From an optimization exercise on the open Yosys and OpenROAD flow, aimed at a short achievable clock period and few clock cycles; shortcuts taken in it are not production practice.
In this exercise RTL edits were held to simulation tests only and were not proved equivalent to the original.
The series may have gaps, and a smaller design here may also do less where the tests do not look.
Power is estimated from default activity; no workload was simulated.

==> design/flow/design.v <==
`timescale 1ns / 1ps
module ControlUnit (
    input  [31:0] instr,
    output reg        reg_write,
    output reg        alu_b_imm,      
    output reg        mem_write,
    output reg        mem_read,
    output reg        is_jal,
    output reg        is_j,           
    output reg        is_jr,
    output reg        is_beq,
    output reg        is_bne,
    output reg        is_stop,
    output reg  [4:0] ra1,
    output reg  [4:0] ra2,
    output reg  [4:0] wa,
    output reg  [5:0] alu_op,
    output reg [31:0] imm
);
    localparam R_TYPE = 6'b000000, ADDI = 6'b001000, ADDIU = 6'b001001,
               ANDI = 6'b001100, ORI = 6'b001101, XORI = 6'b001110,
               LUI = 6'b001111, SLTI = 6'b001010, SLTIU = 6'b001011,
               BEQ = 6'b000100, BNE = 6'b000101, J = 6'b000010,
               JAL = 6'b000011, LW = 6'b100011, SW = 6'b101011,
               STOP = 6'b111111;
    wire [31:0] zext = {16'b0, instr[15:0]};
    wire [31:0] mag  = {17'b0, instr[14:0]};
    wire [31:0] sext = instr[15] ? (32'd0 - mag) : mag;
    always @(*) begin
        reg_write = 1'b0; alu_b_imm = 1'b1; mem_write = 1'b0; mem_read = 1'b0;
        is_jal = 1'b0; is_j = 1'b0; is_jr = 1'b0; is_beq = 1'b0; is_bne = 1'b0;
        is_stop = 1'b0;
        ra1 = instr[25:21]; ra2 = instr[20:16]; wa = instr[20:16];
        alu_op = 6'b100000; imm = sext;
        case (instr[31:26])
            R_TYPE: begin
                wa = instr[15:11];
                alu_op = instr[5:0];
                if (instr[25:21] != 5'd0) begin
                    alu_b_imm = 1'b0;
                    if (instr[15:11] == 5'd0 && instr[5:0] == 6'b001000)
                        is_jr = 1'b1;
                    else
                        reg_write = 1'b1;
                end else begin
                    reg_write = 1'b1;
                    ra1 = instr[20:16];
                    imm = {27'b0, instr[10:6]};
                end
            end
            ADDI:  begin reg_write = 1'b1; end
            ADDIU: begin reg_write = 1'b1; alu_op = 6'b100001; imm = zext; end
            ANDI:  begin reg_write = 1'b1; alu_op = 6'b100100; imm = zext; end
            ORI:   begin reg_write = 1'b1; alu_op = 6'b100101; imm = zext; end
            XORI:  begin reg_write = 1'b1; alu_op = 6'b100110; imm = zext; end
            LUI:   begin reg_write = 1'b1; alu_op = 6'b001111; imm = zext; end
            SLTI:  begin reg_write = 1'b1; alu_op = 6'b101010; end
            SLTIU: begin reg_write = 1'b1; alu_op = 6'b101011; imm = zext; end
            LW:    begin reg_write = 1'b1; mem_read = 1'b1; end
            SW:    begin mem_write = 1'b1; end
            BEQ:   begin is_beq = 1'b1; alu_b_imm = 1'b0; end
            BNE:   begin is_bne = 1'b1; alu_b_imm = 1'b0; end
            J:     begin is_j = 1'b1; end
            JAL:   begin is_j = 1'b1; is_jal = 1'b1; reg_write = 1'b1; wa = 5'd31; end
            STOP:  begin is_stop = 1'b1; end
            default: ;  
        endcase
    end
endmodule
`timescale 1ns / 1ps
module ALU (
    input      [5:0]  op,
    input      [31:0] a,
    input      [31:0] b,
    output reg [31:0] out
);
    always @(*) begin
        case (op)
            6'b100000, 6'b100001: out = a + b;                        
            6'b100010, 6'b100011: out = a - b;                        
            6'b100100: out = a & b;
            6'b100101: out = a | b;
            6'b100110: out = a ^ b;
            6'b100111: out = ~(a | b);
            6'b101010: out = {31'b0, $signed(a) < $signed(b)};        
            6'b101011: out = {31'b0, a < b};                          
            6'b000000: out = a << b[4:0];                             
            6'b000010: out = a >> b[4:0];                             
            6'b000011: out = $unsigned($signed(a) >>> b[4:0]);        
            6'b000100: out = b << a[4:0];                             
            6'b000110: out = b >> a[4:0];                             
            6'b000111: out = $unsigned($signed(b) >>> a[4:0]);        
            6'b001111: out = b << 16;                                 
            default:   out = 32'hffffffff;
        endcase
    end
endmodule
`timescale 1ns / 1ps
module RegFile (
    input         clk,
    input         rst,
    input  [4:0]  ra1,
    input  [4:0]  ra2,
    input         we,
    input  [4:0]  wa,
    input  [31:0] wd,
    output [31:0] rd1,
    output [31:0] rd2
);
    reg [31:0] regs [1:31];
    integer i;
    always @(posedge clk) begin
        if (rst) begin
            for (i = 1; i < 32; i = i + 1) regs[i] <= 32'd0;
        end else if (we && wa != 5'd0) begin
            regs[wa] <= wd;
        end
    end
    assign rd1 = (ra1 == 5'd0) ? 32'd0 : (we && wa == ra1) ? wd : regs[ra1];
    assign rd2 = (ra2 == 5'd0) ? 32'd0 : (we && wa == ra2) ? wd : regs[ra2];
endmodule
`timescale 1ns / 1ps
module cpu_stream (
    input             clk,
    input             rst,
    output     [31:0] imem_addr,
    input      [31:0] imem_rdata,
    output     [31:0] dmem_addr,
    output     [31:0] dmem_wdata,
    output            dmem_we,
    input      [31:0] dmem_rdata,
    output reg        halted
);
    reg  [31:0] pc;
    wire [31:0] pc4_if = pc + 32'd4;
    assign imem_addr = pc;
    reg         id_valid;
    reg  [31:0] id_instr, id_pc4;
    wire        c_reg_write, c_b_imm, c_mem_write, c_mem_read, c_jal, c_j, c_jr;
    wire        c_beq, c_bne, c_stop;
    wire [4:0]  c_ra1, c_ra2, c_wa;
    wire [5:0]  c_op;
    wire [31:0] c_imm;
    ControlUnit cu (
        .instr(id_instr), .reg_write(c_reg_write), .alu_b_imm(c_b_imm),
        .mem_write(c_mem_write), .mem_read(c_mem_read), .is_jal(c_jal),
        .is_j(c_j), .is_jr(c_jr), .is_beq(c_beq), .is_bne(c_bne),
        .is_stop(c_stop), .ra1(c_ra1), .ra2(c_ra2), .wa(c_wa),
        .alu_op(c_op), .imm(c_imm)
    );
    reg         wb_valid, wb_reg_write;
    reg  [4:0]  wb_wa;
    reg  [31:0] wb_data;
    reg         wb_stop;
    wire [31:0] rf_rd1, rf_rd2;
    RegFile rf (
        .clk(clk), .rst(rst), .ra1(c_ra1), .ra2(c_ra2),
        .we(wb_valid & wb_reg_write), .wa(wb_wa), .wd(wb_data),
        .rd1(rf_rd1), .rd2(rf_rd2)
    );
    wire [31:0] jtarget_id = {id_pc4[31:28], id_instr[25:0], 2'b00};
    reg         ex_valid, ex_reg_write, ex_b_imm, ex_mem_write, ex_mem_read;
    reg         ex_jal, ex_j, ex_jr, ex_beq, ex_bne, ex_stop;
    reg  [4:0]  ex_ra1, ex_ra2, ex_wa;
    reg  [5:0]  ex_op;
    reg  [31:0] ex_imm, ex_rd1, ex_rd2, ex_pc4, ex_jtarget;
    reg         mem_valid, mem_reg_write, mem_mem_write, mem_mem_read, mem_stop;
    reg         mem_taken;
    reg  [4:0]  mem_wa;
    reg  [31:0] mem_result, mem_store, mem_btarget;
    reg         stopping;
    wire fwd_mem1 = mem_valid && mem_reg_write && mem_wa != 5'd0 && mem_wa == ex_ra1;
    wire fwd_wb1  = wb_valid  && wb_reg_write  && wb_wa  != 5'd0 && wb_wa  == ex_ra1;
    wire fwd_mem2 = mem_valid && mem_reg_write && mem_wa != 5'd0 && mem_wa == ex_ra2;
    wire fwd_wb2  = wb_valid  && wb_reg_write  && wb_wa  != 5'd0 && wb_wa  == ex_ra2;
    wire [31:0] opa  = fwd_mem1 ? mem_result : fwd_wb1 ? wb_data : ex_rd1;
    wire [31:0] regb = fwd_mem2 ? mem_result : fwd_wb2 ? wb_data : ex_rd2;
    wire [31:0] opb  = ex_b_imm ? ex_imm : regb;
    wire [31:0] alu_out;
    ALU alu (.op(ex_op), .a(opa), .b(opb), .out(alu_out));
    wire        ex_eq      = (opa == regb);
    wire        ex_taken   = ex_valid && ((ex_beq && ex_eq) || (ex_bne && !ex_eq));
    wire [31:0] ex_btarget = ex_pc4 + {ex_imm[29:0], 2'b00};
    wire        ex_jump    = ex_valid && (ex_j || ex_jr);
    wire [31:0] ex_jdest   = ex_jr ? opa : ex_jtarget;
    wire redirect_mem = mem_valid && mem_taken;
    wire redirect_ex  = ex_jump && !redirect_mem;
    wire load_use = ex_valid && ex_mem_read && ex_wa != 5'd0 &&
                    (ex_wa == c_ra1 || ex_wa == c_ra2);
    wire id_live  = id_valid && !stopping;
    wire stall    = id_live && load_use && !redirect_mem && !redirect_ex;
    assign dmem_addr  = (mem_valid && (mem_mem_read || mem_mem_write)) ? mem_result : 32'd0;
    assign dmem_wdata = mem_store;
    assign dmem_we    = mem_valid && mem_mem_write;
    always @(posedge clk) begin
        if (rst) begin
            pc <= 32'd0;
            id_valid <= 1'b0;
            ex_valid <= 1'b0;
            mem_valid <= 1'b0;
            wb_valid <= 1'b0;
            stopping <= 1'b0;
            halted <= 1'b0;
        end else begin
            if (redirect_mem) begin
                pc <= mem_btarget;
                id_valid <= 1'b0;
                stopping <= 1'b0;
            end else if (redirect_ex) begin
                pc <= ex_jdest;
                id_valid <= 1'b0;
                stopping <= 1'b0;
            end else if (!stall) begin
                pc <= pc4_if;
                id_valid <= 1'b1;
                if (id_live && c_stop) stopping <= 1'b1;
            end
            if (!stall) begin
                id_instr <= imem_rdata;
                id_pc4 <= pc4_if;
            end
            ex_valid <= id_live && !stall && !redirect_mem && !redirect_ex;
            ex_reg_write <= c_reg_write; ex_b_imm <= c_b_imm;
            ex_mem_write <= c_mem_write; ex_mem_read <= c_mem_read;
            ex_jal <= c_jal; ex_j <= c_j; ex_jr <= c_jr;
            ex_beq <= c_beq; ex_bne <= c_bne; ex_stop <= c_stop;
            ex_ra1 <= c_ra1; ex_ra2 <= c_ra2; ex_wa <= c_wa;
            ex_op <= c_op; ex_imm <= c_imm;
            ex_rd1 <= rf_rd1; ex_rd2 <= rf_rd2;
            ex_pc4 <= id_pc4; ex_jtarget <= jtarget_id;
            mem_valid <= ex_valid && !redirect_mem;
            mem_reg_write <= ex_reg_write;
            mem_mem_write <= ex_mem_write;
            mem_mem_read <= ex_mem_read;
            mem_stop <= ex_stop;
            mem_taken <= ex_taken;
            mem_wa <= ex_wa;
            mem_result <= ex_jal ? ex_pc4 : alu_out;
            mem_store <= regb;
            mem_btarget <= ex_btarget;
            wb_valid <= mem_valid;
            wb_reg_write <= mem_reg_write;
            wb_wa <= mem_wa;
            wb_data <= mem_mem_read ? dmem_rdata : mem_result;
            wb_stop <= mem_stop;
            if (wb_valid && wb_stop) halted <= 1'b1;
        end
    end
endmodule
==> design/flow/run.sh <==
#!/bin/bash
# synth_recipe.tcl (not shown) runs the flow's synth.tcl, then flattens the netlist and writes it again
# the make line also repeats each setting of config.mk as NAME=value (left out here)
make -C /OpenROAD-flow-scripts/flow DESIGN_CONFIG=/design/flow/config.mk WORK_HOME=/design/flow/orfs CLKGATE_MAP_FILE= SYNTH_SCRIPT=/design/flow/synth_recipe.tcl finish
==> design/flow/config.mk <==
export PLATFORM = sky130hd
export DESIGN_NAME = cpu_stream
export DESIGN_NICKNAME = cpu_stream
export VERILOG_FILES = /design/flow/design.v
export SDC_FILE = /design/flow/constraint.sdc
export NUM_CORES = 4
export LEC_CHECK = 0
export CAP_MARGIN = 20
export CORE_MARGIN = 2
export CORE_UTILIZATION = 40
export SLEW_MARGIN = 20
==> design/flow/constraint.sdc <==
create_clock -name core_clock -period 7.0 [get_ports {clk}]
set_input_delay 1.4000 -clock core_clock [delete_from_list [all_inputs] [get_ports {clk}]]
set_output_delay 1.4000 -clock core_clock [all_outputs]
set_load 0.01 [all_outputs]
**Run 1: cells colored by class**

(1 px per µm) Fill, decap, tap and diode cells in gray.
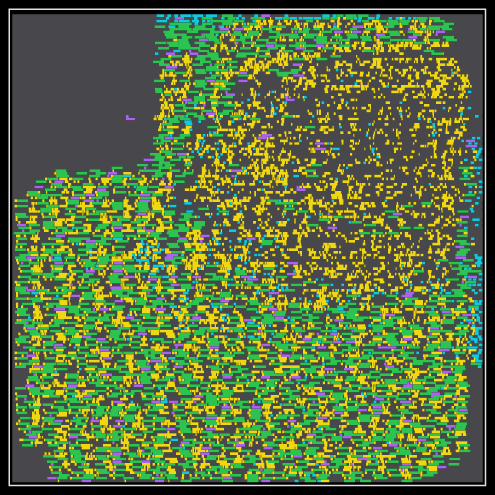
remaining buffers and delay cells: shown in cyan, cells 541, share of their area 5.0%. registers: shown in green, cells 1436, share of their area 44%. clock drivers and dummy loads: shown in purple, cells 300, share of their area 5.5%. remaining logic cells: shown in yellow, cells 6066, share of their area 45%.
std cell rows: 172
fraction of area in registers: 0.425

**Run 1: metal 3**

(1 px per µm)
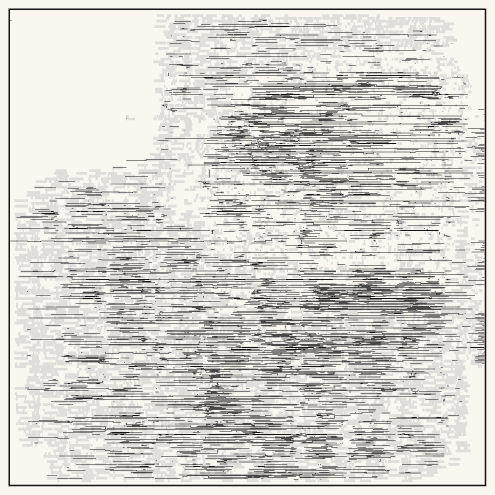
The layer holds 13% of the routed length. The layer carries 54.2 mm of wire.

**Run 1: I/O nets highlighted**

(1 px per µm)
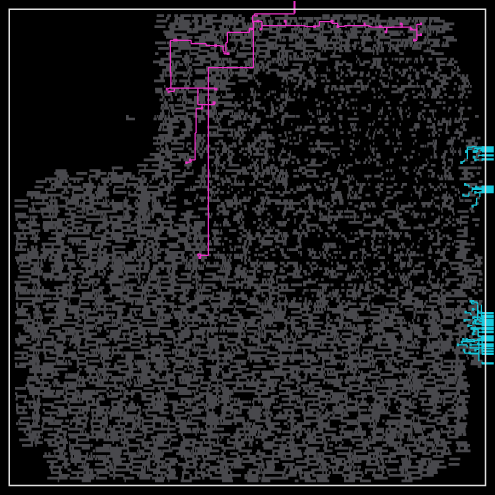
rst: shown in magenta, direction input, edge north, end cells 27, buffers 2, wire 936 µm. dmem_addr: shown in cyan, direction output, edge east, end cells 32, buffers 32, wire 470 µm.
Ports: 164
Port Buffers: 163

-- run 1: power by group through the flow --
stage | logic (mW) | clock network, mW | registers (mW)
after global routing | 4.86 | 9.17 | 10.3
after floorplan | 2.60 | 0 | 10.3
after detailed placement | 4.52 | 0 | 10.5
final | 4.72 | 8.79 | 10.3
after global placement | 4.53 | 0 | 10.5
after CTS | 4.53 | 8.87 | 10.3
-- run 1: layout by cell type (no fill, tap or decap), types with 132 or more instances in the layout --
| cell | netlist | routed |
|---|---|---|
| ha_1 | 136 | 136 |
| nand3_1 | 335 | 332 |
| edfxtp_1 | 1398 | 1398 |
| clkbuf_16 | 0 | 167 |
| buf_4 | 4 | 353 |
| nand2_1 | 951 | 951 |
| clkdlybuf4s50_1 | 0 | 163 |
| and2_1 | 1040 | 1039 |
| mux2i_1 | 412 | 412 |
| a21oi_1 | 433 | 429 |
| a31oi_1 | 140 | 137 |
| o21ai_0 | 364 | 322 |
| mux4_2 | 378 | 378 |
| nor2_1 | 416 | 380 |
| xnor2_1 | 132 | 132 |
-- run 1: area by class of cell --
cell class              instances  area share
multi-input cells            5920       0.431
clock inverters                94      0.0102
inverters                     146     0.00567
repair buffers                541      0.0477
well taps                    2958      0.0368
clock buffers                 206      0.0430
diodes                         24    0.000597
flip-flops and latches       1436       0.425
-- run 1: metal layers --
layer	vias to the layer above	wire, µm
li1	30537	-
met5	-	337
met2	5260	174000
met1	37174	161000
met4	46	22700
met3	989	54200
-- run 1: flip-flops by register name (all words and copies together) (netlist names), 4 cells and up --
register / count
ex_imm: 17
ex_jtarget: 22
ex_op: 6
ex_pc4: 32
ex_ra1: 5
ex_ra2: 4
ex_rd1: 32
ex_rd2: 32
ex_wa: 5
id_instr: 32
id_pc4: 32
mem_btarget: 32
mem_result: 32
mem_store: 32
mem_wa: 5
pc: 32
rf.regs: 1024
wb_data: 32
wb_wa: 5
-- run 1: worst reg2reg max path, delay by kind of cell, from the launching register on --
family                     cells  cell delay (ns)
AOI/OAI and AO/OA              6             2.09
adders and majority gates      1             0.50
buffers and inverters          2             0.62
DFF                            1             0.58
muxes                          2             0.57
and+or+nand+nor                5             1.88
-- run 1: kinds of logic after synthesis --
| family | Yosys count | share of synthesized area |
|---|---|---|
| DFF | 1436 | 0.482 |
| and+or+nand+nor | 3111 | 0.175 |
| xor gates and xnor gates | 183 | 0.0181 |
| adders and majority gates | 138 | 0.0196 |
| muxes | 851 | 0.150 |
| buffers and inverters | 886 | 0.0383 |
| AOI/OAI and AO/OA | 1605 | 0.117 |
| other | 1 | 0.0000423 |
-- run 1: metrics by stage --
step / cells / util / total power [mW] / setup WS [ns] / hold slack [ns]
final: 11325 / 0.457 / 23.8 / 0.530 / 0.417
after global placement: 10996 / 0.432 / 15.0 / 0.772 / 0.401
after floorplan: 8242 / - / 12.9 / 1.04 / 0.400
after detailed placement: 10999 / 0.432 / 15.0 / 0.736 / 0.405
after CTS: 11299 / 0.457 / 23.7 / 0.750 / 0.417
after global routing: 11303 / 0.457 / 24.4 / 0.384 / 0.423
-- run 1: how the worst max path moves through the flow --
stage,slack [ns],cells past startpoint,end,start
detailed placement,0.74,16,mem_result[19]$_DFFE_PN_,wb_wa[4]$_DFFE_PN_
global route,0.38,22,mem_result[0]$_DFFE_PN_,wb_wa[4]$_DFFE_PN_
global placement,0.77,16,mem_result[19]$_DFFE_PN_,wb_wa[4]$_DFFE_PN_
floorplan,1.04,25,mem_result[28]$_DFFE_PN_,mem_wa[0]$_DFFE_PN_
finish,0.53,16,mem_result[20]$_DFFE_PN_,wb_wa[4]$_DFFE_PN_
CTS,0.75,16,mem_result[19]$_DFFE_PN_,wb_wa[4]$_DFFE_PN_
==> impl_metrics.toml, run 1 <==
[synthesis]
syn_avg_cell_area_um2 = 10.8
synth_top_cell_by_area = "edfxtp_1"
synth_flop_cell = "edfxtp_1"
netlist_instances = 8211

[power_and_ir_drop]
ir_drop_v = 0.000251
static-leakage-power_nw = 36.7
seq_power_share = 0.433

[clock_network]
htreeDepth = 4
clk_path_buf_depth = 3

[drt]
ant_nets = 0
vias = 74006
first_pass_iters = 9

[timing]
setup_tns_ns = 0
relSlewSlack = 0.0905
timing.fmax_mhz = 155
hold_viol = 0
fin_crit_sh = 0.924
setup_violations = 0

[hold_path]
hold_start = "id_pc4[18]$_DFFE_PP_"
holdPathEnd = "ex_pc4[18]$_DFFE_PN_"

[place]
hpwl_mm = 280
gp_congestion = 1.07

[critical_path]
cp_max_fo = 15
setup.worst_path.end_class = "flop"
cpPeakStageDelay_ns = 0.84
path_buf_inv = 2
cpMaxStageDelayCell = "a21oi_1"

[global_route]
gr-max-usage-layer = "met2"
grt_first_pass_wirelength_mm = 564
met1_usage = 0.489

[job]
cap_violations = 0

[status]
status = "complete, no violations"
Testbench counts for the RTL of run 1, summed over its fixed seeds: cycles 27,779.
==> run 2: a larger rewrite; changed files in full <==
==> design/flow/design.v <==
`timescale 1ns / 1ps
module ControlUnit (
    input  [31:0] instr,
    output reg        a_rs,         
    output reg        a_rt,         
    output reg [31:0] a_const,      
    output reg        b_rt,         
    output reg        b_rs,         
    output reg [31:0] b_const,      
    output reg        b_link,       
    output reg        b_pred,       
    output reg        reg_write,
    output reg  [4:0] wa,
    output reg        is_load,
    output reg        is_store,
    output reg        is_br,
    output reg        is_bne,
    output reg        is_jr,
    output reg        is_jal,
    output reg        is_stop,
    output reg        f_add,
    output reg        f_sub,        
    output reg        f_and,
    output reg        f_or,
    output reg        f_xor,
    output reg        f_nor,
    output reg        f_slt,
    output reg        f_sltu,
    output reg        f_sll,
    output reg        f_srl,        
    output reg        f_arith,      
    output reg        f_lui,        
    output reg        f_passb
);
    wire [5:0]  op = instr[31:26];
    wire [4:0]  rs = instr[25:21];
    wire [4:0]  rt = instr[20:16];
    wire [4:0]  rd = instr[15:11];
    wire [5:0]  fn = instr[5:0];
    wire [31:0] zext = {16'b0, instr[15:0]};
    wire [31:0] mag  = {17'b0, instr[14:0]};
    wire [31:0] sext = instr[15] ? (32'd0 - mag) : mag;
    wire [31:0] shamt = {27'b0, instr[10:6]};
    reg swap;
    always @(*) begin
        a_rs = 1'b0; a_rt = 1'b0; a_const = 32'd0;
        b_rt = 1'b0; b_rs = 1'b0; b_const = 32'd0; b_link = 1'b0; b_pred = 1'b0;
        reg_write = 1'b0; wa = rt;
        is_load = 1'b0; is_store = 1'b0; is_br = 1'b0; is_bne = op[0];
        is_jr = 1'b0; is_jal = 1'b0; is_stop = 1'b0;
        f_add = 1'b0; f_sub = 1'b0; f_and = 1'b0; f_or = 1'b0; f_xor = 1'b0;
        f_nor = 1'b0; f_slt = 1'b0; f_sltu = 1'b0; f_sll = 1'b0; f_srl = 1'b0;
        f_arith = 1'b0; f_lui = 1'b0; f_passb = 1'b0;
        swap = 1'b0;
        case (op)
            6'b000000: begin
                if (rs != 5'd0 && rd == 5'd0 && fn == 6'b001000) begin
                    is_jr = 1'b1; a_rs = 1'b1; b_pred = 1'b1;
                end else begin
                    reg_write = (rd != 5'd0);
                    wa = rd;
                    case (fn)
                        6'b100000, 6'b100001: f_add = 1'b1;
                        6'b100010, 6'b100011: begin f_add = 1'b1; f_sub = 1'b1; end
                        6'b100100: f_and = 1'b1;
                        6'b100101: f_or = 1'b1;
                        6'b100110: f_xor = 1'b1;
                        6'b100111: f_nor = 1'b1;
                        6'b101010: f_slt = 1'b1;
                        6'b101011: f_sltu = 1'b1;
                        6'b000000: f_sll = 1'b1;
                        6'b000010: f_srl = 1'b1;
                        6'b000011: begin f_srl = 1'b1; f_arith = 1'b1; end
                        6'b000100: begin f_sll = 1'b1; swap = 1'b1; end
                        6'b000110: begin f_srl = 1'b1; swap = 1'b1; end
                        6'b000111: begin f_srl = 1'b1; f_arith = 1'b1; swap = 1'b1; end
                        6'b001111: f_lui = 1'b1;
                        default:   f_passb = 1'b1;
                    endcase
                    if (f_passb) begin
                        b_const = 32'hffffffff;        
                    end else if (rs != 5'd0) begin
                        if (swap) begin a_rt = 1'b1; b_rs = 1'b1; end
                        else      begin a_rs = 1'b1; b_rt = 1'b1; end
                    end else begin
                        if (swap) begin a_const = shamt; b_rt = 1'b1; end
                        else      begin a_rt = 1'b1; b_const = shamt; end
                    end
                end
            end
            6'b001000: begin reg_write = 1'b1; a_rs = 1'b1; b_const = sext; f_add = 1'b1; end
            6'b001001: begin reg_write = 1'b1; a_rs = 1'b1; b_const = zext; f_add = 1'b1; end
            6'b001100: begin reg_write = 1'b1; a_rs = 1'b1; b_const = zext; f_and = 1'b1; end
            6'b001101: begin reg_write = 1'b1; a_rs = 1'b1; b_const = zext; f_or = 1'b1; end
            6'b001110: begin reg_write = 1'b1; a_rs = 1'b1; b_const = zext; f_xor = 1'b1; end
            6'b001111: begin reg_write = 1'b1; b_const = {instr[15:0], 16'b0}; f_passb = 1'b1; end
            6'b001010: begin reg_write = 1'b1; a_rs = 1'b1; b_const = sext; f_slt = 1'b1; end
            6'b001011: begin reg_write = 1'b1; a_rs = 1'b1; b_const = zext; f_sltu = 1'b1; end
            6'b100011: begin reg_write = 1'b1; a_rs = 1'b1; b_const = sext; f_add = 1'b1; is_load = 1'b1; end
            6'b101011: begin a_rs = 1'b1; b_const = sext; f_add = 1'b1; is_store = 1'b1; end
            6'b000100, 6'b000101: begin is_br = 1'b1; a_rs = 1'b1; b_rt = 1'b1; end
            6'b000011: begin reg_write = 1'b1; wa = 5'd31; is_jal = 1'b1; b_link = 1'b1; f_passb = 1'b1; end
            6'b111111: is_stop = 1'b1;
            default: ;  
        endcase
        if (wa == 5'd0) reg_write = 1'b0;
    end
endmodule
`timescale 1ns / 1ps
module ALU (
    input  [31:0] a,
    input  [31:0] b,
    input         f_add, f_sub, f_and, f_or, f_xor, f_nor, f_slt, f_sltu,
    input         f_sll, f_srl, f_arith, f_lui, f_passb,
    output [31:0] out
);
    wire [31:0] sum  = a + (b ^ {32{f_sub}}) + {31'b0, f_sub};
    wire        lt   = $signed(a) < $signed(b);
    wire        ltu  = a < b;
    wire [31:0] shl  = a << b[4:0];
    wire [31:0] shr  = $unsigned($signed({f_arith & a[31], a}) >>> b[4:0]);
    wire [31:0] rest = ({32{f_and}}  & (a & b))
                     | ({32{f_or}}   & (a | b))
                     | ({32{f_xor}}  & (a ^ b))
                     | ({32{f_nor}}  & ~(a | b))
                     | ({32{f_sll}}  & shl)
                     | ({32{f_srl}}  & shr)
                     | ({32{f_lui}}  & {b[15:0], 16'b0})
                     | ({32{f_passb}} & b);
    wire        cmp  = (f_slt & lt) | (f_sltu & ltu);
    assign out = ({32{f_add}} & sum) | {rest[31:1], rest[0] | cmp};
endmodule
`timescale 1ns / 1ps
module RegFile (
    input         clk,
    input         rst,
    input  [4:0]  ra1,
    input  [4:0]  ra2,
    input         we,
    input  [4:0]  wa,
    input  [31:0] wd,
    output [31:0] rd1,
    output [31:0] rd2
);
    reg [31:0] regs [1:31];
    integer i;
    always @(posedge clk) begin
        if (rst) begin
            for (i = 1; i < 32; i = i + 1) regs[i] <= 32'd0;
        end else if (we) begin
            regs[wa] <= wd;
        end
    end
    wire [31:0] r1 = (ra1 == 5'd0) ? 32'd0 : regs[ra1];
    wire [31:0] r2 = (ra2 == 5'd0) ? 32'd0 : regs[ra2];
    assign rd1 = (we && wa == ra1) ? wd : r1;
    assign rd2 = (we && wa == ra2) ? wd : r2;
endmodule
`timescale 1ns / 1ps
module cpu_stream (
    input             clk,
    input             rst,
    output     [31:0] imem_addr,
    input      [31:0] imem_rdata,
    output     [31:0] dmem_addr,
    output     [31:0] dmem_wdata,
    output            dmem_we,
    input      [31:0] dmem_rdata,
    output reg        halted
);
    reg  [31:0] pc;                          
    reg         d_valid, d_pred, d_take;
    reg  [31:0] d_instr, d_pc4, d_target;
    reg         e_mis_eq, e_mis_ne;
    reg         e_valid, e_rw, e_load, e_store, e_br, e_bne, e_jr, e_pred, e_stop;
    reg  [4:0]  e_wa;
    reg  [31:0] e_a, e_b, e_s, e_alt;
    reg         e_fa_m, e_fa_w, e_fb_m, e_fb_w, e_fs_m, e_fs_w, e_fs_late;
    reg         e_add, e_sub, e_and, e_or, e_xor, e_nor, e_slt, e_sltu;
    reg         e_sll, e_srl, e_arith, e_lui, e_passb;
    reg         m_valid, m_rw, m_load, m_store, m_sfwd;
    reg  [4:0]  m_wa;
    reg  [31:0] m_result, m_sdata;
    reg         w_rw;
    reg  [4:0]  w_wa;
    reg  [31:0] w_data;
    reg         stopping;                    
    reg  [31:0] ras0, ras1, ras2, ras3;      
    wire [31:0] f_addr = d_take ? d_target : pc;
    assign imem_addr = f_addr;
    wire [31:0] pc_p4  = pc + 32'd4;
    wire [31:0] tgt_p4 = d_target + 32'd4;
    wire [31:0] f_pc4  = d_take ? tgt_p4 : pc_p4;
    wire [31:0] ir    = imem_rdata;
    wire [5:0]  f_op  = ir[31:26];
    wire        f_j   = (f_op == 6'b000010) | (f_op == 6'b000011);
    wire        f_br  = (f_op[5:1] == 5'b00010);
    wire        f_jr  = (f_op == 6'b000000) & (ir[25:21] != 5'd0) &
                        (ir[15:11] == 5'd0) & (ir[5:0] == 6'b001000);
    wire        f_same = (ir[25:21] == ir[20:16]);
    wire        f_back = ir[15] & (ir[14:0] != 15'd0);
    wire        f_brtk = f_same ? ~f_op[0] : (f_op[0] | f_back);
    wire        f_pred = f_j | f_jr | (f_br & f_brtk);
    wire [17:0] lo_p   = {1'b0, f_pc4[16:0]} + {1'b0, ir[14:0], 2'b00};
    wire [17:0] lo_n   = {1'b0, f_pc4[16:0]} - {1'b0, ir[14:0], 2'b00};
    wire [16:0] lo_pos = lo_p[16:0];
    wire [16:0] lo_neg = lo_n[16:0];
    wire        co_pos = lo_p[17];
    wire        co_neg = ~lo_n[17];
    wire [14:0] hi     = f_pc4[31:17];
    wire [14:0] hi_inc = hi + 15'd1;
    wire [14:0] hi_dec = hi - 15'd1;
    wire [31:0] f_bpos = {co_pos ? hi_inc : hi, lo_pos};
    wire [31:0] f_bneg = {co_neg ? hi : hi_dec, lo_neg};
    wire [31:0] f_btgt = ir[15] ? f_bneg : f_bpos;
    wire [31:0] f_jtgt = {f_pc4[31:28], ir[25:0], 2'b00};
    wire        d_is_jal_live;
    wire [31:0] f_ras  = d_is_jal_live ? d_pc4 : ras0;
    wire [31:0] f_target = f_br ? f_btgt : f_jr ? f_ras : f_jtgt;
    wire        c_a_rs, c_a_rt, c_b_rt, c_b_rs, c_b_link, c_b_pred;
    wire [31:0] c_a_const, c_b_const;
    wire        c_rw, c_load, c_store, c_br, c_bne, c_jr, c_jal, c_stop;
    wire [4:0]  c_wa;
    wire        c_add, c_sub, c_and, c_or, c_xor, c_nor, c_slt, c_sltu;
    wire        c_sll, c_srl, c_arith, c_lui, c_passb;
    ControlUnit cu (
        .instr(d_instr),
        .a_rs(c_a_rs), .a_rt(c_a_rt), .a_const(c_a_const),
        .b_rt(c_b_rt), .b_rs(c_b_rs), .b_const(c_b_const),
        .b_link(c_b_link), .b_pred(c_b_pred),
        .reg_write(c_rw), .wa(c_wa), .is_load(c_load), .is_store(c_store),
        .is_br(c_br), .is_bne(c_bne), .is_jr(c_jr), .is_jal(c_jal), .is_stop(c_stop),
        .f_add(c_add), .f_sub(c_sub), .f_and(c_and), .f_or(c_or), .f_xor(c_xor),
        .f_nor(c_nor), .f_slt(c_slt), .f_sltu(c_sltu), .f_sll(c_sll), .f_srl(c_srl),
        .f_arith(c_arith), .f_lui(c_lui), .f_passb(c_passb)
    );
    assign d_is_jal_live = d_valid & c_jal;
    wire [4:0]  d_rs = d_instr[25:21];
    wire [4:0]  d_rt = d_instr[20:16];
    wire [31:0] rf_rs, rf_rt;
    RegFile rf (
        .clk(clk), .rst(rst), .ra1(d_rs), .ra2(d_rt),
        .we(w_rw), .wa(w_wa), .wd(w_data), .rd1(rf_rs), .rd2(rf_rt)
    );
    wire        a_reg = c_a_rs | c_a_rt;
    wire [4:0]  a_idx = c_a_rs ? d_rs : d_rt;
    wire        b_reg = c_b_rs | c_b_rt;
    wire [4:0]  b_idx = c_b_rs ? d_rs : d_rt;
    wire [31:0] d_a = c_a_rs ? rf_rs : c_a_rt ? rf_rt : c_a_const;
    wire [31:0] d_b = c_b_rt ? rf_rt : c_b_rs ? rf_rs :
                      c_b_link ? d_pc4 : c_b_pred ? d_target : c_b_const;
    wire        e_wr = e_valid & e_rw;
    wire        m_wr = m_valid & m_rw;
    wire        fa_m = a_reg & e_wr & (e_wa == a_idx);
    wire        fa_w = a_reg & m_wr & (m_wa == a_idx);
    wire        fb_m = b_reg & e_wr & (e_wa == b_idx);
    wire        fb_w = b_reg & m_wr & (m_wa == b_idx);
    wire        fs_m = e_wr & (e_wa == d_rt);
    wire        fs_w = m_wr & (m_wa == d_rt);
    wire        stall = d_valid & e_valid & e_load & ((fa_m) | (fb_m));
    wire [31:0] opa = ({32{e_fa_m}} & m_result) | ({32{e_fa_w}} & w_data) |
                      ({32{~e_fa_m & ~e_fa_w}} & e_a);
    wire [31:0] opb = ({32{e_fb_m}} & m_result) | ({32{e_fb_w}} & w_data) |
                      ({32{~e_fb_m & ~e_fb_w}} & e_b);
    wire [31:0] ops = ({32{e_fs_m}} & m_result) | ({32{e_fs_w}} & w_data) |
                      ({32{~e_fs_m & ~e_fs_w}} & e_s);
    wire [31:0] alu_out;
    ALU alu (
        .a(opa), .b(opb),
        .f_add(e_add), .f_sub(e_sub), .f_and(e_and), .f_or(e_or), .f_xor(e_xor),
        .f_nor(e_nor), .f_slt(e_slt), .f_sltu(e_sltu), .f_sll(e_sll), .f_srl(e_srl),
        .f_arith(e_arith), .f_lui(e_lui), .f_passb(e_passb), .out(alu_out)
    );
    wire        e_eq    = (opa == opb);
    wire        e_mis   = e_eq ? e_mis_eq : e_mis_ne;
    wire [31:0] e_fix   = e_jr ? opa : e_alt;
    wire        d_go    = d_valid & ~stall & ~e_mis;
    assign dmem_addr  = m_result;
    assign dmem_we    = m_valid & m_store;
    assign dmem_wdata = m_sfwd ? w_data : m_sdata;
    always @(posedge clk) begin
        if (rst) begin
            pc <= 32'd0;
            d_valid <= 1'b0;
            d_take <= 1'b0;
            e_valid <= 1'b0;
            m_valid <= 1'b0;
            m_rw <= 1'b0;
            w_rw <= 1'b0;
            stopping <= 1'b0;
            halted <= 1'b0;
            ras0 <= 32'd0; ras1 <= 32'd0; ras2 <= 32'd0; ras3 <= 32'd0;
        end else begin
            if (e_mis) begin
                pc <= e_fix;
                d_valid <= 1'b0;
                d_take <= 1'b0;
                stopping <= 1'b0;
            end else if (stall) begin
                pc <= f_addr;
            end else begin
                pc <= f_pc4;
                d_valid <= ~(stopping | (d_valid & c_stop));
                d_take <= ~(stopping | (d_valid & c_stop)) & f_pred;
                if (d_valid & c_stop) stopping <= 1'b1;
            end
            if (d_valid & c_jal) begin
                ras0 <= d_pc4; ras1 <= ras0; ras2 <= ras1; ras3 <= ras2;
            end else if (d_valid & ~stall & c_jr) begin
                ras0 <= ras1; ras1 <= ras2; ras2 <= ras3;
            end
            e_valid <= d_go;
            m_valid <= e_valid;
            m_rw <= e_valid & e_rw;
            w_rw <= m_valid & m_rw;
            if (e_valid & e_stop) halted <= 1'b1;
        end
        if (!stall) begin
            d_instr <= ir;
            d_pc4 <= f_pc4;
            d_pred <= f_pred;
            d_target <= f_target;
        end
        e_rw <= c_rw; e_wa <= c_wa;
        e_load <= c_load; e_store <= c_store;
        e_br <= c_br; e_bne <= c_bne; e_jr <= c_jr; e_stop <= c_stop;
        e_pred <= d_pred;
        e_mis_eq <= d_go & c_br & (c_bne ^ ~d_pred);
        e_mis_ne <= d_go & ((c_br & (c_bne ^ d_pred)) | c_jr);
        e_alt <= d_pred ? d_pc4 : d_target;
        e_a <= d_a; e_b <= d_b; e_s <= rf_rt;
        e_fa_m <= fa_m; e_fa_w <= fa_w & ~fa_m;
        e_fb_m <= fb_m; e_fb_w <= fb_w & ~fb_m;
        e_fs_m <= fs_m & ~e_load; e_fs_w <= fs_w & ~fs_m;
        e_fs_late <= fs_m & e_load;
        e_add <= c_add; e_sub <= c_sub; e_and <= c_and; e_or <= c_or;
        e_xor <= c_xor; e_nor <= c_nor; e_slt <= c_slt; e_sltu <= c_sltu;
        e_sll <= c_sll; e_srl <= c_srl; e_arith <= c_arith; e_lui <= c_lui;
        e_passb <= c_passb;
        m_load <= e_load; m_store <= e_store; m_wa <= e_wa;
        m_result <= alu_out;
        m_sdata <= ops;
        m_sfwd <= e_fs_late;
        w_wa <= m_wa;
        w_data <= m_load ? dmem_rdata : m_result;
    end
endmodule
==> design/flow/config.mk <==
export PLATFORM = sky130hd
export DESIGN_NAME = cpu_stream
export DESIGN_NICKNAME = cpu_stream
export VERILOG_FILES = /design/flow/design.v
export SDC_FILE = /design/flow/constraint.sdc
export NUM_CORES = 4
export LEC_CHECK = 0
export ABC_AREA = 0
export ABC_CLOCK_PERIOD_IN_PS = 2500
export CAP_MARGIN = 30
export CORE_MARGIN = 2
export CORE_UTILIZATION = 40
export SETUP_SLACK_MARGIN = 4.2
export SLEW_MARGIN = 30
export TNS_END_PERCENT = 100
**Run 2: metal 3**

(1 px per µm)
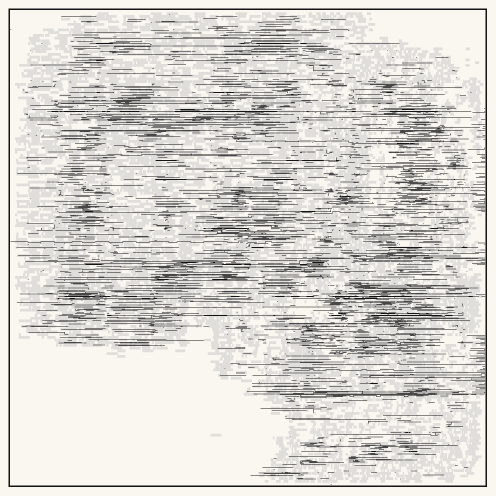
The layer carries 44.1 mm of wire. The longest straight run is 200 µm. The layer holds 11% of the routed length. 1320 nets have wire on it. The wires run mostly horizontal.
Global Route met3 Usage: 0.0882
DR vias: 71781
Routed Wire Length: 395 mm

==> run 2 against run 1 <==
  * Register-to-register slack gained 2.5 ns
  * Largest cell class unchanged
  * Non-clock buffer count is 707 higher
  * Synthesized cell count fell by 11%
  * Clock power grew 9.8%
  * Via count decreased by 3.0%
==> impl_metrics.toml, run 2 <==
[timing]
hold-worst-slack_ns = 0.293
fin_crit_sh = 0.565
setup_violations = 0
relSlewSlack = 0.250
timing.fmax_mhz = 253

[place]
post-place-cells = 10028
port_buffers = 163
gp_congestion = 0.989

[finish]
final_cells = 11246
mostFrequentLayoutCell = "edfxtp_1"
mostFrequentLayoutCells = "1121 x edfxtp_1, 1027 x and2_1, 640 x mux4_2"
regMostFlops = "rf.regs"
largest_reg_flops = 1024

[drt]
first_pass_iters = 10
ant_nets = 0

[power_and_ir_drop]
ir_drop_v = 0.000244
static-leakage-power_nw = 45.0
seq_power_share = 0.442

[synthesis]
synth_flop_cell = "edfxtp_1"
netlist_instances = 7341
syn_avg_cell_area_um2 = 12.1

[global_route]
grt_first_pass_wirelength_mm = 543

[floorplanning]
placementRows = 173
boundaryPins = 164

[critical_path]
cp_max_fo = 7

[status]
status = "complete, no violations"

[job]
cap_violations = 0
Testbench counts for the RTL of run 2, summed over its fixed seeds: cycles 19,213.
**Run 2: path with the least slack**

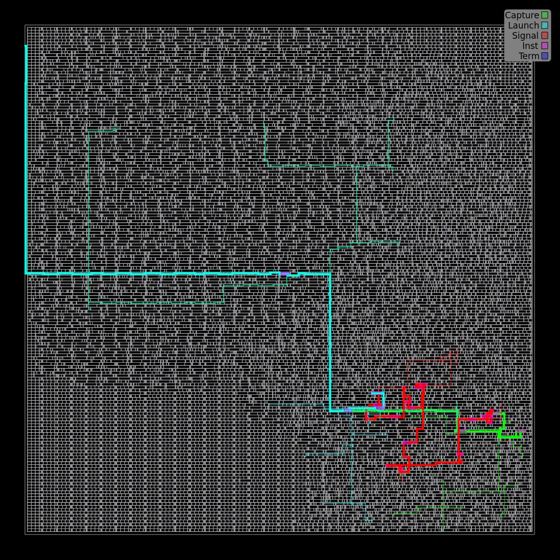
min cycle time layout: 3.96 ns
total negative slack: 0 ns

==> run 2: per-layer routing <==
layer | GRT usage | part of all wire | up-vias
met5 | 0 | 0.00036 | -
met4 | 0.208 | 0.072 | 20
met3 | 0.0882 | 0.11 | 1176
met2 | 0.534 | 0.46 | 4656
met1 | 0.424 | 0.36 | 36640
li1 | - | - | 29289
==> run 2: final timing paths <==
path	slack [ns]	depth (start not counted)	to	startpoint
hold / removal	0.29	0	m_sfwd$_DFF_P_	e_fs_late$_DFF_P_
hold reg to reg	0.29	0	m_sfwd$_DFF_P_	e_fs_late$_DFF_P_
setup reg to reg	3.04	16	d_target[24]$_DFFE_PN_	d_take$_SDFFE_PP0N_
setup / recovery	3.04	16	d_target[24]$_DFFE_PN_	d_take$_SDFFE_PP0N_
==> run 2: logic make-up after synthesis <==
| family | after synthesis | synth area share |
|---|---|---|
| AO/OA/AOI/OAI | 1173 | 0.0900 |
| XOR/XNOR | 150 | 0.0148 |
| adder cells (fa/ha/maj) | 166 | 0.0236 |
| buffers and inverters | 860 | 0.0372 |
| flip-flops | 1582 | 0.482 |
| multiplexers | 1083 | 0.214 |
| AND/OR/NAND/NOR | 2327 | 0.138 |
==> run 2: power groups by stage <==
stage / combinational [mW] / clock [mW] / sequential, mW
after CTS: 3.50 / 9.68 / 10.6
after detailed placement: 2.70 / 0 / 10.8
final: 3.74 / 9.65 / 10.6
after floorplan: 1.71 / 0 / 10.6
after global routing: 3.84 / 10.0 / 10.6
after global placement: 2.68 / 0 / 10.8
==> run 2: critical path, cell delays in order (launching register included) <==
cell and delay (ns):
dfxtp_4 0.41, mux2i_4 0.21, inv_2 0.10, ha_4 0.16, nand4_1 0.17, a21oi_4 0.25
buf_12 0.15, nand3_4 0.09, xnor2_4 0.23, ha_4 0.27, or3_4 0.34, o31a_1 0.37
o21ai_4 0.24, nand3_4 0.16, o32ai_4 0.30, xnor2_1 0.15, o21ai_1 0.08
==> run 2: cell type report <==
cell class | instances | area [µm²]
antenna | 11 | 27.5
clock buffer | 243 | 4960
clock inverter | 89 | 963
fill | 18393 | 104000
inverter | 166 | 738
multi-input combinational | 4927 | 49300
sequential | 1582 | 43100
tap | 2975 | 3720
timing repair buffer | 1248 | 14800
timing repair inverter | 5 | 71.3
==> run 2: stage by stage <==
| step | setup WS (ns) | power, mW |
|---|---|---|
| 2_1_floorplan | 2.75 | 12.3 |
| 5_1_grt | 2.87 | 24.5 |
| 6_report | 3.04 | 24.0 |
| 4_1_cts | 3.02 | 23.8 |
| 3_3_place_gp | 1.64 | 13.5 |
| 3_5_place_dp | 1.66 | 13.5 |
==> run 2: what timing repair did <==
action                                   CTS  global route
gates resized for setup                 1729           489
pin swaps                                274           267
endpoints found under the setup margin  1833           674
setup buffers                            568           188
cloned                                   111             7
==> run 3, diff against run 2 <==
--- a/design/flow/design.v
+++ b/design/flow/design.v
@@ -325,8 +325,8 @@
         e_load <= c_load; e_store <= c_store;
         e_br <= c_br; e_bne <= c_bne; e_jr <= c_jr; e_stop <= c_stop;
         e_pred <= d_pred;
-        e_mis_eq <= d_go & c_br & (c_bne ^ ~d_pred);
-        e_mis_ne <= d_go & ((c_br & (c_bne ^ d_pred)) | c_jr);
+        e_mis_eq <= ~rst & d_go & c_br & (c_bne ^ ~d_pred);
+        e_mis_ne <= ~rst & d_go & ((c_br & (c_bne ^ d_pred)) | c_jr);
         e_alt <= d_pred ? d_pc4 : d_target;
         e_a <= d_a; e_b <= d_b; e_s <= rf_rt;
         e_fa_m <= fa_m; e_fa_w <= fa_w & ~fa_m;
**Run 3: path with the least slack**

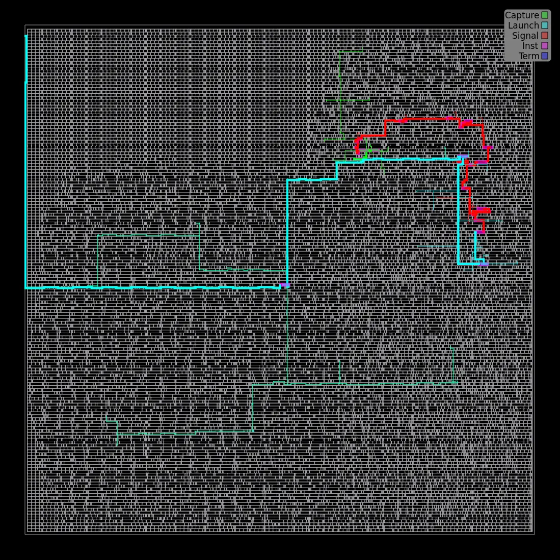
setup slack after layout: 2.62 ns
min cycle time layout: 4.38 ns
non-filler cells in the finished layout: 11269

==> run 3 against run 2 <==
  * Highest routed layer unchanged
  * Core utilization grew 0.78 points
  * Flip-flop and latch count is the same
  * Combinational power grew 5%
  * Critical endpoint is now d_target[29]$_DFFE_PN_
  * First-iteration DRC count shrank 6.5%
==> impl_metrics.toml, run 3 <==
[synthesis]
netlist_instances = 7405
syn_avg_cell_area_um2 = 12.0
synth_flop_cell = "edfxtp_1"

[power_and_ir_drop]
finalPower_mw = 23.9
seq_power_share = 0.445
ir_drop_v = 0.000230

[critical_path]
crit_path_frequent_cell = "ha_4"
r2r_slack_ns = 2.62
path_buf_inv = 1

[finish]
regMostFlops = "rf.regs"
largest_reg_flops = 1024
mostFrequentLayoutCells = "1121 x edfxtp_1, 1009 x and2_1, 640 x mux4_2"

[hold_path]
whs_path_depth = 0
hold_start = "e_store$_DFF_P_"
holdPathEnd = "m_store$_DFF_P_"

[place]
post-place-cells = 10016
port_buffers = 163
place_ws_ns = 1.51

[drt]
vias = 71994
drt_wl_total_mm = 387
first_pass_iters = 9

[timing]
setup_tns_ns = 0
relSlewSlack = 0.280
timing.fmax_mhz = 228
fin_crit_sh = 0.626

[job]
cap_violations = 0

[status]
status = "complete, no violations"

[floorplanning]
boundaryPins = 164
placementRows = 172

[global_route]
grt_first_pass_wirelength_mm = 529
Testbench counts for the RTL of run 3, summed over its fixed seeds: cycles 19,213.
**Run 3: cells colored by class**

(1 px per µm) Fill, decap, tap and diode cells in gray.
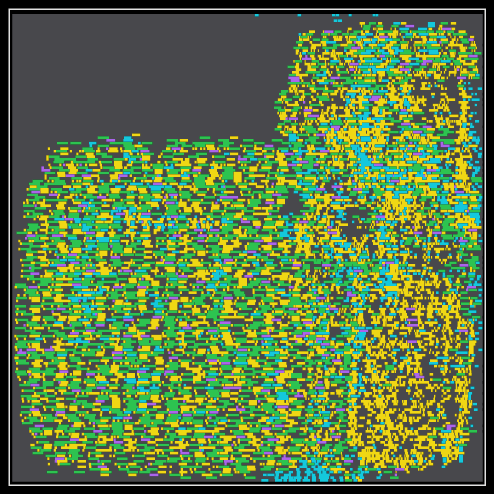
remaining logic cells: shown in yellow, cells 5169, share of their area 44%. clock drivers and dummy loads: shown in purple, cells 325, share of their area 4.9%. remaining buffers and delay cells: shown in cyan, cells 1228, share of their area 13%. registers: shown in green, cells 1582, share of their area 38%.

[run 3: cell type report]
| type | instances | area (µm²) |
|---|---|---|
| fillers | 18023 | 101000 |
| multi-input cells | 5008 | 49800 |
| flip-flops and latches | 1582 | 43100 |
| repair buffers | 1228 | 15400 |
| clock buffers | 245 | 4960 |
| well taps | 2958 | 3700 |
| clock inverters | 80 | 701 |
| inverters | 157 | 682 |
| repair inverters | 4 | 110 |
| diodes | 7 | 17.5 |
[run 3: logic make-up (layout without fill, tap and decap cells)]
family / count (synthesis) / count (layout) / share of synthesized area
AOI/OAI and AO/OA: 1216 / 1217 / 0.0925
xor gates and xnor gates: 163 / 163 / 0.0161
adders and majority gates: 166 / 166 / 0.0237
buffers and inverters: 850 / 1714 / 0.0368
DFF: 1582 / 1582 / 0.484
muxes: 980 / 980 / 0.203
other: 0 / 7 / 0
and+or+nand+nor: 2448 / 2482 / 0.143
[run 3: power by group through the flow]
stage / clock network, mW / registers (mW) / logic [mW]
CTS: 9.36 / 10.6 / 3.53
detailed placement: 0 / 10.8 / 2.74
global placement: 0 / 10.8 / 2.73
finish: 9.32 / 10.6 / 3.93
floorplan: 0 / 10.6 / 1.78
global route: 9.73 / 10.6 / 4.03
[run 3: per-stage QoR]
stage               hold slack [ns]  utilization
floorplan                     0.310            -
finish                        0.328        0.539
global route                  0.333        0.539
global placement              0.313        0.428
detailed placement            0.315        0.429
CTS                           0.328        0.513
[run 3: how the worst max path moves through the flow]
stage | from | to | slack [ns] | cells past startpoint
floorplan | d_take$_SDFFE_PP0N_ | d_target[29]$_DFFE_PN_ | 2.09 | 24
global placement | d_take$_SDFFE_PP0N_ | d_target[31]$_DFFE_PN_ | 1.52 | 15
detailed placement | d_take$_SDFFE_PP0N_ | d_target[31]$_DFFE_PN_ | 1.51 | 15
CTS | d_take$_SDFFE_PP0N_ | d_target[31]$_DFFE_PN_ | 2.61 | 18
global route | d_take$_SDFFE_PP0N_ | d_target[29]$_DFFE_PN_ | 2.41 | 17
finish | d_take$_SDFFE_PP0N_ | d_target[29]$_DFFE_PN_ | 2.62 | 18
[run 3: layer usage]
metal / vias to the layer above / global-route usage / share of wire
li1: 29318 / - / -
met1: 36608 / 0.419 / 0.36
met2: 4777 / 0.515 / 0.45
met3: 1275 / 0.0755 / 0.11
met4: 16 / 0.200 / 0.078
met5: - / 0 / 0.00031
[run 3: repair_timing]
item	in CTS	in global routing
gates resized for setup	1715	625
cloned	120	25
endpoints found under the setup margin	1188	794
buffers inserted	521	255
pin swaps	201	308
--- run 4 (changed files replaced; the others as in run 3) ---
==> design/flow/design.v <==
`timescale 1ns / 1ps
module ControlUnit (
    input  [31:0] instr,
    output reg        a_rs,         
    output reg        a_rt,         
    output reg [31:0] a_const,      
    output reg        b_rt,         
    output reg        b_rs,         
    output reg [31:0] b_const,      
    output reg        b_link,       
    output reg        b_pred,       
    output reg        reg_write,
    output reg  [4:0] wa,
    output reg        is_load,
    output reg        is_store,
    output reg        is_br,
    output reg        is_bne,
    output reg        is_jr,
    output reg        is_jal,
    output reg        is_stop,
    output reg        f_add,
    output reg        f_sub,        
    output reg        f_and,
    output reg        f_or,
    output reg        f_xor,
    output reg        f_nor,
    output reg        f_slt,
    output reg        f_sltu,
    output reg        f_sll,
    output reg        f_srl,        
    output reg        f_arith,      
    output reg        f_lui,        
    output reg        f_passb,
    output reg        f_ones        
);
    wire [5:0]  op = instr[31:26];
    wire [4:0]  rs = instr[25:21];
    wire [4:0]  rt = instr[20:16];
    wire [4:0]  rd = instr[15:11];
    wire [5:0]  fn = instr[5:0];
    wire [31:0] zext = {16'b0, instr[15:0]};
    wire [31:0] mag  = {17'b0, instr[14:0]};
    wire [31:0] sext = instr[15] ? (32'd0 - mag) : mag;
    wire [31:0] shamt = {27'b0, instr[10:6]};
    reg swap;
    always @(*) begin
        a_rs = 1'b0; a_rt = 1'b0; a_const = 32'd0;
        b_rt = 1'b0; b_rs = 1'b0; b_const = 32'd0; b_link = 1'b0; b_pred = 1'b0;
        reg_write = 1'b0; wa = rt;
        is_load = 1'b0; is_store = 1'b0; is_br = 1'b0; is_bne = op[0];
        is_jr = 1'b0; is_jal = 1'b0; is_stop = 1'b0;
        f_add = 1'b0; f_sub = 1'b0; f_and = 1'b0; f_or = 1'b0; f_xor = 1'b0;
        f_nor = 1'b0; f_slt = 1'b0; f_sltu = 1'b0; f_sll = 1'b0; f_srl = 1'b0;
        f_arith = 1'b0; f_lui = 1'b0; f_passb = 1'b0; f_ones = 1'b0;
        swap = 1'b0;
        case (op)
            6'b000000: begin
                if (rs != 5'd0 && rd == 5'd0 && fn == 6'b001000) begin
                    is_jr = 1'b1; a_rs = 1'b1; b_pred = 1'b1;
                end else begin
                    reg_write = (rd != 5'd0);
                    wa = rd;
                    case (fn)
                        6'b100000, 6'b100001: f_add = 1'b1;
                        6'b100010, 6'b100011: begin f_add = 1'b1; f_sub = 1'b1; end
                        6'b100100: f_and = 1'b1;
                        6'b100101: f_or = 1'b1;
                        6'b100110: f_xor = 1'b1;
                        6'b100111: f_nor = 1'b1;
                        6'b101010: f_slt = 1'b1;
                        6'b101011: f_sltu = 1'b1;
                        6'b000000: f_sll = 1'b1;
                        6'b000010: f_srl = 1'b1;
                        6'b000011: begin f_srl = 1'b1; f_arith = 1'b1; end
                        6'b000100: begin f_sll = 1'b1; swap = 1'b1; end
                        6'b000110: begin f_srl = 1'b1; swap = 1'b1; end
                        6'b000111: begin f_srl = 1'b1; f_arith = 1'b1; swap = 1'b1; end
                        6'b001111: f_lui = 1'b1;
                        default:   f_ones = 1'b1;
                    endcase
                    swap = (fn == 6'b000100) | (fn == 6'b000110) | (fn == 6'b000111);
                    if (rs != 5'd0) begin
                        if (swap) begin a_rt = 1'b1; b_rs = 1'b1; end
                        else      begin a_rs = 1'b1; b_rt = 1'b1; end
                    end else begin
                        if (swap) begin a_const = shamt; b_rt = 1'b1; end
                        else      begin a_rt = 1'b1; b_const = shamt; end
                    end
                end
            end
            6'b001000: begin reg_write = 1'b1; a_rs = 1'b1; b_const = sext; f_add = 1'b1; end
            6'b001001: begin reg_write = 1'b1; a_rs = 1'b1; b_const = zext; f_add = 1'b1; end
            6'b001100: begin reg_write = 1'b1; a_rs = 1'b1; b_const = zext; f_and = 1'b1; end
            6'b001101: begin reg_write = 1'b1; a_rs = 1'b1; b_const = zext; f_or = 1'b1; end
            6'b001110: begin reg_write = 1'b1; a_rs = 1'b1; b_const = zext; f_xor = 1'b1; end
            6'b001111: begin reg_write = 1'b1; b_const = {instr[15:0], 16'b0}; f_passb = 1'b1; end
            6'b001010: begin reg_write = 1'b1; a_rs = 1'b1; b_const = sext; f_slt = 1'b1; end
            6'b001011: begin reg_write = 1'b1; a_rs = 1'b1; b_const = zext; f_sltu = 1'b1; end
            6'b100011: begin reg_write = 1'b1; a_rs = 1'b1; b_const = sext; f_add = 1'b1; is_load = 1'b1; end
            6'b101011: begin a_rs = 1'b1; b_const = sext; f_add = 1'b1; is_store = 1'b1; end
            6'b000100, 6'b000101: begin is_br = 1'b1; a_rs = 1'b1; b_rt = 1'b1; end
            6'b000011: begin reg_write = 1'b1; wa = 5'd31; is_jal = 1'b1; b_link = 1'b1; f_passb = 1'b1; end
            6'b111111: is_stop = 1'b1;
            default: ;  
        endcase
        if (wa == 5'd0) reg_write = 1'b0;
    end
endmodule
`timescale 1ns / 1ps
module ALU (
    input  [31:0] a,
    input  [31:0] b,
    input  [31:0] bx,
    input         f_add, f_sub, f_and, f_or, f_xor, f_nor, f_slt, f_sltu,
    input         f_sll, f_srl, f_arith, f_lui, f_passb, f_ones,
    output [31:0] out_s,
    output        out_c,
    output [31:0] out_o
);
    wire [31:0] sum  = a + bx + {31'b0, f_sub};
    wire        lt   = $signed(a) < $signed(b);
    wire        ltu  = a < b;
    wire [31:0] shl  = a << b[4:0];
    wire [31:0] shr  = $unsigned($signed({f_arith & a[31], a}) >>> b[4:0]);
    wire [31:0] rest = ({32{f_and}}  & (a & b))
                     | ({32{f_or}}   & (a | b))
                     | ({32{f_xor}}  & (a ^ b))
                     | ({32{f_nor}}  & ~(a | b))
                     | ({32{f_sll}}  & shl)
                     | ({32{f_srl}}  & shr)
                     | ({32{f_lui}}  & {b[15:0], 16'b0})
                     | ({32{f_passb}} & b)
                     | {32{f_ones}};
    assign out_c = (f_slt & lt) | (f_sltu & ltu);
    assign out_s = sum;
    assign out_o = rest;
endmodule
`timescale 1ns / 1ps
module RegFile (
    input         clk,
    input         rst,
    input  [4:0]  ra1,
    input  [4:0]  ra2,
    input  [31:1] rsel1,     
    input  [31:1] rsel2,     
    input         we,
    input  [4:0]  wa,
    input  [31:1] wsel,      
    input  [31:0] wd,
    output [31:0] rd1,
    output [31:0] rd2
);
    reg [31:0] regs [1:31];
    integer i;
    always @(posedge clk) begin
        if (rst) begin
            for (i = 1; i < 32; i = i + 1) regs[i] <= 32'd0;
        end else begin
            for (i = 1; i < 32; i = i + 1)
                if (wsel[i]) regs[i] <= wd;
        end
    end
    reg  [31:0] r1, r2;
    integer j;
    always @(*) begin
        r1 = 32'd0; r2 = 32'd0;
        for (j = 1; j < 32; j = j + 1) begin
            r1 = r1 | (regs[j] & {32{rsel1[j]}});
            r2 = r2 | (regs[j] & {32{rsel2[j]}});
        end
    end
    assign rd1 = (we && wa == ra1) ? wd : r1;
    assign rd2 = (we && wa == ra2) ? wd : r2;
endmodule
`timescale 1ns / 1ps
module cpu_stream (
    input             clk,
    input             rst,
    output     [31:0] imem_addr,
    input      [31:0] imem_rdata,
    output     [31:0] dmem_addr,
    output     [31:0] dmem_wdata,
    output            dmem_we,
    input      [31:0] dmem_rdata,
    output reg        halted
);
    reg  [31:0] pc;                          
    reg         d_valid, d_pred, d_take;
    reg  [31:0] d_instr, d_pc4, d_target;
    reg  [31:1] d_rs_oh, d_rt_oh;            
    reg         e_mis_eq, e_mis_ne;
    reg         e_valid, e_rw, e_load, e_store, e_br, e_bne, e_jr, e_pred, e_stop;
    reg  [4:0]  e_wa;
    reg  [31:0] e_a, e_b, e_s, e_alt;
    reg         e_fs_late;
    reg         e_add, e_sub, e_and, e_or, e_xor, e_nor, e_slt, e_sltu;
    reg         e_sll, e_srl, e_arith, e_lui, e_passb, e_ones;
    reg         m_valid, m_rw, m_load, m_we;
    reg  [4:0]  m_wa;
    reg  [31:0] m_sum, m_oth, m_sdata;
    reg         m_cmp;
    reg         m_grp_s, m_grp_c;            
    reg         e_grp_s, e_grp_c;
    reg         e_fa_s, e_fa_c, e_fa_o, e_fb_s, e_fb_c, e_fb_o, e_fs_s, e_fs_c, e_fs_o;
    reg         e_bx_sp, e_bx_sn, e_bx_cp, e_bx_cn, e_bx_op, e_bx_on, e_bx_r;
    reg  [31:0] e_bx;
    reg         w_rw;
    reg  [4:0]  w_wa;
    reg  [31:1] w_sel;                       
    reg  [31:0] w_data;
    integer     k;
    reg         stopping;                    
    reg  [31:0] ras0, ras1, ras2, ras3;      
    wire [31:0] f_addr = d_take ? d_target : pc;
    assign imem_addr = f_addr;
    wire [31:0] pc_p4  = pc + 32'd4;
    wire [31:0] tgt_p4 = d_target + 32'd4;
    wire [31:0] f_pc4  = d_take ? tgt_p4 : pc_p4;
    wire [31:0] ir    = imem_rdata;
    wire [5:0]  f_op  = ir[31:26];
    wire        f_j   = (f_op == 6'b000010) | (f_op == 6'b000011);
    wire        f_br  = (f_op[5:1] == 5'b00010);
    wire        f_jr  = (f_op == 6'b000000) & (ir[25:21] != 5'd0) &
                        (ir[15:11] == 5'd0) & (ir[5:0] == 6'b001000);
    wire        f_same = (ir[25:21] == ir[20:16]);
    wire        f_back = ir[15] & (ir[14:0] != 15'd0);
    wire        f_brtk = f_same ? ~f_op[0] : (f_op[0] | f_back);
    wire        f_use_rs = ((f_op == 6'b000000) & (ir[25:21] != 5'd0)) |
                           (f_op[5:3] == 3'b001) | (f_op == 6'b100011) |
                           (f_op == 6'b101011) | f_br;
    wire        f_use_rt = (f_op == 6'b000000) | f_br;
    wire [31:0] bt_pc, bt_tgt;
    wire        bt_pc_ok, bt_tgt_ok;
    BranchTarget bt_a (.base(pc),       .imm(ir[15:0]), .target(bt_pc),  .ok(bt_pc_ok));
    BranchTarget bt_b (.base(d_target), .imm(ir[15:0]), .target(bt_tgt), .ok(bt_tgt_ok));
    wire        f_bt_ok = d_take ? bt_tgt_ok : bt_pc_ok;
    wire        f_pred = f_j | f_jr | (f_br & f_brtk & f_bt_ok);
    wire [31:0] f_btgt = d_take ? bt_tgt : bt_pc;
    wire [31:0] f_jtgt = {f_pc4[31:28], ir[25:0], 2'b00};
    wire        d_is_jal_live;
    wire [31:0] f_ras  = d_is_jal_live ? d_pc4 : ras0;
    wire [31:0] f_target = f_br ? f_btgt : f_jr ? f_ras : f_jtgt;
    wire        c_a_rs, c_a_rt, c_b_rt, c_b_rs, c_b_link, c_b_pred;
    wire [31:0] c_a_const, c_b_const;
    wire        c_rw, c_load, c_store, c_br, c_bne, c_jr, c_jal, c_stop;
    wire [4:0]  c_wa;
    wire        c_add, c_sub, c_and, c_or, c_xor, c_nor, c_slt, c_sltu;
    wire        c_sll, c_srl, c_arith, c_lui, c_passb, c_ones;
    ControlUnit cu (
        .instr(d_instr),
        .a_rs(c_a_rs), .a_rt(c_a_rt), .a_const(c_a_const),
        .b_rt(c_b_rt), .b_rs(c_b_rs), .b_const(c_b_const),
        .b_link(c_b_link), .b_pred(c_b_pred),
        .reg_write(c_rw), .wa(c_wa), .is_load(c_load), .is_store(c_store),
        .is_br(c_br), .is_bne(c_bne), .is_jr(c_jr), .is_jal(c_jal), .is_stop(c_stop),
        .f_add(c_add), .f_sub(c_sub), .f_and(c_and), .f_or(c_or), .f_xor(c_xor),
        .f_nor(c_nor), .f_slt(c_slt), .f_sltu(c_sltu), .f_sll(c_sll), .f_srl(c_srl),
        .f_arith(c_arith), .f_lui(c_lui), .f_passb(c_passb), .f_ones(c_ones)
    );
    assign d_is_jal_live = d_valid & c_jal;
    wire [31:0] d_btgt;
    FullTarget ft (.pc4(d_pc4), .imm(d_instr[15:0]), .target(d_btgt));
    wire [4:0]  d_rs = d_instr[25:21];
    wire [4:0]  d_rt = d_instr[20:16];
    wire [31:0] rf_rs, rf_rt;
    RegFile rf (
        .clk(clk), .rst(rst), .ra1(d_rs), .ra2(d_rt), .rsel1(d_rs_oh), .rsel2(d_rt_oh),
        .we(w_rw), .wa(w_wa), .wsel(w_sel), .wd(w_data), .rd1(rf_rs), .rd2(rf_rt)
    );
    wire        a_reg = c_a_rs | c_a_rt;
    wire [4:0]  a_idx = c_a_rs ? d_rs : d_rt;
    wire        b_reg = c_b_rs | c_b_rt;
    wire [4:0]  b_idx = c_b_rs ? d_rs : d_rt;
    wire [31:0] m_cmp32  = {31'b0, m_cmp};
    wire [31:0] m_result = m_grp_s ? m_sum : m_grp_c ? m_cmp32 : m_oth;
    wire [31:0] m_value = m_load ? dmem_rdata : m_result;
    wire        m_wr    = m_valid & m_rw;
    wire [31:0] v_rs    = (m_wr & (m_wa == d_rs)) ? m_value : rf_rs;
    wire [31:0] v_rt    = (m_wr & (m_wa == d_rt)) ? m_value : rf_rt;
    wire [31:0] d_a = c_a_rs ? v_rs : c_a_rt ? v_rt : c_a_const;
    wire [31:0] d_b = c_b_rt ? v_rt : c_b_rs ? v_rs :
                      c_b_link ? d_pc4 : c_b_pred ? d_target : c_b_const;
    wire        e_wr = e_valid & e_rw;
    wire        fa_m = a_reg & e_wr & (e_wa == a_idx);
    wire        fb_m = b_reg & e_wr & (e_wa == b_idx);
    wire        fs_m = e_wr & (e_wa == d_rt);
    reg         d_lu;
    wire        stall = d_valid & d_lu;
    wire        fa_r = ~e_fa_s & ~e_fa_c & ~e_fa_o;
    wire        fb_r = ~e_fb_s & ~e_fb_c & ~e_fb_o;
    wire        fs_r = ~e_fs_s & ~e_fs_c & ~e_fs_o;
    wire [31:0] opa = ({32{e_fa_s}} & m_sum) | ({32{e_fa_c}} & m_cmp32) |
                      ({32{e_fa_o}} & m_oth) | ({32{fa_r}} & e_a);
    wire [31:0] opb = ({32{e_fb_s}} & m_sum) | ({32{e_fb_c}} & m_cmp32) |
                      ({32{e_fb_o}} & m_oth) | ({32{fb_r}} & e_b);
    wire [31:0] ops = ({32{e_fs_s}} & m_sum) | ({32{e_fs_c}} & m_cmp32) |
                      ({32{e_fs_o}} & m_oth) | ({32{fs_r}} & e_s);
    wire [31:0] opbx = ({32{e_bx_sp}} & m_sum)   | ({32{e_bx_sn}} & ~m_sum) |
                       ({32{e_bx_cp}} & m_cmp32) | ({32{e_bx_cn}} & ~m_cmp32) |
                       ({32{e_bx_op}} & m_oth)   | ({32{e_bx_on}} & ~m_oth) |
                       ({32{e_bx_r}}  & e_bx);
    wire [31:0] alu_s, alu_o;
    wire        alu_c;
    ALU alu (
        .a(opa), .b(opb), .bx(opbx),
        .f_add(e_add), .f_sub(e_sub), .f_and(e_and), .f_or(e_or), .f_xor(e_xor),
        .f_nor(e_nor), .f_slt(e_slt), .f_sltu(e_sltu), .f_sll(e_sll), .f_srl(e_srl),
        .f_arith(e_arith), .f_lui(e_lui), .f_passb(e_passb), .f_ones(e_ones), .out_s(alu_s), .out_c(alu_c), .out_o(alu_o)
    );
    wire        eq_ab   = (e_a == e_b);
    wire        eq_sb   = (m_sum == e_b);
    wire        eq_cb   = (m_cmp32 == e_b);
    wire        eq_ob   = (m_oth == e_b);
    wire        eq_as   = (e_a == m_sum);
    wire        eq_ac   = (e_a == m_cmp32);
    wire        eq_ao   = (e_a == m_oth);
    wire        e_eq    = fa_r ? (fb_r ? eq_ab : e_fb_s ? eq_as : e_fb_c ? eq_ac : eq_ao)
                               : (fb_r ? (e_fa_s ? eq_sb : e_fa_c ? eq_cb : eq_ob) : 1'b1);
    wire        e_mis   = e_eq ? e_mis_eq : e_mis_ne;
    wire [31:0] e_fix   = e_jr ? opa : e_alt;
    wire        d_go    = d_valid & ~stall & ~e_mis;
    assign dmem_addr  = m_sum;               
    assign dmem_we    = m_we;
    assign dmem_wdata = m_sdata;
    always @(posedge clk) begin
        if (rst) begin
            pc <= 32'd0;
            d_valid <= 1'b0;
            d_take <= 1'b0;
            d_lu <= 1'b0;
            e_valid <= 1'b0;
            m_valid <= 1'b0;
            m_we <= 1'b0;
            m_rw <= 1'b0;
            w_rw <= 1'b0;
            w_sel <= 31'd0;
            stopping <= 1'b0;
            halted <= 1'b0;
            ras0 <= 32'd0; ras1 <= 32'd0; ras2 <= 32'd0; ras3 <= 32'd0;
        end else begin
            d_lu <= ~stall & d_valid & c_load & c_rw &
                    ((f_use_rs & (ir[25:21] == c_wa)) | (f_use_rt & (ir[20:16] == c_wa)));
            if (e_mis) begin
                pc <= e_fix;
                d_valid <= 1'b0;
                d_take <= 1'b0;
                stopping <= 1'b0;
            end else if (stall) begin
                pc <= f_addr;
            end else begin
                pc <= f_pc4;
                d_valid <= ~(stopping | (d_valid & c_stop));
                d_take <= ~(stopping | (d_valid & c_stop)) & f_pred;
                if (d_valid & c_stop) stopping <= 1'b1;
            end
            if (d_valid & c_jal) begin
                ras0 <= d_pc4; ras1 <= ras0; ras2 <= ras1; ras3 <= ras2;
            end else if (d_valid & ~stall & c_jr) begin
                ras0 <= ras1; ras1 <= ras2; ras2 <= ras3;
            end
            e_valid <= d_go;
            m_valid <= e_valid;
            m_we <= e_valid & e_store;
            m_rw <= e_valid & e_rw;
            w_rw <= m_valid & m_rw;
            for (k = 1; k < 32; k = k + 1) w_sel[k] <= m_valid & m_rw & (m_wa == k);
            if (e_valid & e_stop) halted <= 1'b1;
        end
        if (!stall) begin
            d_instr <= ir;
            for (k = 1; k < 32; k = k + 1) begin
                d_rs_oh[k] <= (ir[25:21] == k);
                d_rt_oh[k] <= (ir[20:16] == k);
            end
            d_pc4 <= f_pc4;
            d_pred <= f_pred;
            d_target <= f_target;
        end
        e_rw <= c_rw; e_wa <= c_wa;
        e_load <= c_load; e_store <= c_store;
        e_br <= c_br; e_bne <= c_bne; e_jr <= c_jr; e_stop <= c_stop;
        e_pred <= d_pred;
        e_mis_eq <= ~rst & d_go & c_br & (c_bne ^ ~d_pred);
        e_mis_ne <= ~rst & d_go & ((c_br & (c_bne ^ d_pred)) | c_jr);
        e_alt <= d_pred ? d_pc4 : d_btgt;
        e_a <= d_a; e_b <= d_b; e_s <= v_rt;
        e_grp_s <= c_add;
        e_grp_c <= c_slt | c_sltu;
        e_fa_s <= fa_m & e_grp_s; e_fa_c <= fa_m & e_grp_c; e_fa_o <= fa_m & ~e_grp_s & ~e_grp_c;
        e_fb_s <= fb_m & e_grp_s; e_fb_c <= fb_m & e_grp_c; e_fb_o <= fb_m & ~e_grp_s & ~e_grp_c;
        e_fs_s <= fs_m & ~e_load & e_grp_s; e_fs_c <= fs_m & ~e_load & e_grp_c;
        e_fs_o <= fs_m & ~e_load & ~e_grp_s & ~e_grp_c;
        e_bx_sp <= fb_m & e_grp_s & ~c_sub; e_bx_sn <= fb_m & e_grp_s & c_sub;
        e_bx_cp <= fb_m & e_grp_c & ~c_sub; e_bx_cn <= fb_m & e_grp_c & c_sub;
        e_bx_op <= fb_m & ~e_grp_s & ~e_grp_c & ~c_sub; e_bx_on <= fb_m & ~e_grp_s & ~e_grp_c & c_sub;
        e_bx_r  <= ~fb_m;
        e_bx    <= d_b ^ {32{c_sub}};
        e_fs_late <= fs_m & e_load;
        e_add <= c_add; e_sub <= c_sub; e_and <= c_and; e_or <= c_or;
        e_xor <= c_xor; e_nor <= c_nor; e_slt <= c_slt; e_sltu <= c_sltu;
        e_sll <= c_sll; e_srl <= c_srl; e_arith <= c_arith; e_lui <= c_lui;
        e_passb <= c_passb; e_ones <= c_ones;
        m_load <= e_load; m_wa <= e_wa;
        m_sum <= alu_s; m_cmp <= alu_c; m_oth <= alu_o;
        m_grp_s <= e_grp_s; m_grp_c <= e_grp_c;
        m_sdata <= e_fs_late ? dmem_rdata : ops;
        w_wa <= m_wa;
        w_data <= m_load ? dmem_rdata : m_result;
    end
endmodule
module BranchTarget (
    input  [31:0] base,
    input  [15:0] imm,
    output [31:0] target,
    output        ok
);
    wire [13:0] off = {2'b0, imm[9:0], 2'b00};
    wire [13:0] lo  = imm[15] ? ({2'b0, base[11:0]} + 14'd4 - off)
                              : ({2'b0, base[11:0]} + 14'd4 + off);
    assign target = {base[31:12], lo[11:0]};
    assign ok     = (lo[13:12] == 2'b00) & (imm[14:10] == 5'd0);
endmodule
module FullTarget (
    input  [31:0] pc4,
    input  [15:0] imm,
    output [31:0] target
);
    wire [14:0] hi     = pc4[31:17];
    wire [14:0] hi_inc = pc4[31:17] + 15'd1;
    wire [14:0] hi_dec = pc4[31:17] - 15'd1;
    wire [17:0] lo_p   = {1'b0, pc4[16:0]} + {1'b0, imm[14:0], 2'b00};
    wire [17:0] lo_n   = {1'b0, pc4[16:0]} - {1'b0, imm[14:0], 2'b00};
    wire [31:0] t_pos  = {lo_p[17] ? hi_inc : hi, lo_p[16:0]};
    wire [31:0] t_neg  = {lo_n[17] ? hi_dec : hi, lo_n[16:0]};
    assign target = imm[15] ? t_neg : t_pos;
endmodule
==> design/flow/config.mk <==
export PLATFORM = sky130hd
export DESIGN_NAME = cpu_stream
export DESIGN_NICKNAME = cpu_stream
export VERILOG_FILES = /design/flow/design.v
export SDC_FILE = /design/flow/constraint.sdc
export NUM_CORES = 4
export LEC_CHECK = 0
export ABC_AREA = 0
export CAP_MARGIN = 30
export CELL_PAD_IN_SITES_DETAIL_PLACEMENT = 1
export CELL_PAD_IN_SITES_GLOBAL_PLACEMENT = 1
export CORE_MARGIN = 2
export CORE_UTILIZATION = 30
export PLACE_DENSITY = 0.45
export SETUP_SLACK_MARGIN = 3.6
export SLEW_MARGIN = 30
export TNS_END_PERCENT = 100
**Run 4: metal 3**

(1 px per µm)
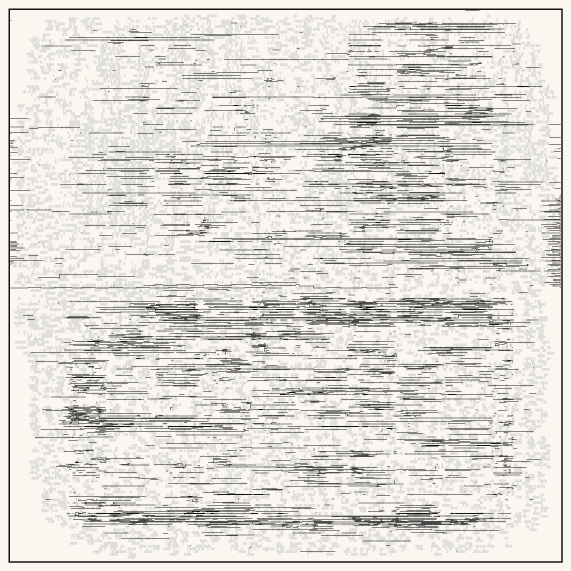
The wires run mostly horizontal. The layer holds 9.2% of the routed length. The layer carries 51.5 mm of wire. 1220 nets have wire on it. The longest straight run is 288 µm.

==> run 4 against run 3 <==
  * Highest routed layer unchanged
  * Sequential share of layout area fell by 3.8 points
  * Global-route usage rose by 2.4 points
  * Count of clock-buffer cells in the layout rose by 71
  * Clock power rose by 23%
  * Critical endpoint is now m_cmp$_DFF_P_
==> impl_metrics.toml, run 4 <==
[drt]
first_pass_iters = 9
drt_wl_total_mm = 562
drt_iter0_markers = 11831
vias = 89613

[place]
port_buffers = 163
post-place-cells = 13559
place_ws_ns = 1.92

[critical_path]
setup.worst_path.end_class = "flop"
cp_data_arrival_time_ns = 4.65
crit_path_start = "e_fa_o$_DFF_P_"

[floorplanning]
core_area_um2 = 297000
boundaryPins = 164
die_x_um = 551

[synthesis]
synth_top_cell_by_area = "dfxtp_1"
netlist_instances = 10103
synth_flop_cell = "dfxtp_1"
syn_avg_cell_area_um2 = 8.89

[timing]
timing.fmax_mhz = 258
fin_crit_sh = 0.553
setup_violations = 0
setup_tns_ns = 0
finalCriticalPeriod_ns = 3.87
relSlewSlack = 0.217
setup_slack_ns = 3.13

[job]
cap_violations = 0

[hold_path]
hold_start = "e_load$_DFF_P_"

[status]
status = "complete, no violations"

[clock_network]
cts_tree = "yes"
clock_sinks = 1711

[power_and_ir_drop]
ir_drop_v = 0.000183
finalPower_mw = 23.5

[finish]
regMostFlops = "rf.regs"
nNetsFinal = 10535
mostFrequentLayoutCells = "1463 x nor2_1, 1459 x dfxtp_1, 1274 x mux2i_1"
final_cells = 14366
largest_reg_flops = 992

[global_route]
grt_first_pass_wirelength_mm = 754
grt.total_usage = 0.354
Testbench counts for the RTL of run 4, summed over its fixed seeds: cycles 19,214.
**Run 4: cells colored by class**

(1 px per µm) Fill, decap, tap and diode cells in gray.
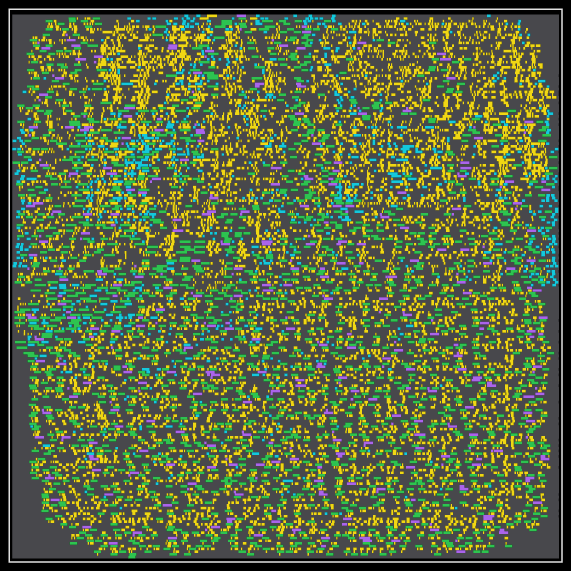
clock drivers and dummy loads: shown in purple, cells 378, share of their area 6.6%. remaining logic cells: shown in yellow, cells 7410, share of their area 51%. remaining buffers and delay cells: shown in cyan, cells 917, share of their area 8.7%. registers: shown in green, cells 1711, share of their area 34%.
fraction of area in registers: 0.326
std cell rows: 200

==> run 4: cell types whose count changed in the layout (fill, tap and decap cells not counted), moves of 107 or more <==
cell,before,now
a221oi_1,17,310
nor2_1,300,1463
mux4_2,640,2
a22oi_1,78,428
a211oi_1,34,201
a22o_1,80,270
edfxtp_1,1121,159
and2_1,1009,27
nand3_1,92,219
nand4_1,49,156
mux2i_1,95,1274
buf_6,279,99
dfxtp_1,407,1459
a21oi_1,178,418
==> run 4: final timing paths <==
| check | cells after the start | end | slack [ns] |
|---|---|---|---|
| worst max-delay path | 15 | m_cmp$_DFF_P_ | 3.13 |
| worst max register to register | 15 | m_cmp$_DFF_P_ | 3.13 |
| worst min register to register | 0 | m_load$_DFF_P_ | 0.42 |
| worst min-delay path | 0 | m_load$_DFF_P_ | 0.42 |
==> run 4: cell type report <==
type	instances	area (µm²)
Timing Repair Buffer	917	9190
Fill cell	33324	186000
Tap cell	3939	4930
Antenna cell	11	27.5
Multi-Input combinational cell	7149	52400
Timing Repair inverter	1	8.76
Sequential cell	1711	36100
Inverter	260	1120
Clock buffer	316	6260
Clock inverter	62	737
==> run 4: repair_timing <==
action,in CTS,in global routing
gates resized for setup,719,343
endpoints found under the hold margin,0,0
endpoints found under the setup margin,457,244
buffers inserted,271,122
pin swaps,79,104
cloned,14,10
==> run 4: per-stage QoR <==
stage          cell area, µm²  hold WS [ns]  utilization
2_1_floorplan           90100         0.363            -
3_3_place_gp            96000         0.412        0.323
3_5_place_dp            96100         0.414        0.323
4_1_cts                108000         0.431        0.363
5_1_grt                111000         0.440        0.373
6_report               111000         0.417        0.373
==> run 4: logic make-up after synthesis <==
kind of cell | share of synthesized area
DFF | 0.399
AOI/OAI and AO/OA | 0.201
xor gates and xnor gates | 0.0272
buffers and inverters | 0.0536
and+or+nand+nor | 0.138
adders and majority gates | 0.0306
muxes | 0.150
==> run 4: worst max-delay path, stage by stage (launching register included) <==
cell and delay, ns:
dfxtp_4 0.36, buf_12 0.12, bufbuf_16 0.29, a222oi_1 0.63, buf_4 0.34, inv_1 0.19
ha_1 0.37, inv_1 0.07, a21oi_1 0.06, o21bai_1 0.18, a21oi_1 0.09, o21bai_1 0.30
a21oi_1 0.11, o21ai_0 0.24, a31oi_1 0.07, a311o_1 0.33
==> run 4: report_power, final <==
part	internal [mW]	switching [mW]
clock network	6.67	4.81
registers	9.97	0.196
logic	0.596	1.25
total	17.2	6.26
==> run 4: metal layers <==
layer | routed length (µm) | track usage | share of wire | vias to the layer above
met5 | 102 | 0 | 0.00018 | -
met4 | 25700 | 0.140 | 0.046 | 14
met1 | 252000 | 0.503 | 0.45 | 46262
li1 | - | - | - | 37310
met2 | 233000 | 0.518 | 0.41 | 4864
met3 | 51500 | 0.0752 | 0.092 | 1163
==> run 5, diff against run 4 <==
==> design/flow/config.mk (replaced) <==
export PLATFORM = sky130hd
export DESIGN_NAME = cpu_stream
export DESIGN_NICKNAME = cpu_stream
export VERILOG_FILES = /design/flow/design.v
export SDC_FILE = /design/flow/constraint.sdc
export NUM_CORES = 4
export LEC_CHECK = 0
export ABC_AREA = 0
export CAP_MARGIN = 30
export CORE_MARGIN = 2
export CORE_UTILIZATION = 35
export PLACE_DENSITY = 0.5
export SETUP_SLACK_MARGIN = 3.6
export SLEW_MARGIN = 30
export TNS_END_PERCENT = 100
**Run 5: path with the least slack**

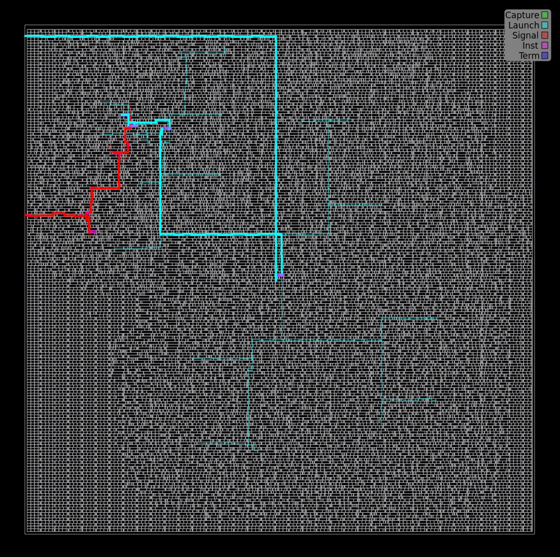
non-filler cells in the finished layout: 13622
setup slack after layout: 3.42 ns
final core utilization: 0.419

==> run 5 against run 4 <==
  * Critical path type is now reg -> out
  * Count of clock-buffer cells in the layout decreased by 47
  * Global-route usage shrank 0.39 points
  * Flip-flop and latch count unchanged
  * Die area is 14% lower
  * Clock power fell by 5%
  * Still clean
  * Via count shrank 0.49%
  * Critical path depth fell by 9
  * Critical endpoint is now imem_addr[21]
  * Register-to-register slack gained 0.32 ns
  * Largest power group unchanged
  * Synthesized cell count is the same
  * Non-clock buffer count shrank 168
  * Clock skew grew 0.032 ns
  * Final cell count is 5.2% lower
==> impl_metrics.toml, run 5 <==
[critical_path]
cp.required_ns = 5.60
cpMaxStageDelayCell = "dfxtp_4"
cp_data_arrival_time_ns = 2.18
cpPeakStageDelay_ns = 0.45
setup.worst_path.end_class = "output pin"
path_buf_inv = 4
crit_family = "buffers and inverters"
cp_cell_sequence = "clkinvlp_4, clkbuf_16, nand2_4, a21boi_4, inv_2, buf_6"
path_class = "reg -> out"

[finish]
largest_reg_flops = 992
regMostFlops = "rf.regs"
nNetsFinal = 10349
nFillCells = 24976
mostFrequentLayoutCell = "nor2_1"

[synthesis]
synth_top_cell_by_area = "dfxtp_1"
synth_cell_types = 84
synth-edff-count = 159
syn_avg_cell_area_um2 = 8.89
synth_flop_cell = "dfxtp_1"
synth_top_area_share = 0.346
synth_common_cells = "1552 x dfxtp_1, 1479 x nor2_1, 1295 x mux2i_1"
ys_ff_latch = 1711
netlist_instances = 10103

[floorplanning]
boundaryPins = 164
core_area_um2 = 255000
die_x_um = 511
placementRows = 185

[clock_network]
cts_tree = "yes"
clock_sinks = 1711

[place]
port_buffers = 163

[global_route]
grt_first_pass_wirelength_mm = 651
grt.total_usage = 0.350

[timing]
relSlewSlack = 0.229
setup_tns_ns = 0
fin_crit_sh = 0.511
timing.fmax_mhz = 279
setup_violations = 0
finalCriticalPeriod_ns = 3.58

[job]
cap_violations = 0

[drt]
first_pass_iters = 22
wl_per_cell_um = 35.4
vias = 89171
drt_wl_total_mm = 483
drt_iter0_markers = 16333

[power_and_ir_drop]
ir_drop_v = 0.000261

[status]
status = "complete, no violations"

[hold_path]
hp-class = "reg -> reg"
**Run 5: I/O nets highlighted**

(1 px per µm)
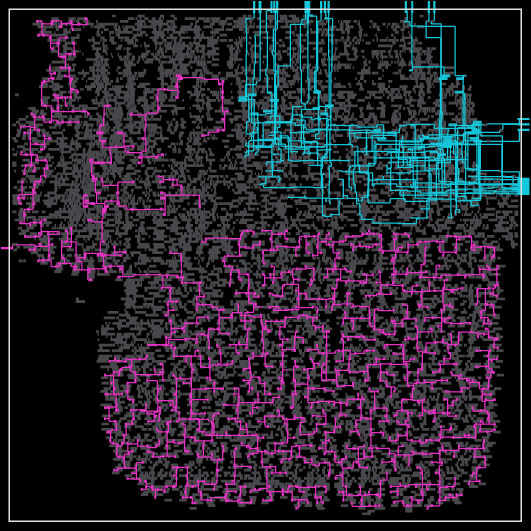
rst: shown in magenta, direction input, edge west, end cells 1187, buffers 12, wire 12000 µm. dmem_addr: shown in cyan, direction output, edge 17 north, 15 east, end cells 32, buffers 33, wire 8830 µm.

==> run 5: report_power, final <==
group	leakage (nW)	total (mW)	switching, mW	internal, mW
sequential	14.4	10.2	0.199	9.97
clock	3.30	10.9	4.69	6.18
combinational	20.7	1.66	1.13	0.535
total	38.4	22.7	6.02	16.7
==> run 5: worst reg2reg max path, delay by kind of cell (launching register included) <==
kind / cells / cell delay (ns)
AOI/OAI and AO/OA: 8 / 1.66
and+or+nand+nor: 3 / 0.68
buffers and inverters: 2 / 0.45
DFF: 1 / 0.33
adders and majority gates: 1 / 0.28
==> run 5: logic make-up after synthesis <==
family,after synthesis,share of synthesized area
AND/OR/NAND/NOR,2840,0.138
AO/OA/AOI/OAI,2468,0.201
flip-flops,1711,0.399
multiplexers,1342,0.150
buffers and inverters,1248,0.0536
XOR/XNOR,279,0.0272
adder cells (fa/ha/maj),215,0.0306
==> run 5: layout make-up <==
class / instances / area [µm²] / area share
timing repair buffer: 749 / 7190 / 0.0674
clock inverter: 101 / 1160 / 0.0109
multi-input combinational: 7149 / 51300 / 0.481
tap: 3366 / 4210 / 0.0395
clock buffer: 269 / 5550 / 0.0520
timing repair inverter: 1 / 8.76 / 0.0000821
sequential: 1711 / 36100 / 0.339
inverter: 260 / 1070 / 0.0101
antenna: 16 / 40.0 / 0.000375
==> run 5: path summary, 6_finish.rpt <==
| path | slack (ns) | startpoint | cells after the start | to |
|---|---|---|---|---|
| min | 0.43 | flop | 1 | e_nor$_SDFF_PP0_ |
| max | 3.42 | d_take$_SDFFE_PP0N_ | 6 | imem_addr[21] |
| min reg2reg | 0.43 | flop | 1 | e_nor$_SDFF_PP0_ |
| max reg2reg | 3.45 | e_fb_s$_DFF_P_ | 14 | m_cmp$_DFF_P_ |
==> run 5: per-stage QoR <==
stage                     instances  hold slack [ns]  setup WS, ns  area [µm²]  total power [mW]
after floorplan               10103            0.363          3.39       90100              11.2
after global placement        12940            0.392          2.16       94800              11.8
after detailed placement      12947            0.407          2.19       95000              11.8
after CTS                     13486            0.420          3.28      104000              22.6
after global routing          13608            0.422          3.37      107000              23.2
final                         13622            0.428          3.42      107000              22.7
==> run 5: per-layer routing <==
layer | global-route usage | routed length (µm) | up-vias
met4 | 0.198 | 31500 | 20
met1 | 0.474 | 194000 | 43542
met2 | 0.482 | 192000 | 7015
met3 | 0.117 | 64800 | 1634
met5 | 0.00292 | 166 | -
li1 | - | - | 36960
==> run 5: what timing repair did <==
item	4_1_cts	5_1_grt
pin swaps	44	72
setup endpoints to repair	371	194
gates resized for setup	496	277
gates cloned	9	12
hold buffers	0	0
setup buffers	160	106
==> run 6, diff against run 5 <==
--- a/design/flow/config.mk
+++ b/design/flow/config.mk
@@ -10,6 +10,6 @@
 export CORE_MARGIN = 2
 export CORE_UTILIZATION = 35
 export PLACE_DENSITY = 0.5
-export SETUP_SLACK_MARGIN = 3.6
+export SETUP_SLACK_MARGIN = 4.0
 export SLEW_MARGIN = 30
 export TNS_END_PERCENT = 100
**Run 6: I/O nets highlighted**

(1 px per µm)
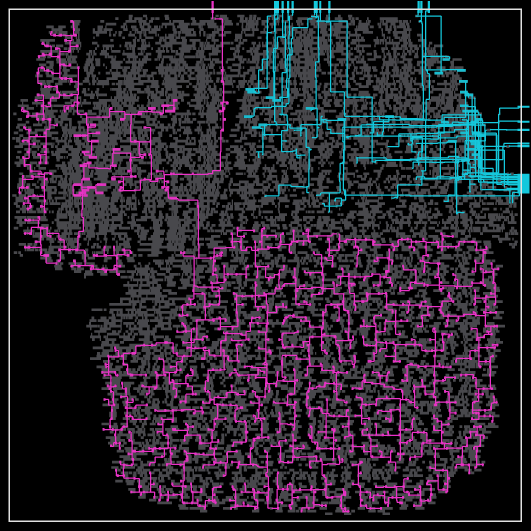
rst: shown in magenta, direction input, edge north, end cells 1187, buffers 15, wire 11900 µm. dmem_addr: shown in cyan, direction output, edge 19 east, 13 north, end cells 32, buffers 39, wire 6150 µm.

==> run 6 against run 5 <==
  * Still clean on timing, DRC and antenna
  * Clock skew up 0.0016 ns
  * Count of clock-buffer cells in the layout up 11
  * Final cell count up 3.4%
  * Sequential share of layout area down 2.7 points
==> impl_metrics.toml, run 6 <==
[synthesis]
synth_common_cells = "1552 x dfxtp_1, 1479 x nor2_1, 1295 x mux2i_1"
ys_ff_latch = 1711
synth_top_area_share = 0.346
synth_cell_types = 84

[status]
status = "complete, no violations"

[critical_path]
path_class = "reg -> out"
setup.worst_path.end_class = "output pin"
path_buf_inv = 5
cp_cell_sequence = "buf_12, buf_16, buf_6, nand2b_4, and2_4, inv_4, buf_6"
reg2reg_to = "pc[22]$_SDFF_PP0_"
cp_data_arrival_time_ns = 2.22
path_depth = 7
cpMaxStageDelayCell = "dfxtp_4"
crit_end = "imem_addr[19]"
ff2ff_path_depth = 13
r2r_slack_ns = 3.51
cpPeakStageDelay_ns = 0.39
crit_family = "buffers and inverters"

[power_and_ir_drop]
ir_drop_v = 0.000265
switching_share = 0.267
clockPowerShare = 0.467
p_int_mw = 16.8
finalPower_mw = 22.9
switchingPower_mw = 6.11
p_comb_frac = 0.089

[drt]
drt_iter0_markers = 15890
wl_per_cell_um = 35.9
drt_wl_total_mm = 506
first_pass_iters = 17

[clock_network]
cts_tree = "yes"
clock_sinks = 1711

[job]
cap_violations = 0

[place]
placed_area_um2 = 95100
post-place-cells = 12954

[floorplanning]
die_x_um = 511
boundaryPins = 164
core_area_um2 = 255000
placementRows = 185

[timing]
setup_violations = 0
relSlewSlack = 0.203
timing.fmax_mhz = 277

[finish]
mostFrequentLayoutCell = "dfxtp_1"
final_cells = 14083
nNetsFinal = 10823
regMostFlops = "rf.regs"
largest_reg_flops = 992

[global_route]
grt_first_pass_wirelength_mm = 680
**Run 6: metal 3**

(1 px per µm)
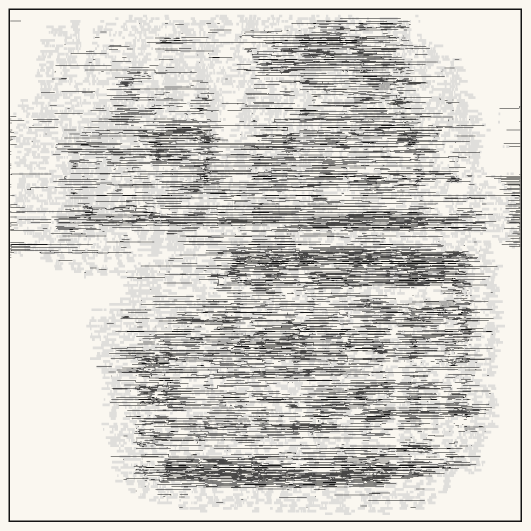
1761 nets have wire on it. The longest straight run is 254 µm. The wires run mostly horizontal.

-- run 6: cell counts after synthesis --
No cell type changed its count.
-- run 6: layout make-up --
type	count	area [µm²]
Clock inverter	78	945
Timing Repair inverter	5	53.8
Tap cell	3366	4210
Clock buffer	280	5670
Timing Repair Buffer	1215	12500
Multi-Input combinational cell	7156	55400
Fill cell	24160	138000
Inverter	260	1170
Sequential cell	1711	36100
Antenna cell	12	30.0
-- run 6: stage by stage --
stage	util	setup WS [ns]	hold WS (ns)
after floorplan	-	3.43	0.363
after global placement	0.373	2.06	0.395
after detailed placement	0.374	2.07	0.398
after CTS	0.435	3.37	0.408
after global routing	0.456	3.34	0.417
final	0.456	3.38	0.412
-- run 6: how the worst min path moves through the flow --
stage | from | endpoint | slack, ns
after detailed placement | e_load$_DFF_P_ | m_load$_DFF_P_ | 0.40
final | e_load$_DFF_P_ | m_load$_DFF_P_ | 0.41
after global routing | e_load$_DFF_P_ | m_load$_DFF_P_ | 0.42
after CTS | e_load$_DFF_P_ | m_load$_DFF_P_ | 0.41
after floorplan | m_wa[2]$_DFF_P_ | w_wa[2]$_DFF_P_ | 0.36
after global placement | e_load$_DFF_P_ | m_load$_DFF_P_ | 0.39
-- run 6: cells by family (layout without fill, tap and decap cells) --
family,Yosys count,after routing,synth area share
AOI/OAI and AO/OA,2468,2471,0.201
xor gates and xnor gates,279,279,0.0272
adders and majority gates,215,215,0.0306
buffers and inverters,1248,1838,0.0536
DFF,1711,1711,0.399
muxes,1342,1342,0.150
other,0,12,0
and+or+nand+nor,2840,2849,0.138
-- run 6: worst register-to-register path, cell delays in order (launching register included) --
cell     delay (ns)
dfxtp_1        0.78
mux2i_1        0.17
o21ai_1        0.19
xor2_1         0.09
nor4_2         0.42
nand2_1        0.18
nor4_4         0.33
buf_6          0.20
nor4b_4        0.07
buf_6          0.16
or2_4          0.31
buf_12         0.17
buf_12         0.15
o31ai_4        0.16
-- run 6: metal layers --
| layer | vias to the layer above | wire (µm) | global-route usage |
|---|---|---|---|
| met5 | - | 338 | 0.00420 |
| met4 | 30 | 34900 | 0.204 |
| met3 | 1802 | 74200 | 0.138 |
| met2 | 7580 | 198000 | 0.501 |
| met1 | 45448 | 198000 | 0.490 |
| li1 | 37938 | - | - |
-- run 6: repair_timing --
| item | CTS | global route |
|---|---|---|
| pin swaps | 227 | 290 |
| hold buffers | 0 | 0 |
| buffers inserted | 432 | 255 |
| gates resized for setup | 1364 | 632 |
| setup endpoints to repair | 505 | 365 |
| cloned | 51 | 17 |
-- run 6: power by group through the flow --
stage                     registers, mW  logic [mW]  clock network (mW)
after global placement             10.4        1.42                   0
after detailed placement           10.4        1.42                   0
after global routing               10.1        2.09                11.1
after CTS                          10.1        1.77                10.8
after floorplan                    10.3       0.913                   0
final                              10.1        2.05                10.7
==> run 7, diff against run 6 <==
--- a/design/flow/config.mk
+++ b/design/flow/config.mk
@@ -7,6 +7,8 @@
 export LEC_CHECK = 0
 export ABC_AREA = 0
 export CAP_MARGIN = 30
+export CELL_PAD_IN_SITES_DETAIL_PLACEMENT = 1
+export CELL_PAD_IN_SITES_GLOBAL_PLACEMENT = 1
 export CORE_MARGIN = 2
 export CORE_UTILIZATION = 35
 export PLACE_DENSITY = 0.5
**Run 7: path with the least slack**

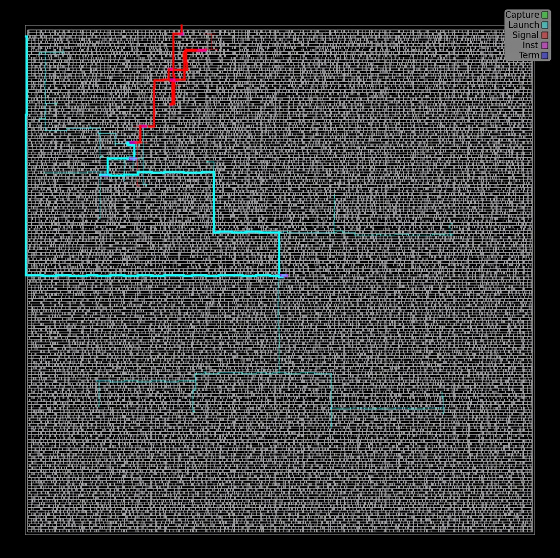
min cycle time layout: 3.57 ns
final core utilization: 0.464
setup slack after layout: 3.43 ns
non-filler cells in the finished layout: 14172

==> run 7 against run 6 <==
  * Clock power is 7% higher
  * Synthesized cell count stayed put
  * Synthesized area stayed put
  * Final cell count is 0.63% higher
  * Core utilization is 0.74 points higher
  * Die area stayed put
  * Sequential power hardly changed
  * Non-clock buffer count is 71 higher
  * Power is 3.9% higher
  * Clock skew is 0.012 ns lower
  * Critical path depth is 1 lower
  * Sequential share of layout area is 0.50 points lower
  * Critical path type unchanged
  * Largest cell class unchanged
  * Largest power group unchanged
==> impl_metrics.toml, run 7 <==
[status]
status = "complete, no violations"

[critical_path]
setup.worst_path.end_class = "output pin"
cp_data_arrival_time_ns = 2.17
cp_cell_sequence = "buf_12, buf_6, buf_16, mux2i_4, inv_2, buf_6"
cpPeakStageDelay_ns = 0.44
r2r_slack_ns = 3.49
cpMaxStageDelayCell = "dfxtp_4"
path_buf_inv = 5
path_class = "reg -> out"
crit_family = "buffers and inverters"

[floorplanning]
die_x_um = 511
boundaryPins = 164

[timing]
timing.fmax_mhz = 280
setup_tns_ns = 0
relSlewSlack = 0.243
hold-worst-slack_ns = 0.420
setup_violations = 0

[clock_network]
clock_sinks = 1711
insertion_delay_ns = 0.90
htreeDepth = 4
cts_tree = "yes"
cts_hold_buf = 0

[finish]
nFillCells = 27902
nNetsFinal = 10899
regMostFlops = "rf.regs"
largest_reg_flops = 992

[synthesis]
synth_common_cells = "1552 x dfxtp_1, 1479 x nor2_1, 1295 x mux2i_1"
synth_cell_types = 84
synth_area_leaders = "dfxtp_1 35%, mux2i_1 14%, nor2_1 6.2%"
synth_top_area_share = 0.346

[drt]
first_pass_iters = 7
drt_wl_total_mm = 567
drt_iter0_markers = 13367

[power_and_ir_drop]
ir_drop_v = 0.000289

[job]
cap_violations = 0

[place]
place_ws_ns = 2.05
**Run 7: cells colored by class**

(1 px per µm) Fill, decap, tap and diode cells in gray.
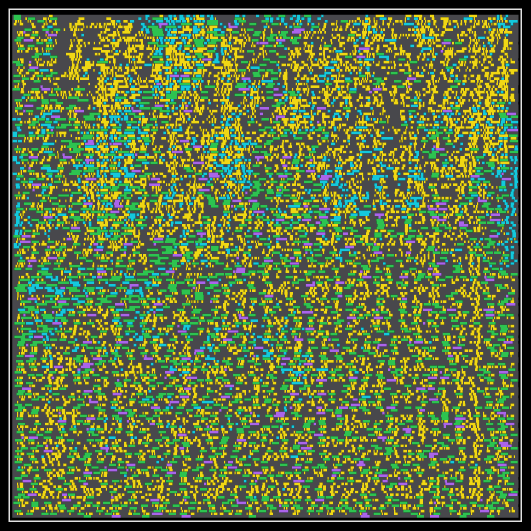
clock drivers and dummy loads: shown in purple, cells 381, share of their area 6.3%. registers: shown in green, cells 1711, share of their area 32%. remaining buffers and delay cells: shown in cyan, cells 1286, share of their area 12%. remaining logic cells: shown in yellow, cells 7416, share of their area 50%.
standard cell core area: 255000 µm²
std cell rows: 185

==> run 7: changes by cell type in the layout (fill, tap and decap cells not counted), moves of 10 or more <==
cell	change
a221oi_1	-14
buf_12	+47
nor3_1	-13
nor3_4	+15
clkbuf_16	+10
buf_4	+12
mux2_4	+12
mux2i_1	-12
mux2_2	-12
a211oi_1	+15
a221oi_2	+15
a21oi_1	-11
==> run 7: path summary, 6_finish.rpt <==
kind	endpoint	depth (start not counted)
max	imem_addr[11]	6
min reg2reg	m_load$_DFF_P_	0
min	m_load$_DFF_P_	0
max reg2reg	m_sum[29]$_DFF_P_	17
==> run 7: what timing repair did <==
item	4_1_cts	5_1_grt
gates cloned	45	21
resized for setup	1428	648
pin swaps	260	339
setup endpoints to repair	631	362
buffers inserted	519	233
==> run 7: kinds of logic after synthesis <==
| group | after synthesis | synth area share |
|---|---|---|
| compound gates | 2468 | 0.201 |
| xor+xnor | 279 | 0.0272 |
| fa+ha+maj | 215 | 0.0306 |
| buf+inv | 1248 | 0.0536 |
| flops | 1711 | 0.399 |
| mux | 1342 | 0.150 |
| simple gates | 2840 | 0.138 |
==> run 7: power by group <==
group          leakage, nW  switching, mW  internal, mW
Combinational         25.5           1.41         0.755
Clock                 3.47           4.89          6.60
Sequential            14.4          0.162          9.97
Total                 43.4           6.46          17.3
==> run 7: metrics by stage <==
| stage | instances | util | power, mW |
|---|---|---|---|
| 3_5_place_dp | 12961 | 0.375 | 11.9 |
| 4_1_cts | 13906 | 0.444 | 23.6 |
| 5_1_grt | 14161 | 0.463 | 24.3 |
| 2_1_floorplan | 10103 | - | 11.2 |
| 3_3_place_gp | 12956 | 0.375 | 11.9 |
| 6_report | 14172 | 0.464 | 23.8 |
==> run 7: metal layers <==
layer	vias up	GRT usage	routed length, µm
met2	5940	0.581	230000
met3	1409	0.122	66900
li1	38077	-	-
met1	47718	0.568	239000
met4	38	0.186	31100
met5	-	0	321
==> run 7: final cells by class <==
cell class | instances | area [µm²] | area share
Antenna cell | 12 | 30.0 | 0.000254
Clock buffer | 286 | 5800 | 0.0492
Clock inverter | 95 | 1310 | 0.0111
Inverter | 260 | 1170 | 0.00990
Multi-Input combinational cell | 7151 | 55600 | 0.471
Sequential cell | 1711 | 36100 | 0.306
Tap cell | 3366 | 4210 | 0.0357
Timing Repair Buffer | 1286 | 13700 | 0.116
Timing Repair inverter | 5 | 58.8 | 0.000498
==> run 8, diff against run 7 <==
--- a/design/flow/config.mk
+++ b/design/flow/config.mk
@@ -12,6 +12,6 @@
 export CORE_MARGIN = 2
 export CORE_UTILIZATION = 35
 export PLACE_DENSITY = 0.5
-export SETUP_SLACK_MARGIN = 4.0
+export SETUP_SLACK_MARGIN = 3.8
 export SLEW_MARGIN = 30
 export TNS_END_PERCENT = 100
**Run 8: path with the least slack**

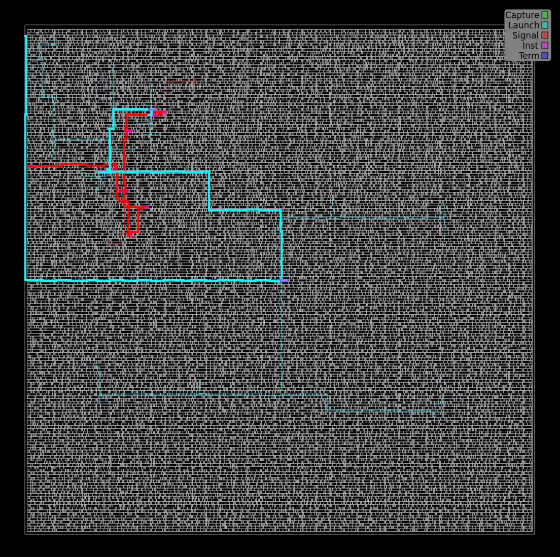
setup slack after layout: 3.41 ns
non-filler cells in the finished layout: 13950
final core utilization: 0.446

==> run 8 against run 7 <==
  * Highest routed layer unchanged
  * Global-route usage down 1.1 points
  * Largest power group unchanged
  * Die area stayed put
  * Core utilization fell by 1.7 points
  * Sequential share of layout area grew 1.2 points
  * Critical endpoint is now imem_addr[19]
  * Fmax down 0.54%
  * Largest cell class unchanged
==> impl_metrics.toml, run 8 <==
[finish]
nFillCells = 28313
drive_above_1_share = 0.202
area_growth_pct = 26.5
regMostFlops = "rf.regs"
nNetsFinal = 10674
largest_reg_flops = 992

[power_and_ir_drop]
power_density_nw_per_um2 = 211
ir_drop_v = 0.000260

[drt]
wl_met3_mm = 59.5
maxUsedRoutingLayer = "met5"
drt_iter0_markers = 12766
wl_met2_mm = 224
vias_per_cell = 6.57
drc = 0
wl_met1_mm = 235
drt_wl_total_mm = 549
first_pass_iters = 13

[timing]
setup_tns_ns = 0
skew_ns = 0.0697
relSlewSlack = 0.161
fin_crit_sh = 0.513
timing.fmax_mhz = 278
setup_violations = 0
report.final.slew_viol_count = 0
hold-worst-slack_ns = 0.419
finalCriticalPeriod_ns = 3.59

[clock_network]
htreeDepth = 4
insertion_delay_ns = 0.90
cts_hold_buf = 0
cts_tree = "yes"
numCtsBuffers = 204
cts.clk_slew.worst_paths_ns = 0.06
clock_sinks = 1711

[synthesis]
synth_common_cells = "1552 x dfxtp_1, 1479 x nor2_1, 1295 x mux2i_1"
synth_top_area_share = 0.346
syn_avg_cell_area_um2 = 8.89
synth-seq-area-share = 0.399
synth-edff-count = 159
synth_cell_types = 84
synth_area_leaders = "dfxtp_1 35%, mux2i_1 14%, nor2_1 6.2%"
yosysMostFrequentCell = "dfxtp_1"
ys_ff_latch = 1711

[status]
status = "complete, no violations"

[critical_path]
ff2ff_path_depth = 16
cp_data_arrival_time_ns = 2.19
path_class = "reg -> out"
cp_max_fo = 6
setup.worst_path.end_class = "output pin"

[global_route]
grt_first_pass_wirelength_mm = 733
grt_max_degree = 191

[floorplanning]
placementRows = 185
start_util = 0.353
boundaryPins = 164
core_area_um2 = 255000
die_x_um = 511

[hold_path]
whs_path_depth = 0

[place]
hpwl_mm = 337
port_buffers = 163

[job]
cap_violations = 0
**Run 8: metal 3**

(1 px per µm)
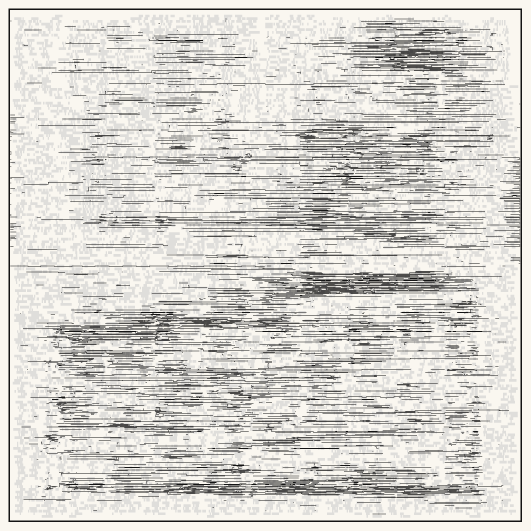
1384 nets have wire on it. The layer carries 59.5 mm of wire. The layer holds 11% of the routed length. The longest straight run is 297 µm.

[run 8: changes by cell type in the layout (fill, tap and decap cells not counted), sizes merged, moves of 2 or more]
cell	change
and2	-4
buf	-215
bufbuf	-11
bufinv	+11
clkbuf	-7
clkdlybuf4s15	-8
clkdlybuf4s50	+49
clkinv	-3
diode	+4
dlygate4sd2	-29
dlymetal6s2s	-4
inv	-8
nand2	+2
nand3	+2
[run 8: area by class of cell]
cell class                      instances  area, µm²  area share
Timing Repair Buffer                 1063      10900      0.0957
Tap cell                             3366       4210      0.0371
Clock buffer                          284       5800      0.0510
Clock inverter                         97       1580      0.0139
Timing Repair inverter                  2       17.5    0.000154
Sequential cell                      1711      36100       0.318
Antenna cell                           16       40.0    0.000352
Inverter                              260       1130     0.00995
Multi-Input combinational cell       7151      53800       0.474
[run 8: power by group]
part           internal, mW  switching [mW]  total [mW]
Clock                  6.99            4.87        11.9
Combinational         0.647            1.31        1.96
Sequential             9.97           0.166        10.1
[run 8: final timing paths]
check                      start                end  slack [ns]
min reg2reg       e_load$_DFF_P_     m_load$_DFF_P_        0.42
max reg2reg       e_fa_s$_DFF_P_  pc[30]$_SDFF_PP0_        3.49
min               e_load$_DFF_P_     m_load$_DFF_P_        0.42
max          d_take$_SDFFE_PP0N_      imem_addr[19]        3.41
[run 8: timing repair]
action | CTS | global route
pin swaps | 93 | 207
gates cloned | 26 | 14
buffers inserted | 354 | 185
endpoints found under the setup margin | 509 | 268
gates resized for setup | 939 | 526
[run 8: critical path: stages (launching register included)]
cell      delay [ns]
dfxtp_4         0.40
buf_12          0.15
buf_12          0.12
buf_16          0.14
nand2b_4        0.14
and2_4          0.19
inv_6           0.05
buf_6           0.11
[run 8: stage by stage]
step                      std cells  utilization  power (mW)  instance area [µm²]  worst slack (ns)
after CTS                     13733        0.430        23.8               109000              3.37
after global routing          13937        0.446        24.5               114000              3.35
after detailed placement      12972        0.374        11.9                95300              1.99
after floorplan               10103            -        11.2                90200              3.43
final                         13950        0.446        24.0               114000              3.41
after global placement        12967        0.374        11.9                95100              2.02
[run 8: kinds of logic after synthesis]
kind of cell	synth area share
compound gates	0.201
xor+xnor	0.0272
fa+ha+maj	0.0306
buf+inv	0.0536
flops	0.399
mux	0.150
simple gates	0.138
[run 8: routing by layer]
| metal | GRT usage | up-vias |
|---|---|---|
| met4 | 0.182 | 24 |
| met3 | 0.107 | 1418 |
| met1 | 0.557 | 46968 |
| met5 | 0 | - |
| met2 | 0.570 | 5711 |
| li1 | - | 37574 |

-- static timing again, ports no longer ideal --
The results above use ideal ports. As a check the final layouts listed here were re-extracted and re-timed, cells and wires unchanged. Step 1 sets driving cells, clkbuf_16 on the clock port and buf_2 on the other inputs (assumed; they add their load-dependent delay and slew). Step 2 times the ports against the registers' clock, not the clock port: input delays grow and output delays shrink by t, the midpoint of the rising clock arrivals with the driver on. Slacks: ideal / step 1 / step 2; pairs: ideal / step 1.
run	shift t [ns]	setup WS [ns]	worst hold slack (ns)	worst setup path at the end	latest minus earliest clock arrival (ns)
run 1	0.934	0.530 / 0.530 / 0.530	0.417 / 0.417 / 0.417	register to register	0.078 / 0.078
run 2	0.934	3.043 / 3.036 / 2.441	0.293 / 0.293 / 0.293	input to register	0.082 / 0.082
run 3	0.920	2.621 / 2.621 / 1.941	0.328 / 0.328 / 0.328	input to register	0.055 / 0.056
run 4	0.989	3.126 / 3.126 / 2.668	0.417 / 0.417 / 0.417	input to register	0.055 / 0.056
run 5	0.990	3.421 / 3.316 / 2.699	0.428 / 0.428 / 0.428	input to register	0.070 / 0.069
run 6	0.986	3.384 / 3.301 / 2.836	0.412 / 0.412 / 0.412	input to register	0.074 / 0.073
run 7	0.970	3.429 / 3.335 / 2.800	0.420 / 0.420 / 0.420	input to register	0.060 / 0.060
run 8	0.954	3.409 / 3.315 / 2.812	0.419 / 0.419 / 0.419	input to register	0.071 / 0.071
After both steps every run listed still meets setup and hold. For run 5, which loses most, drivers alone change the setup slack by -0.105 ns; drivers and shift together by -0.722 ns.
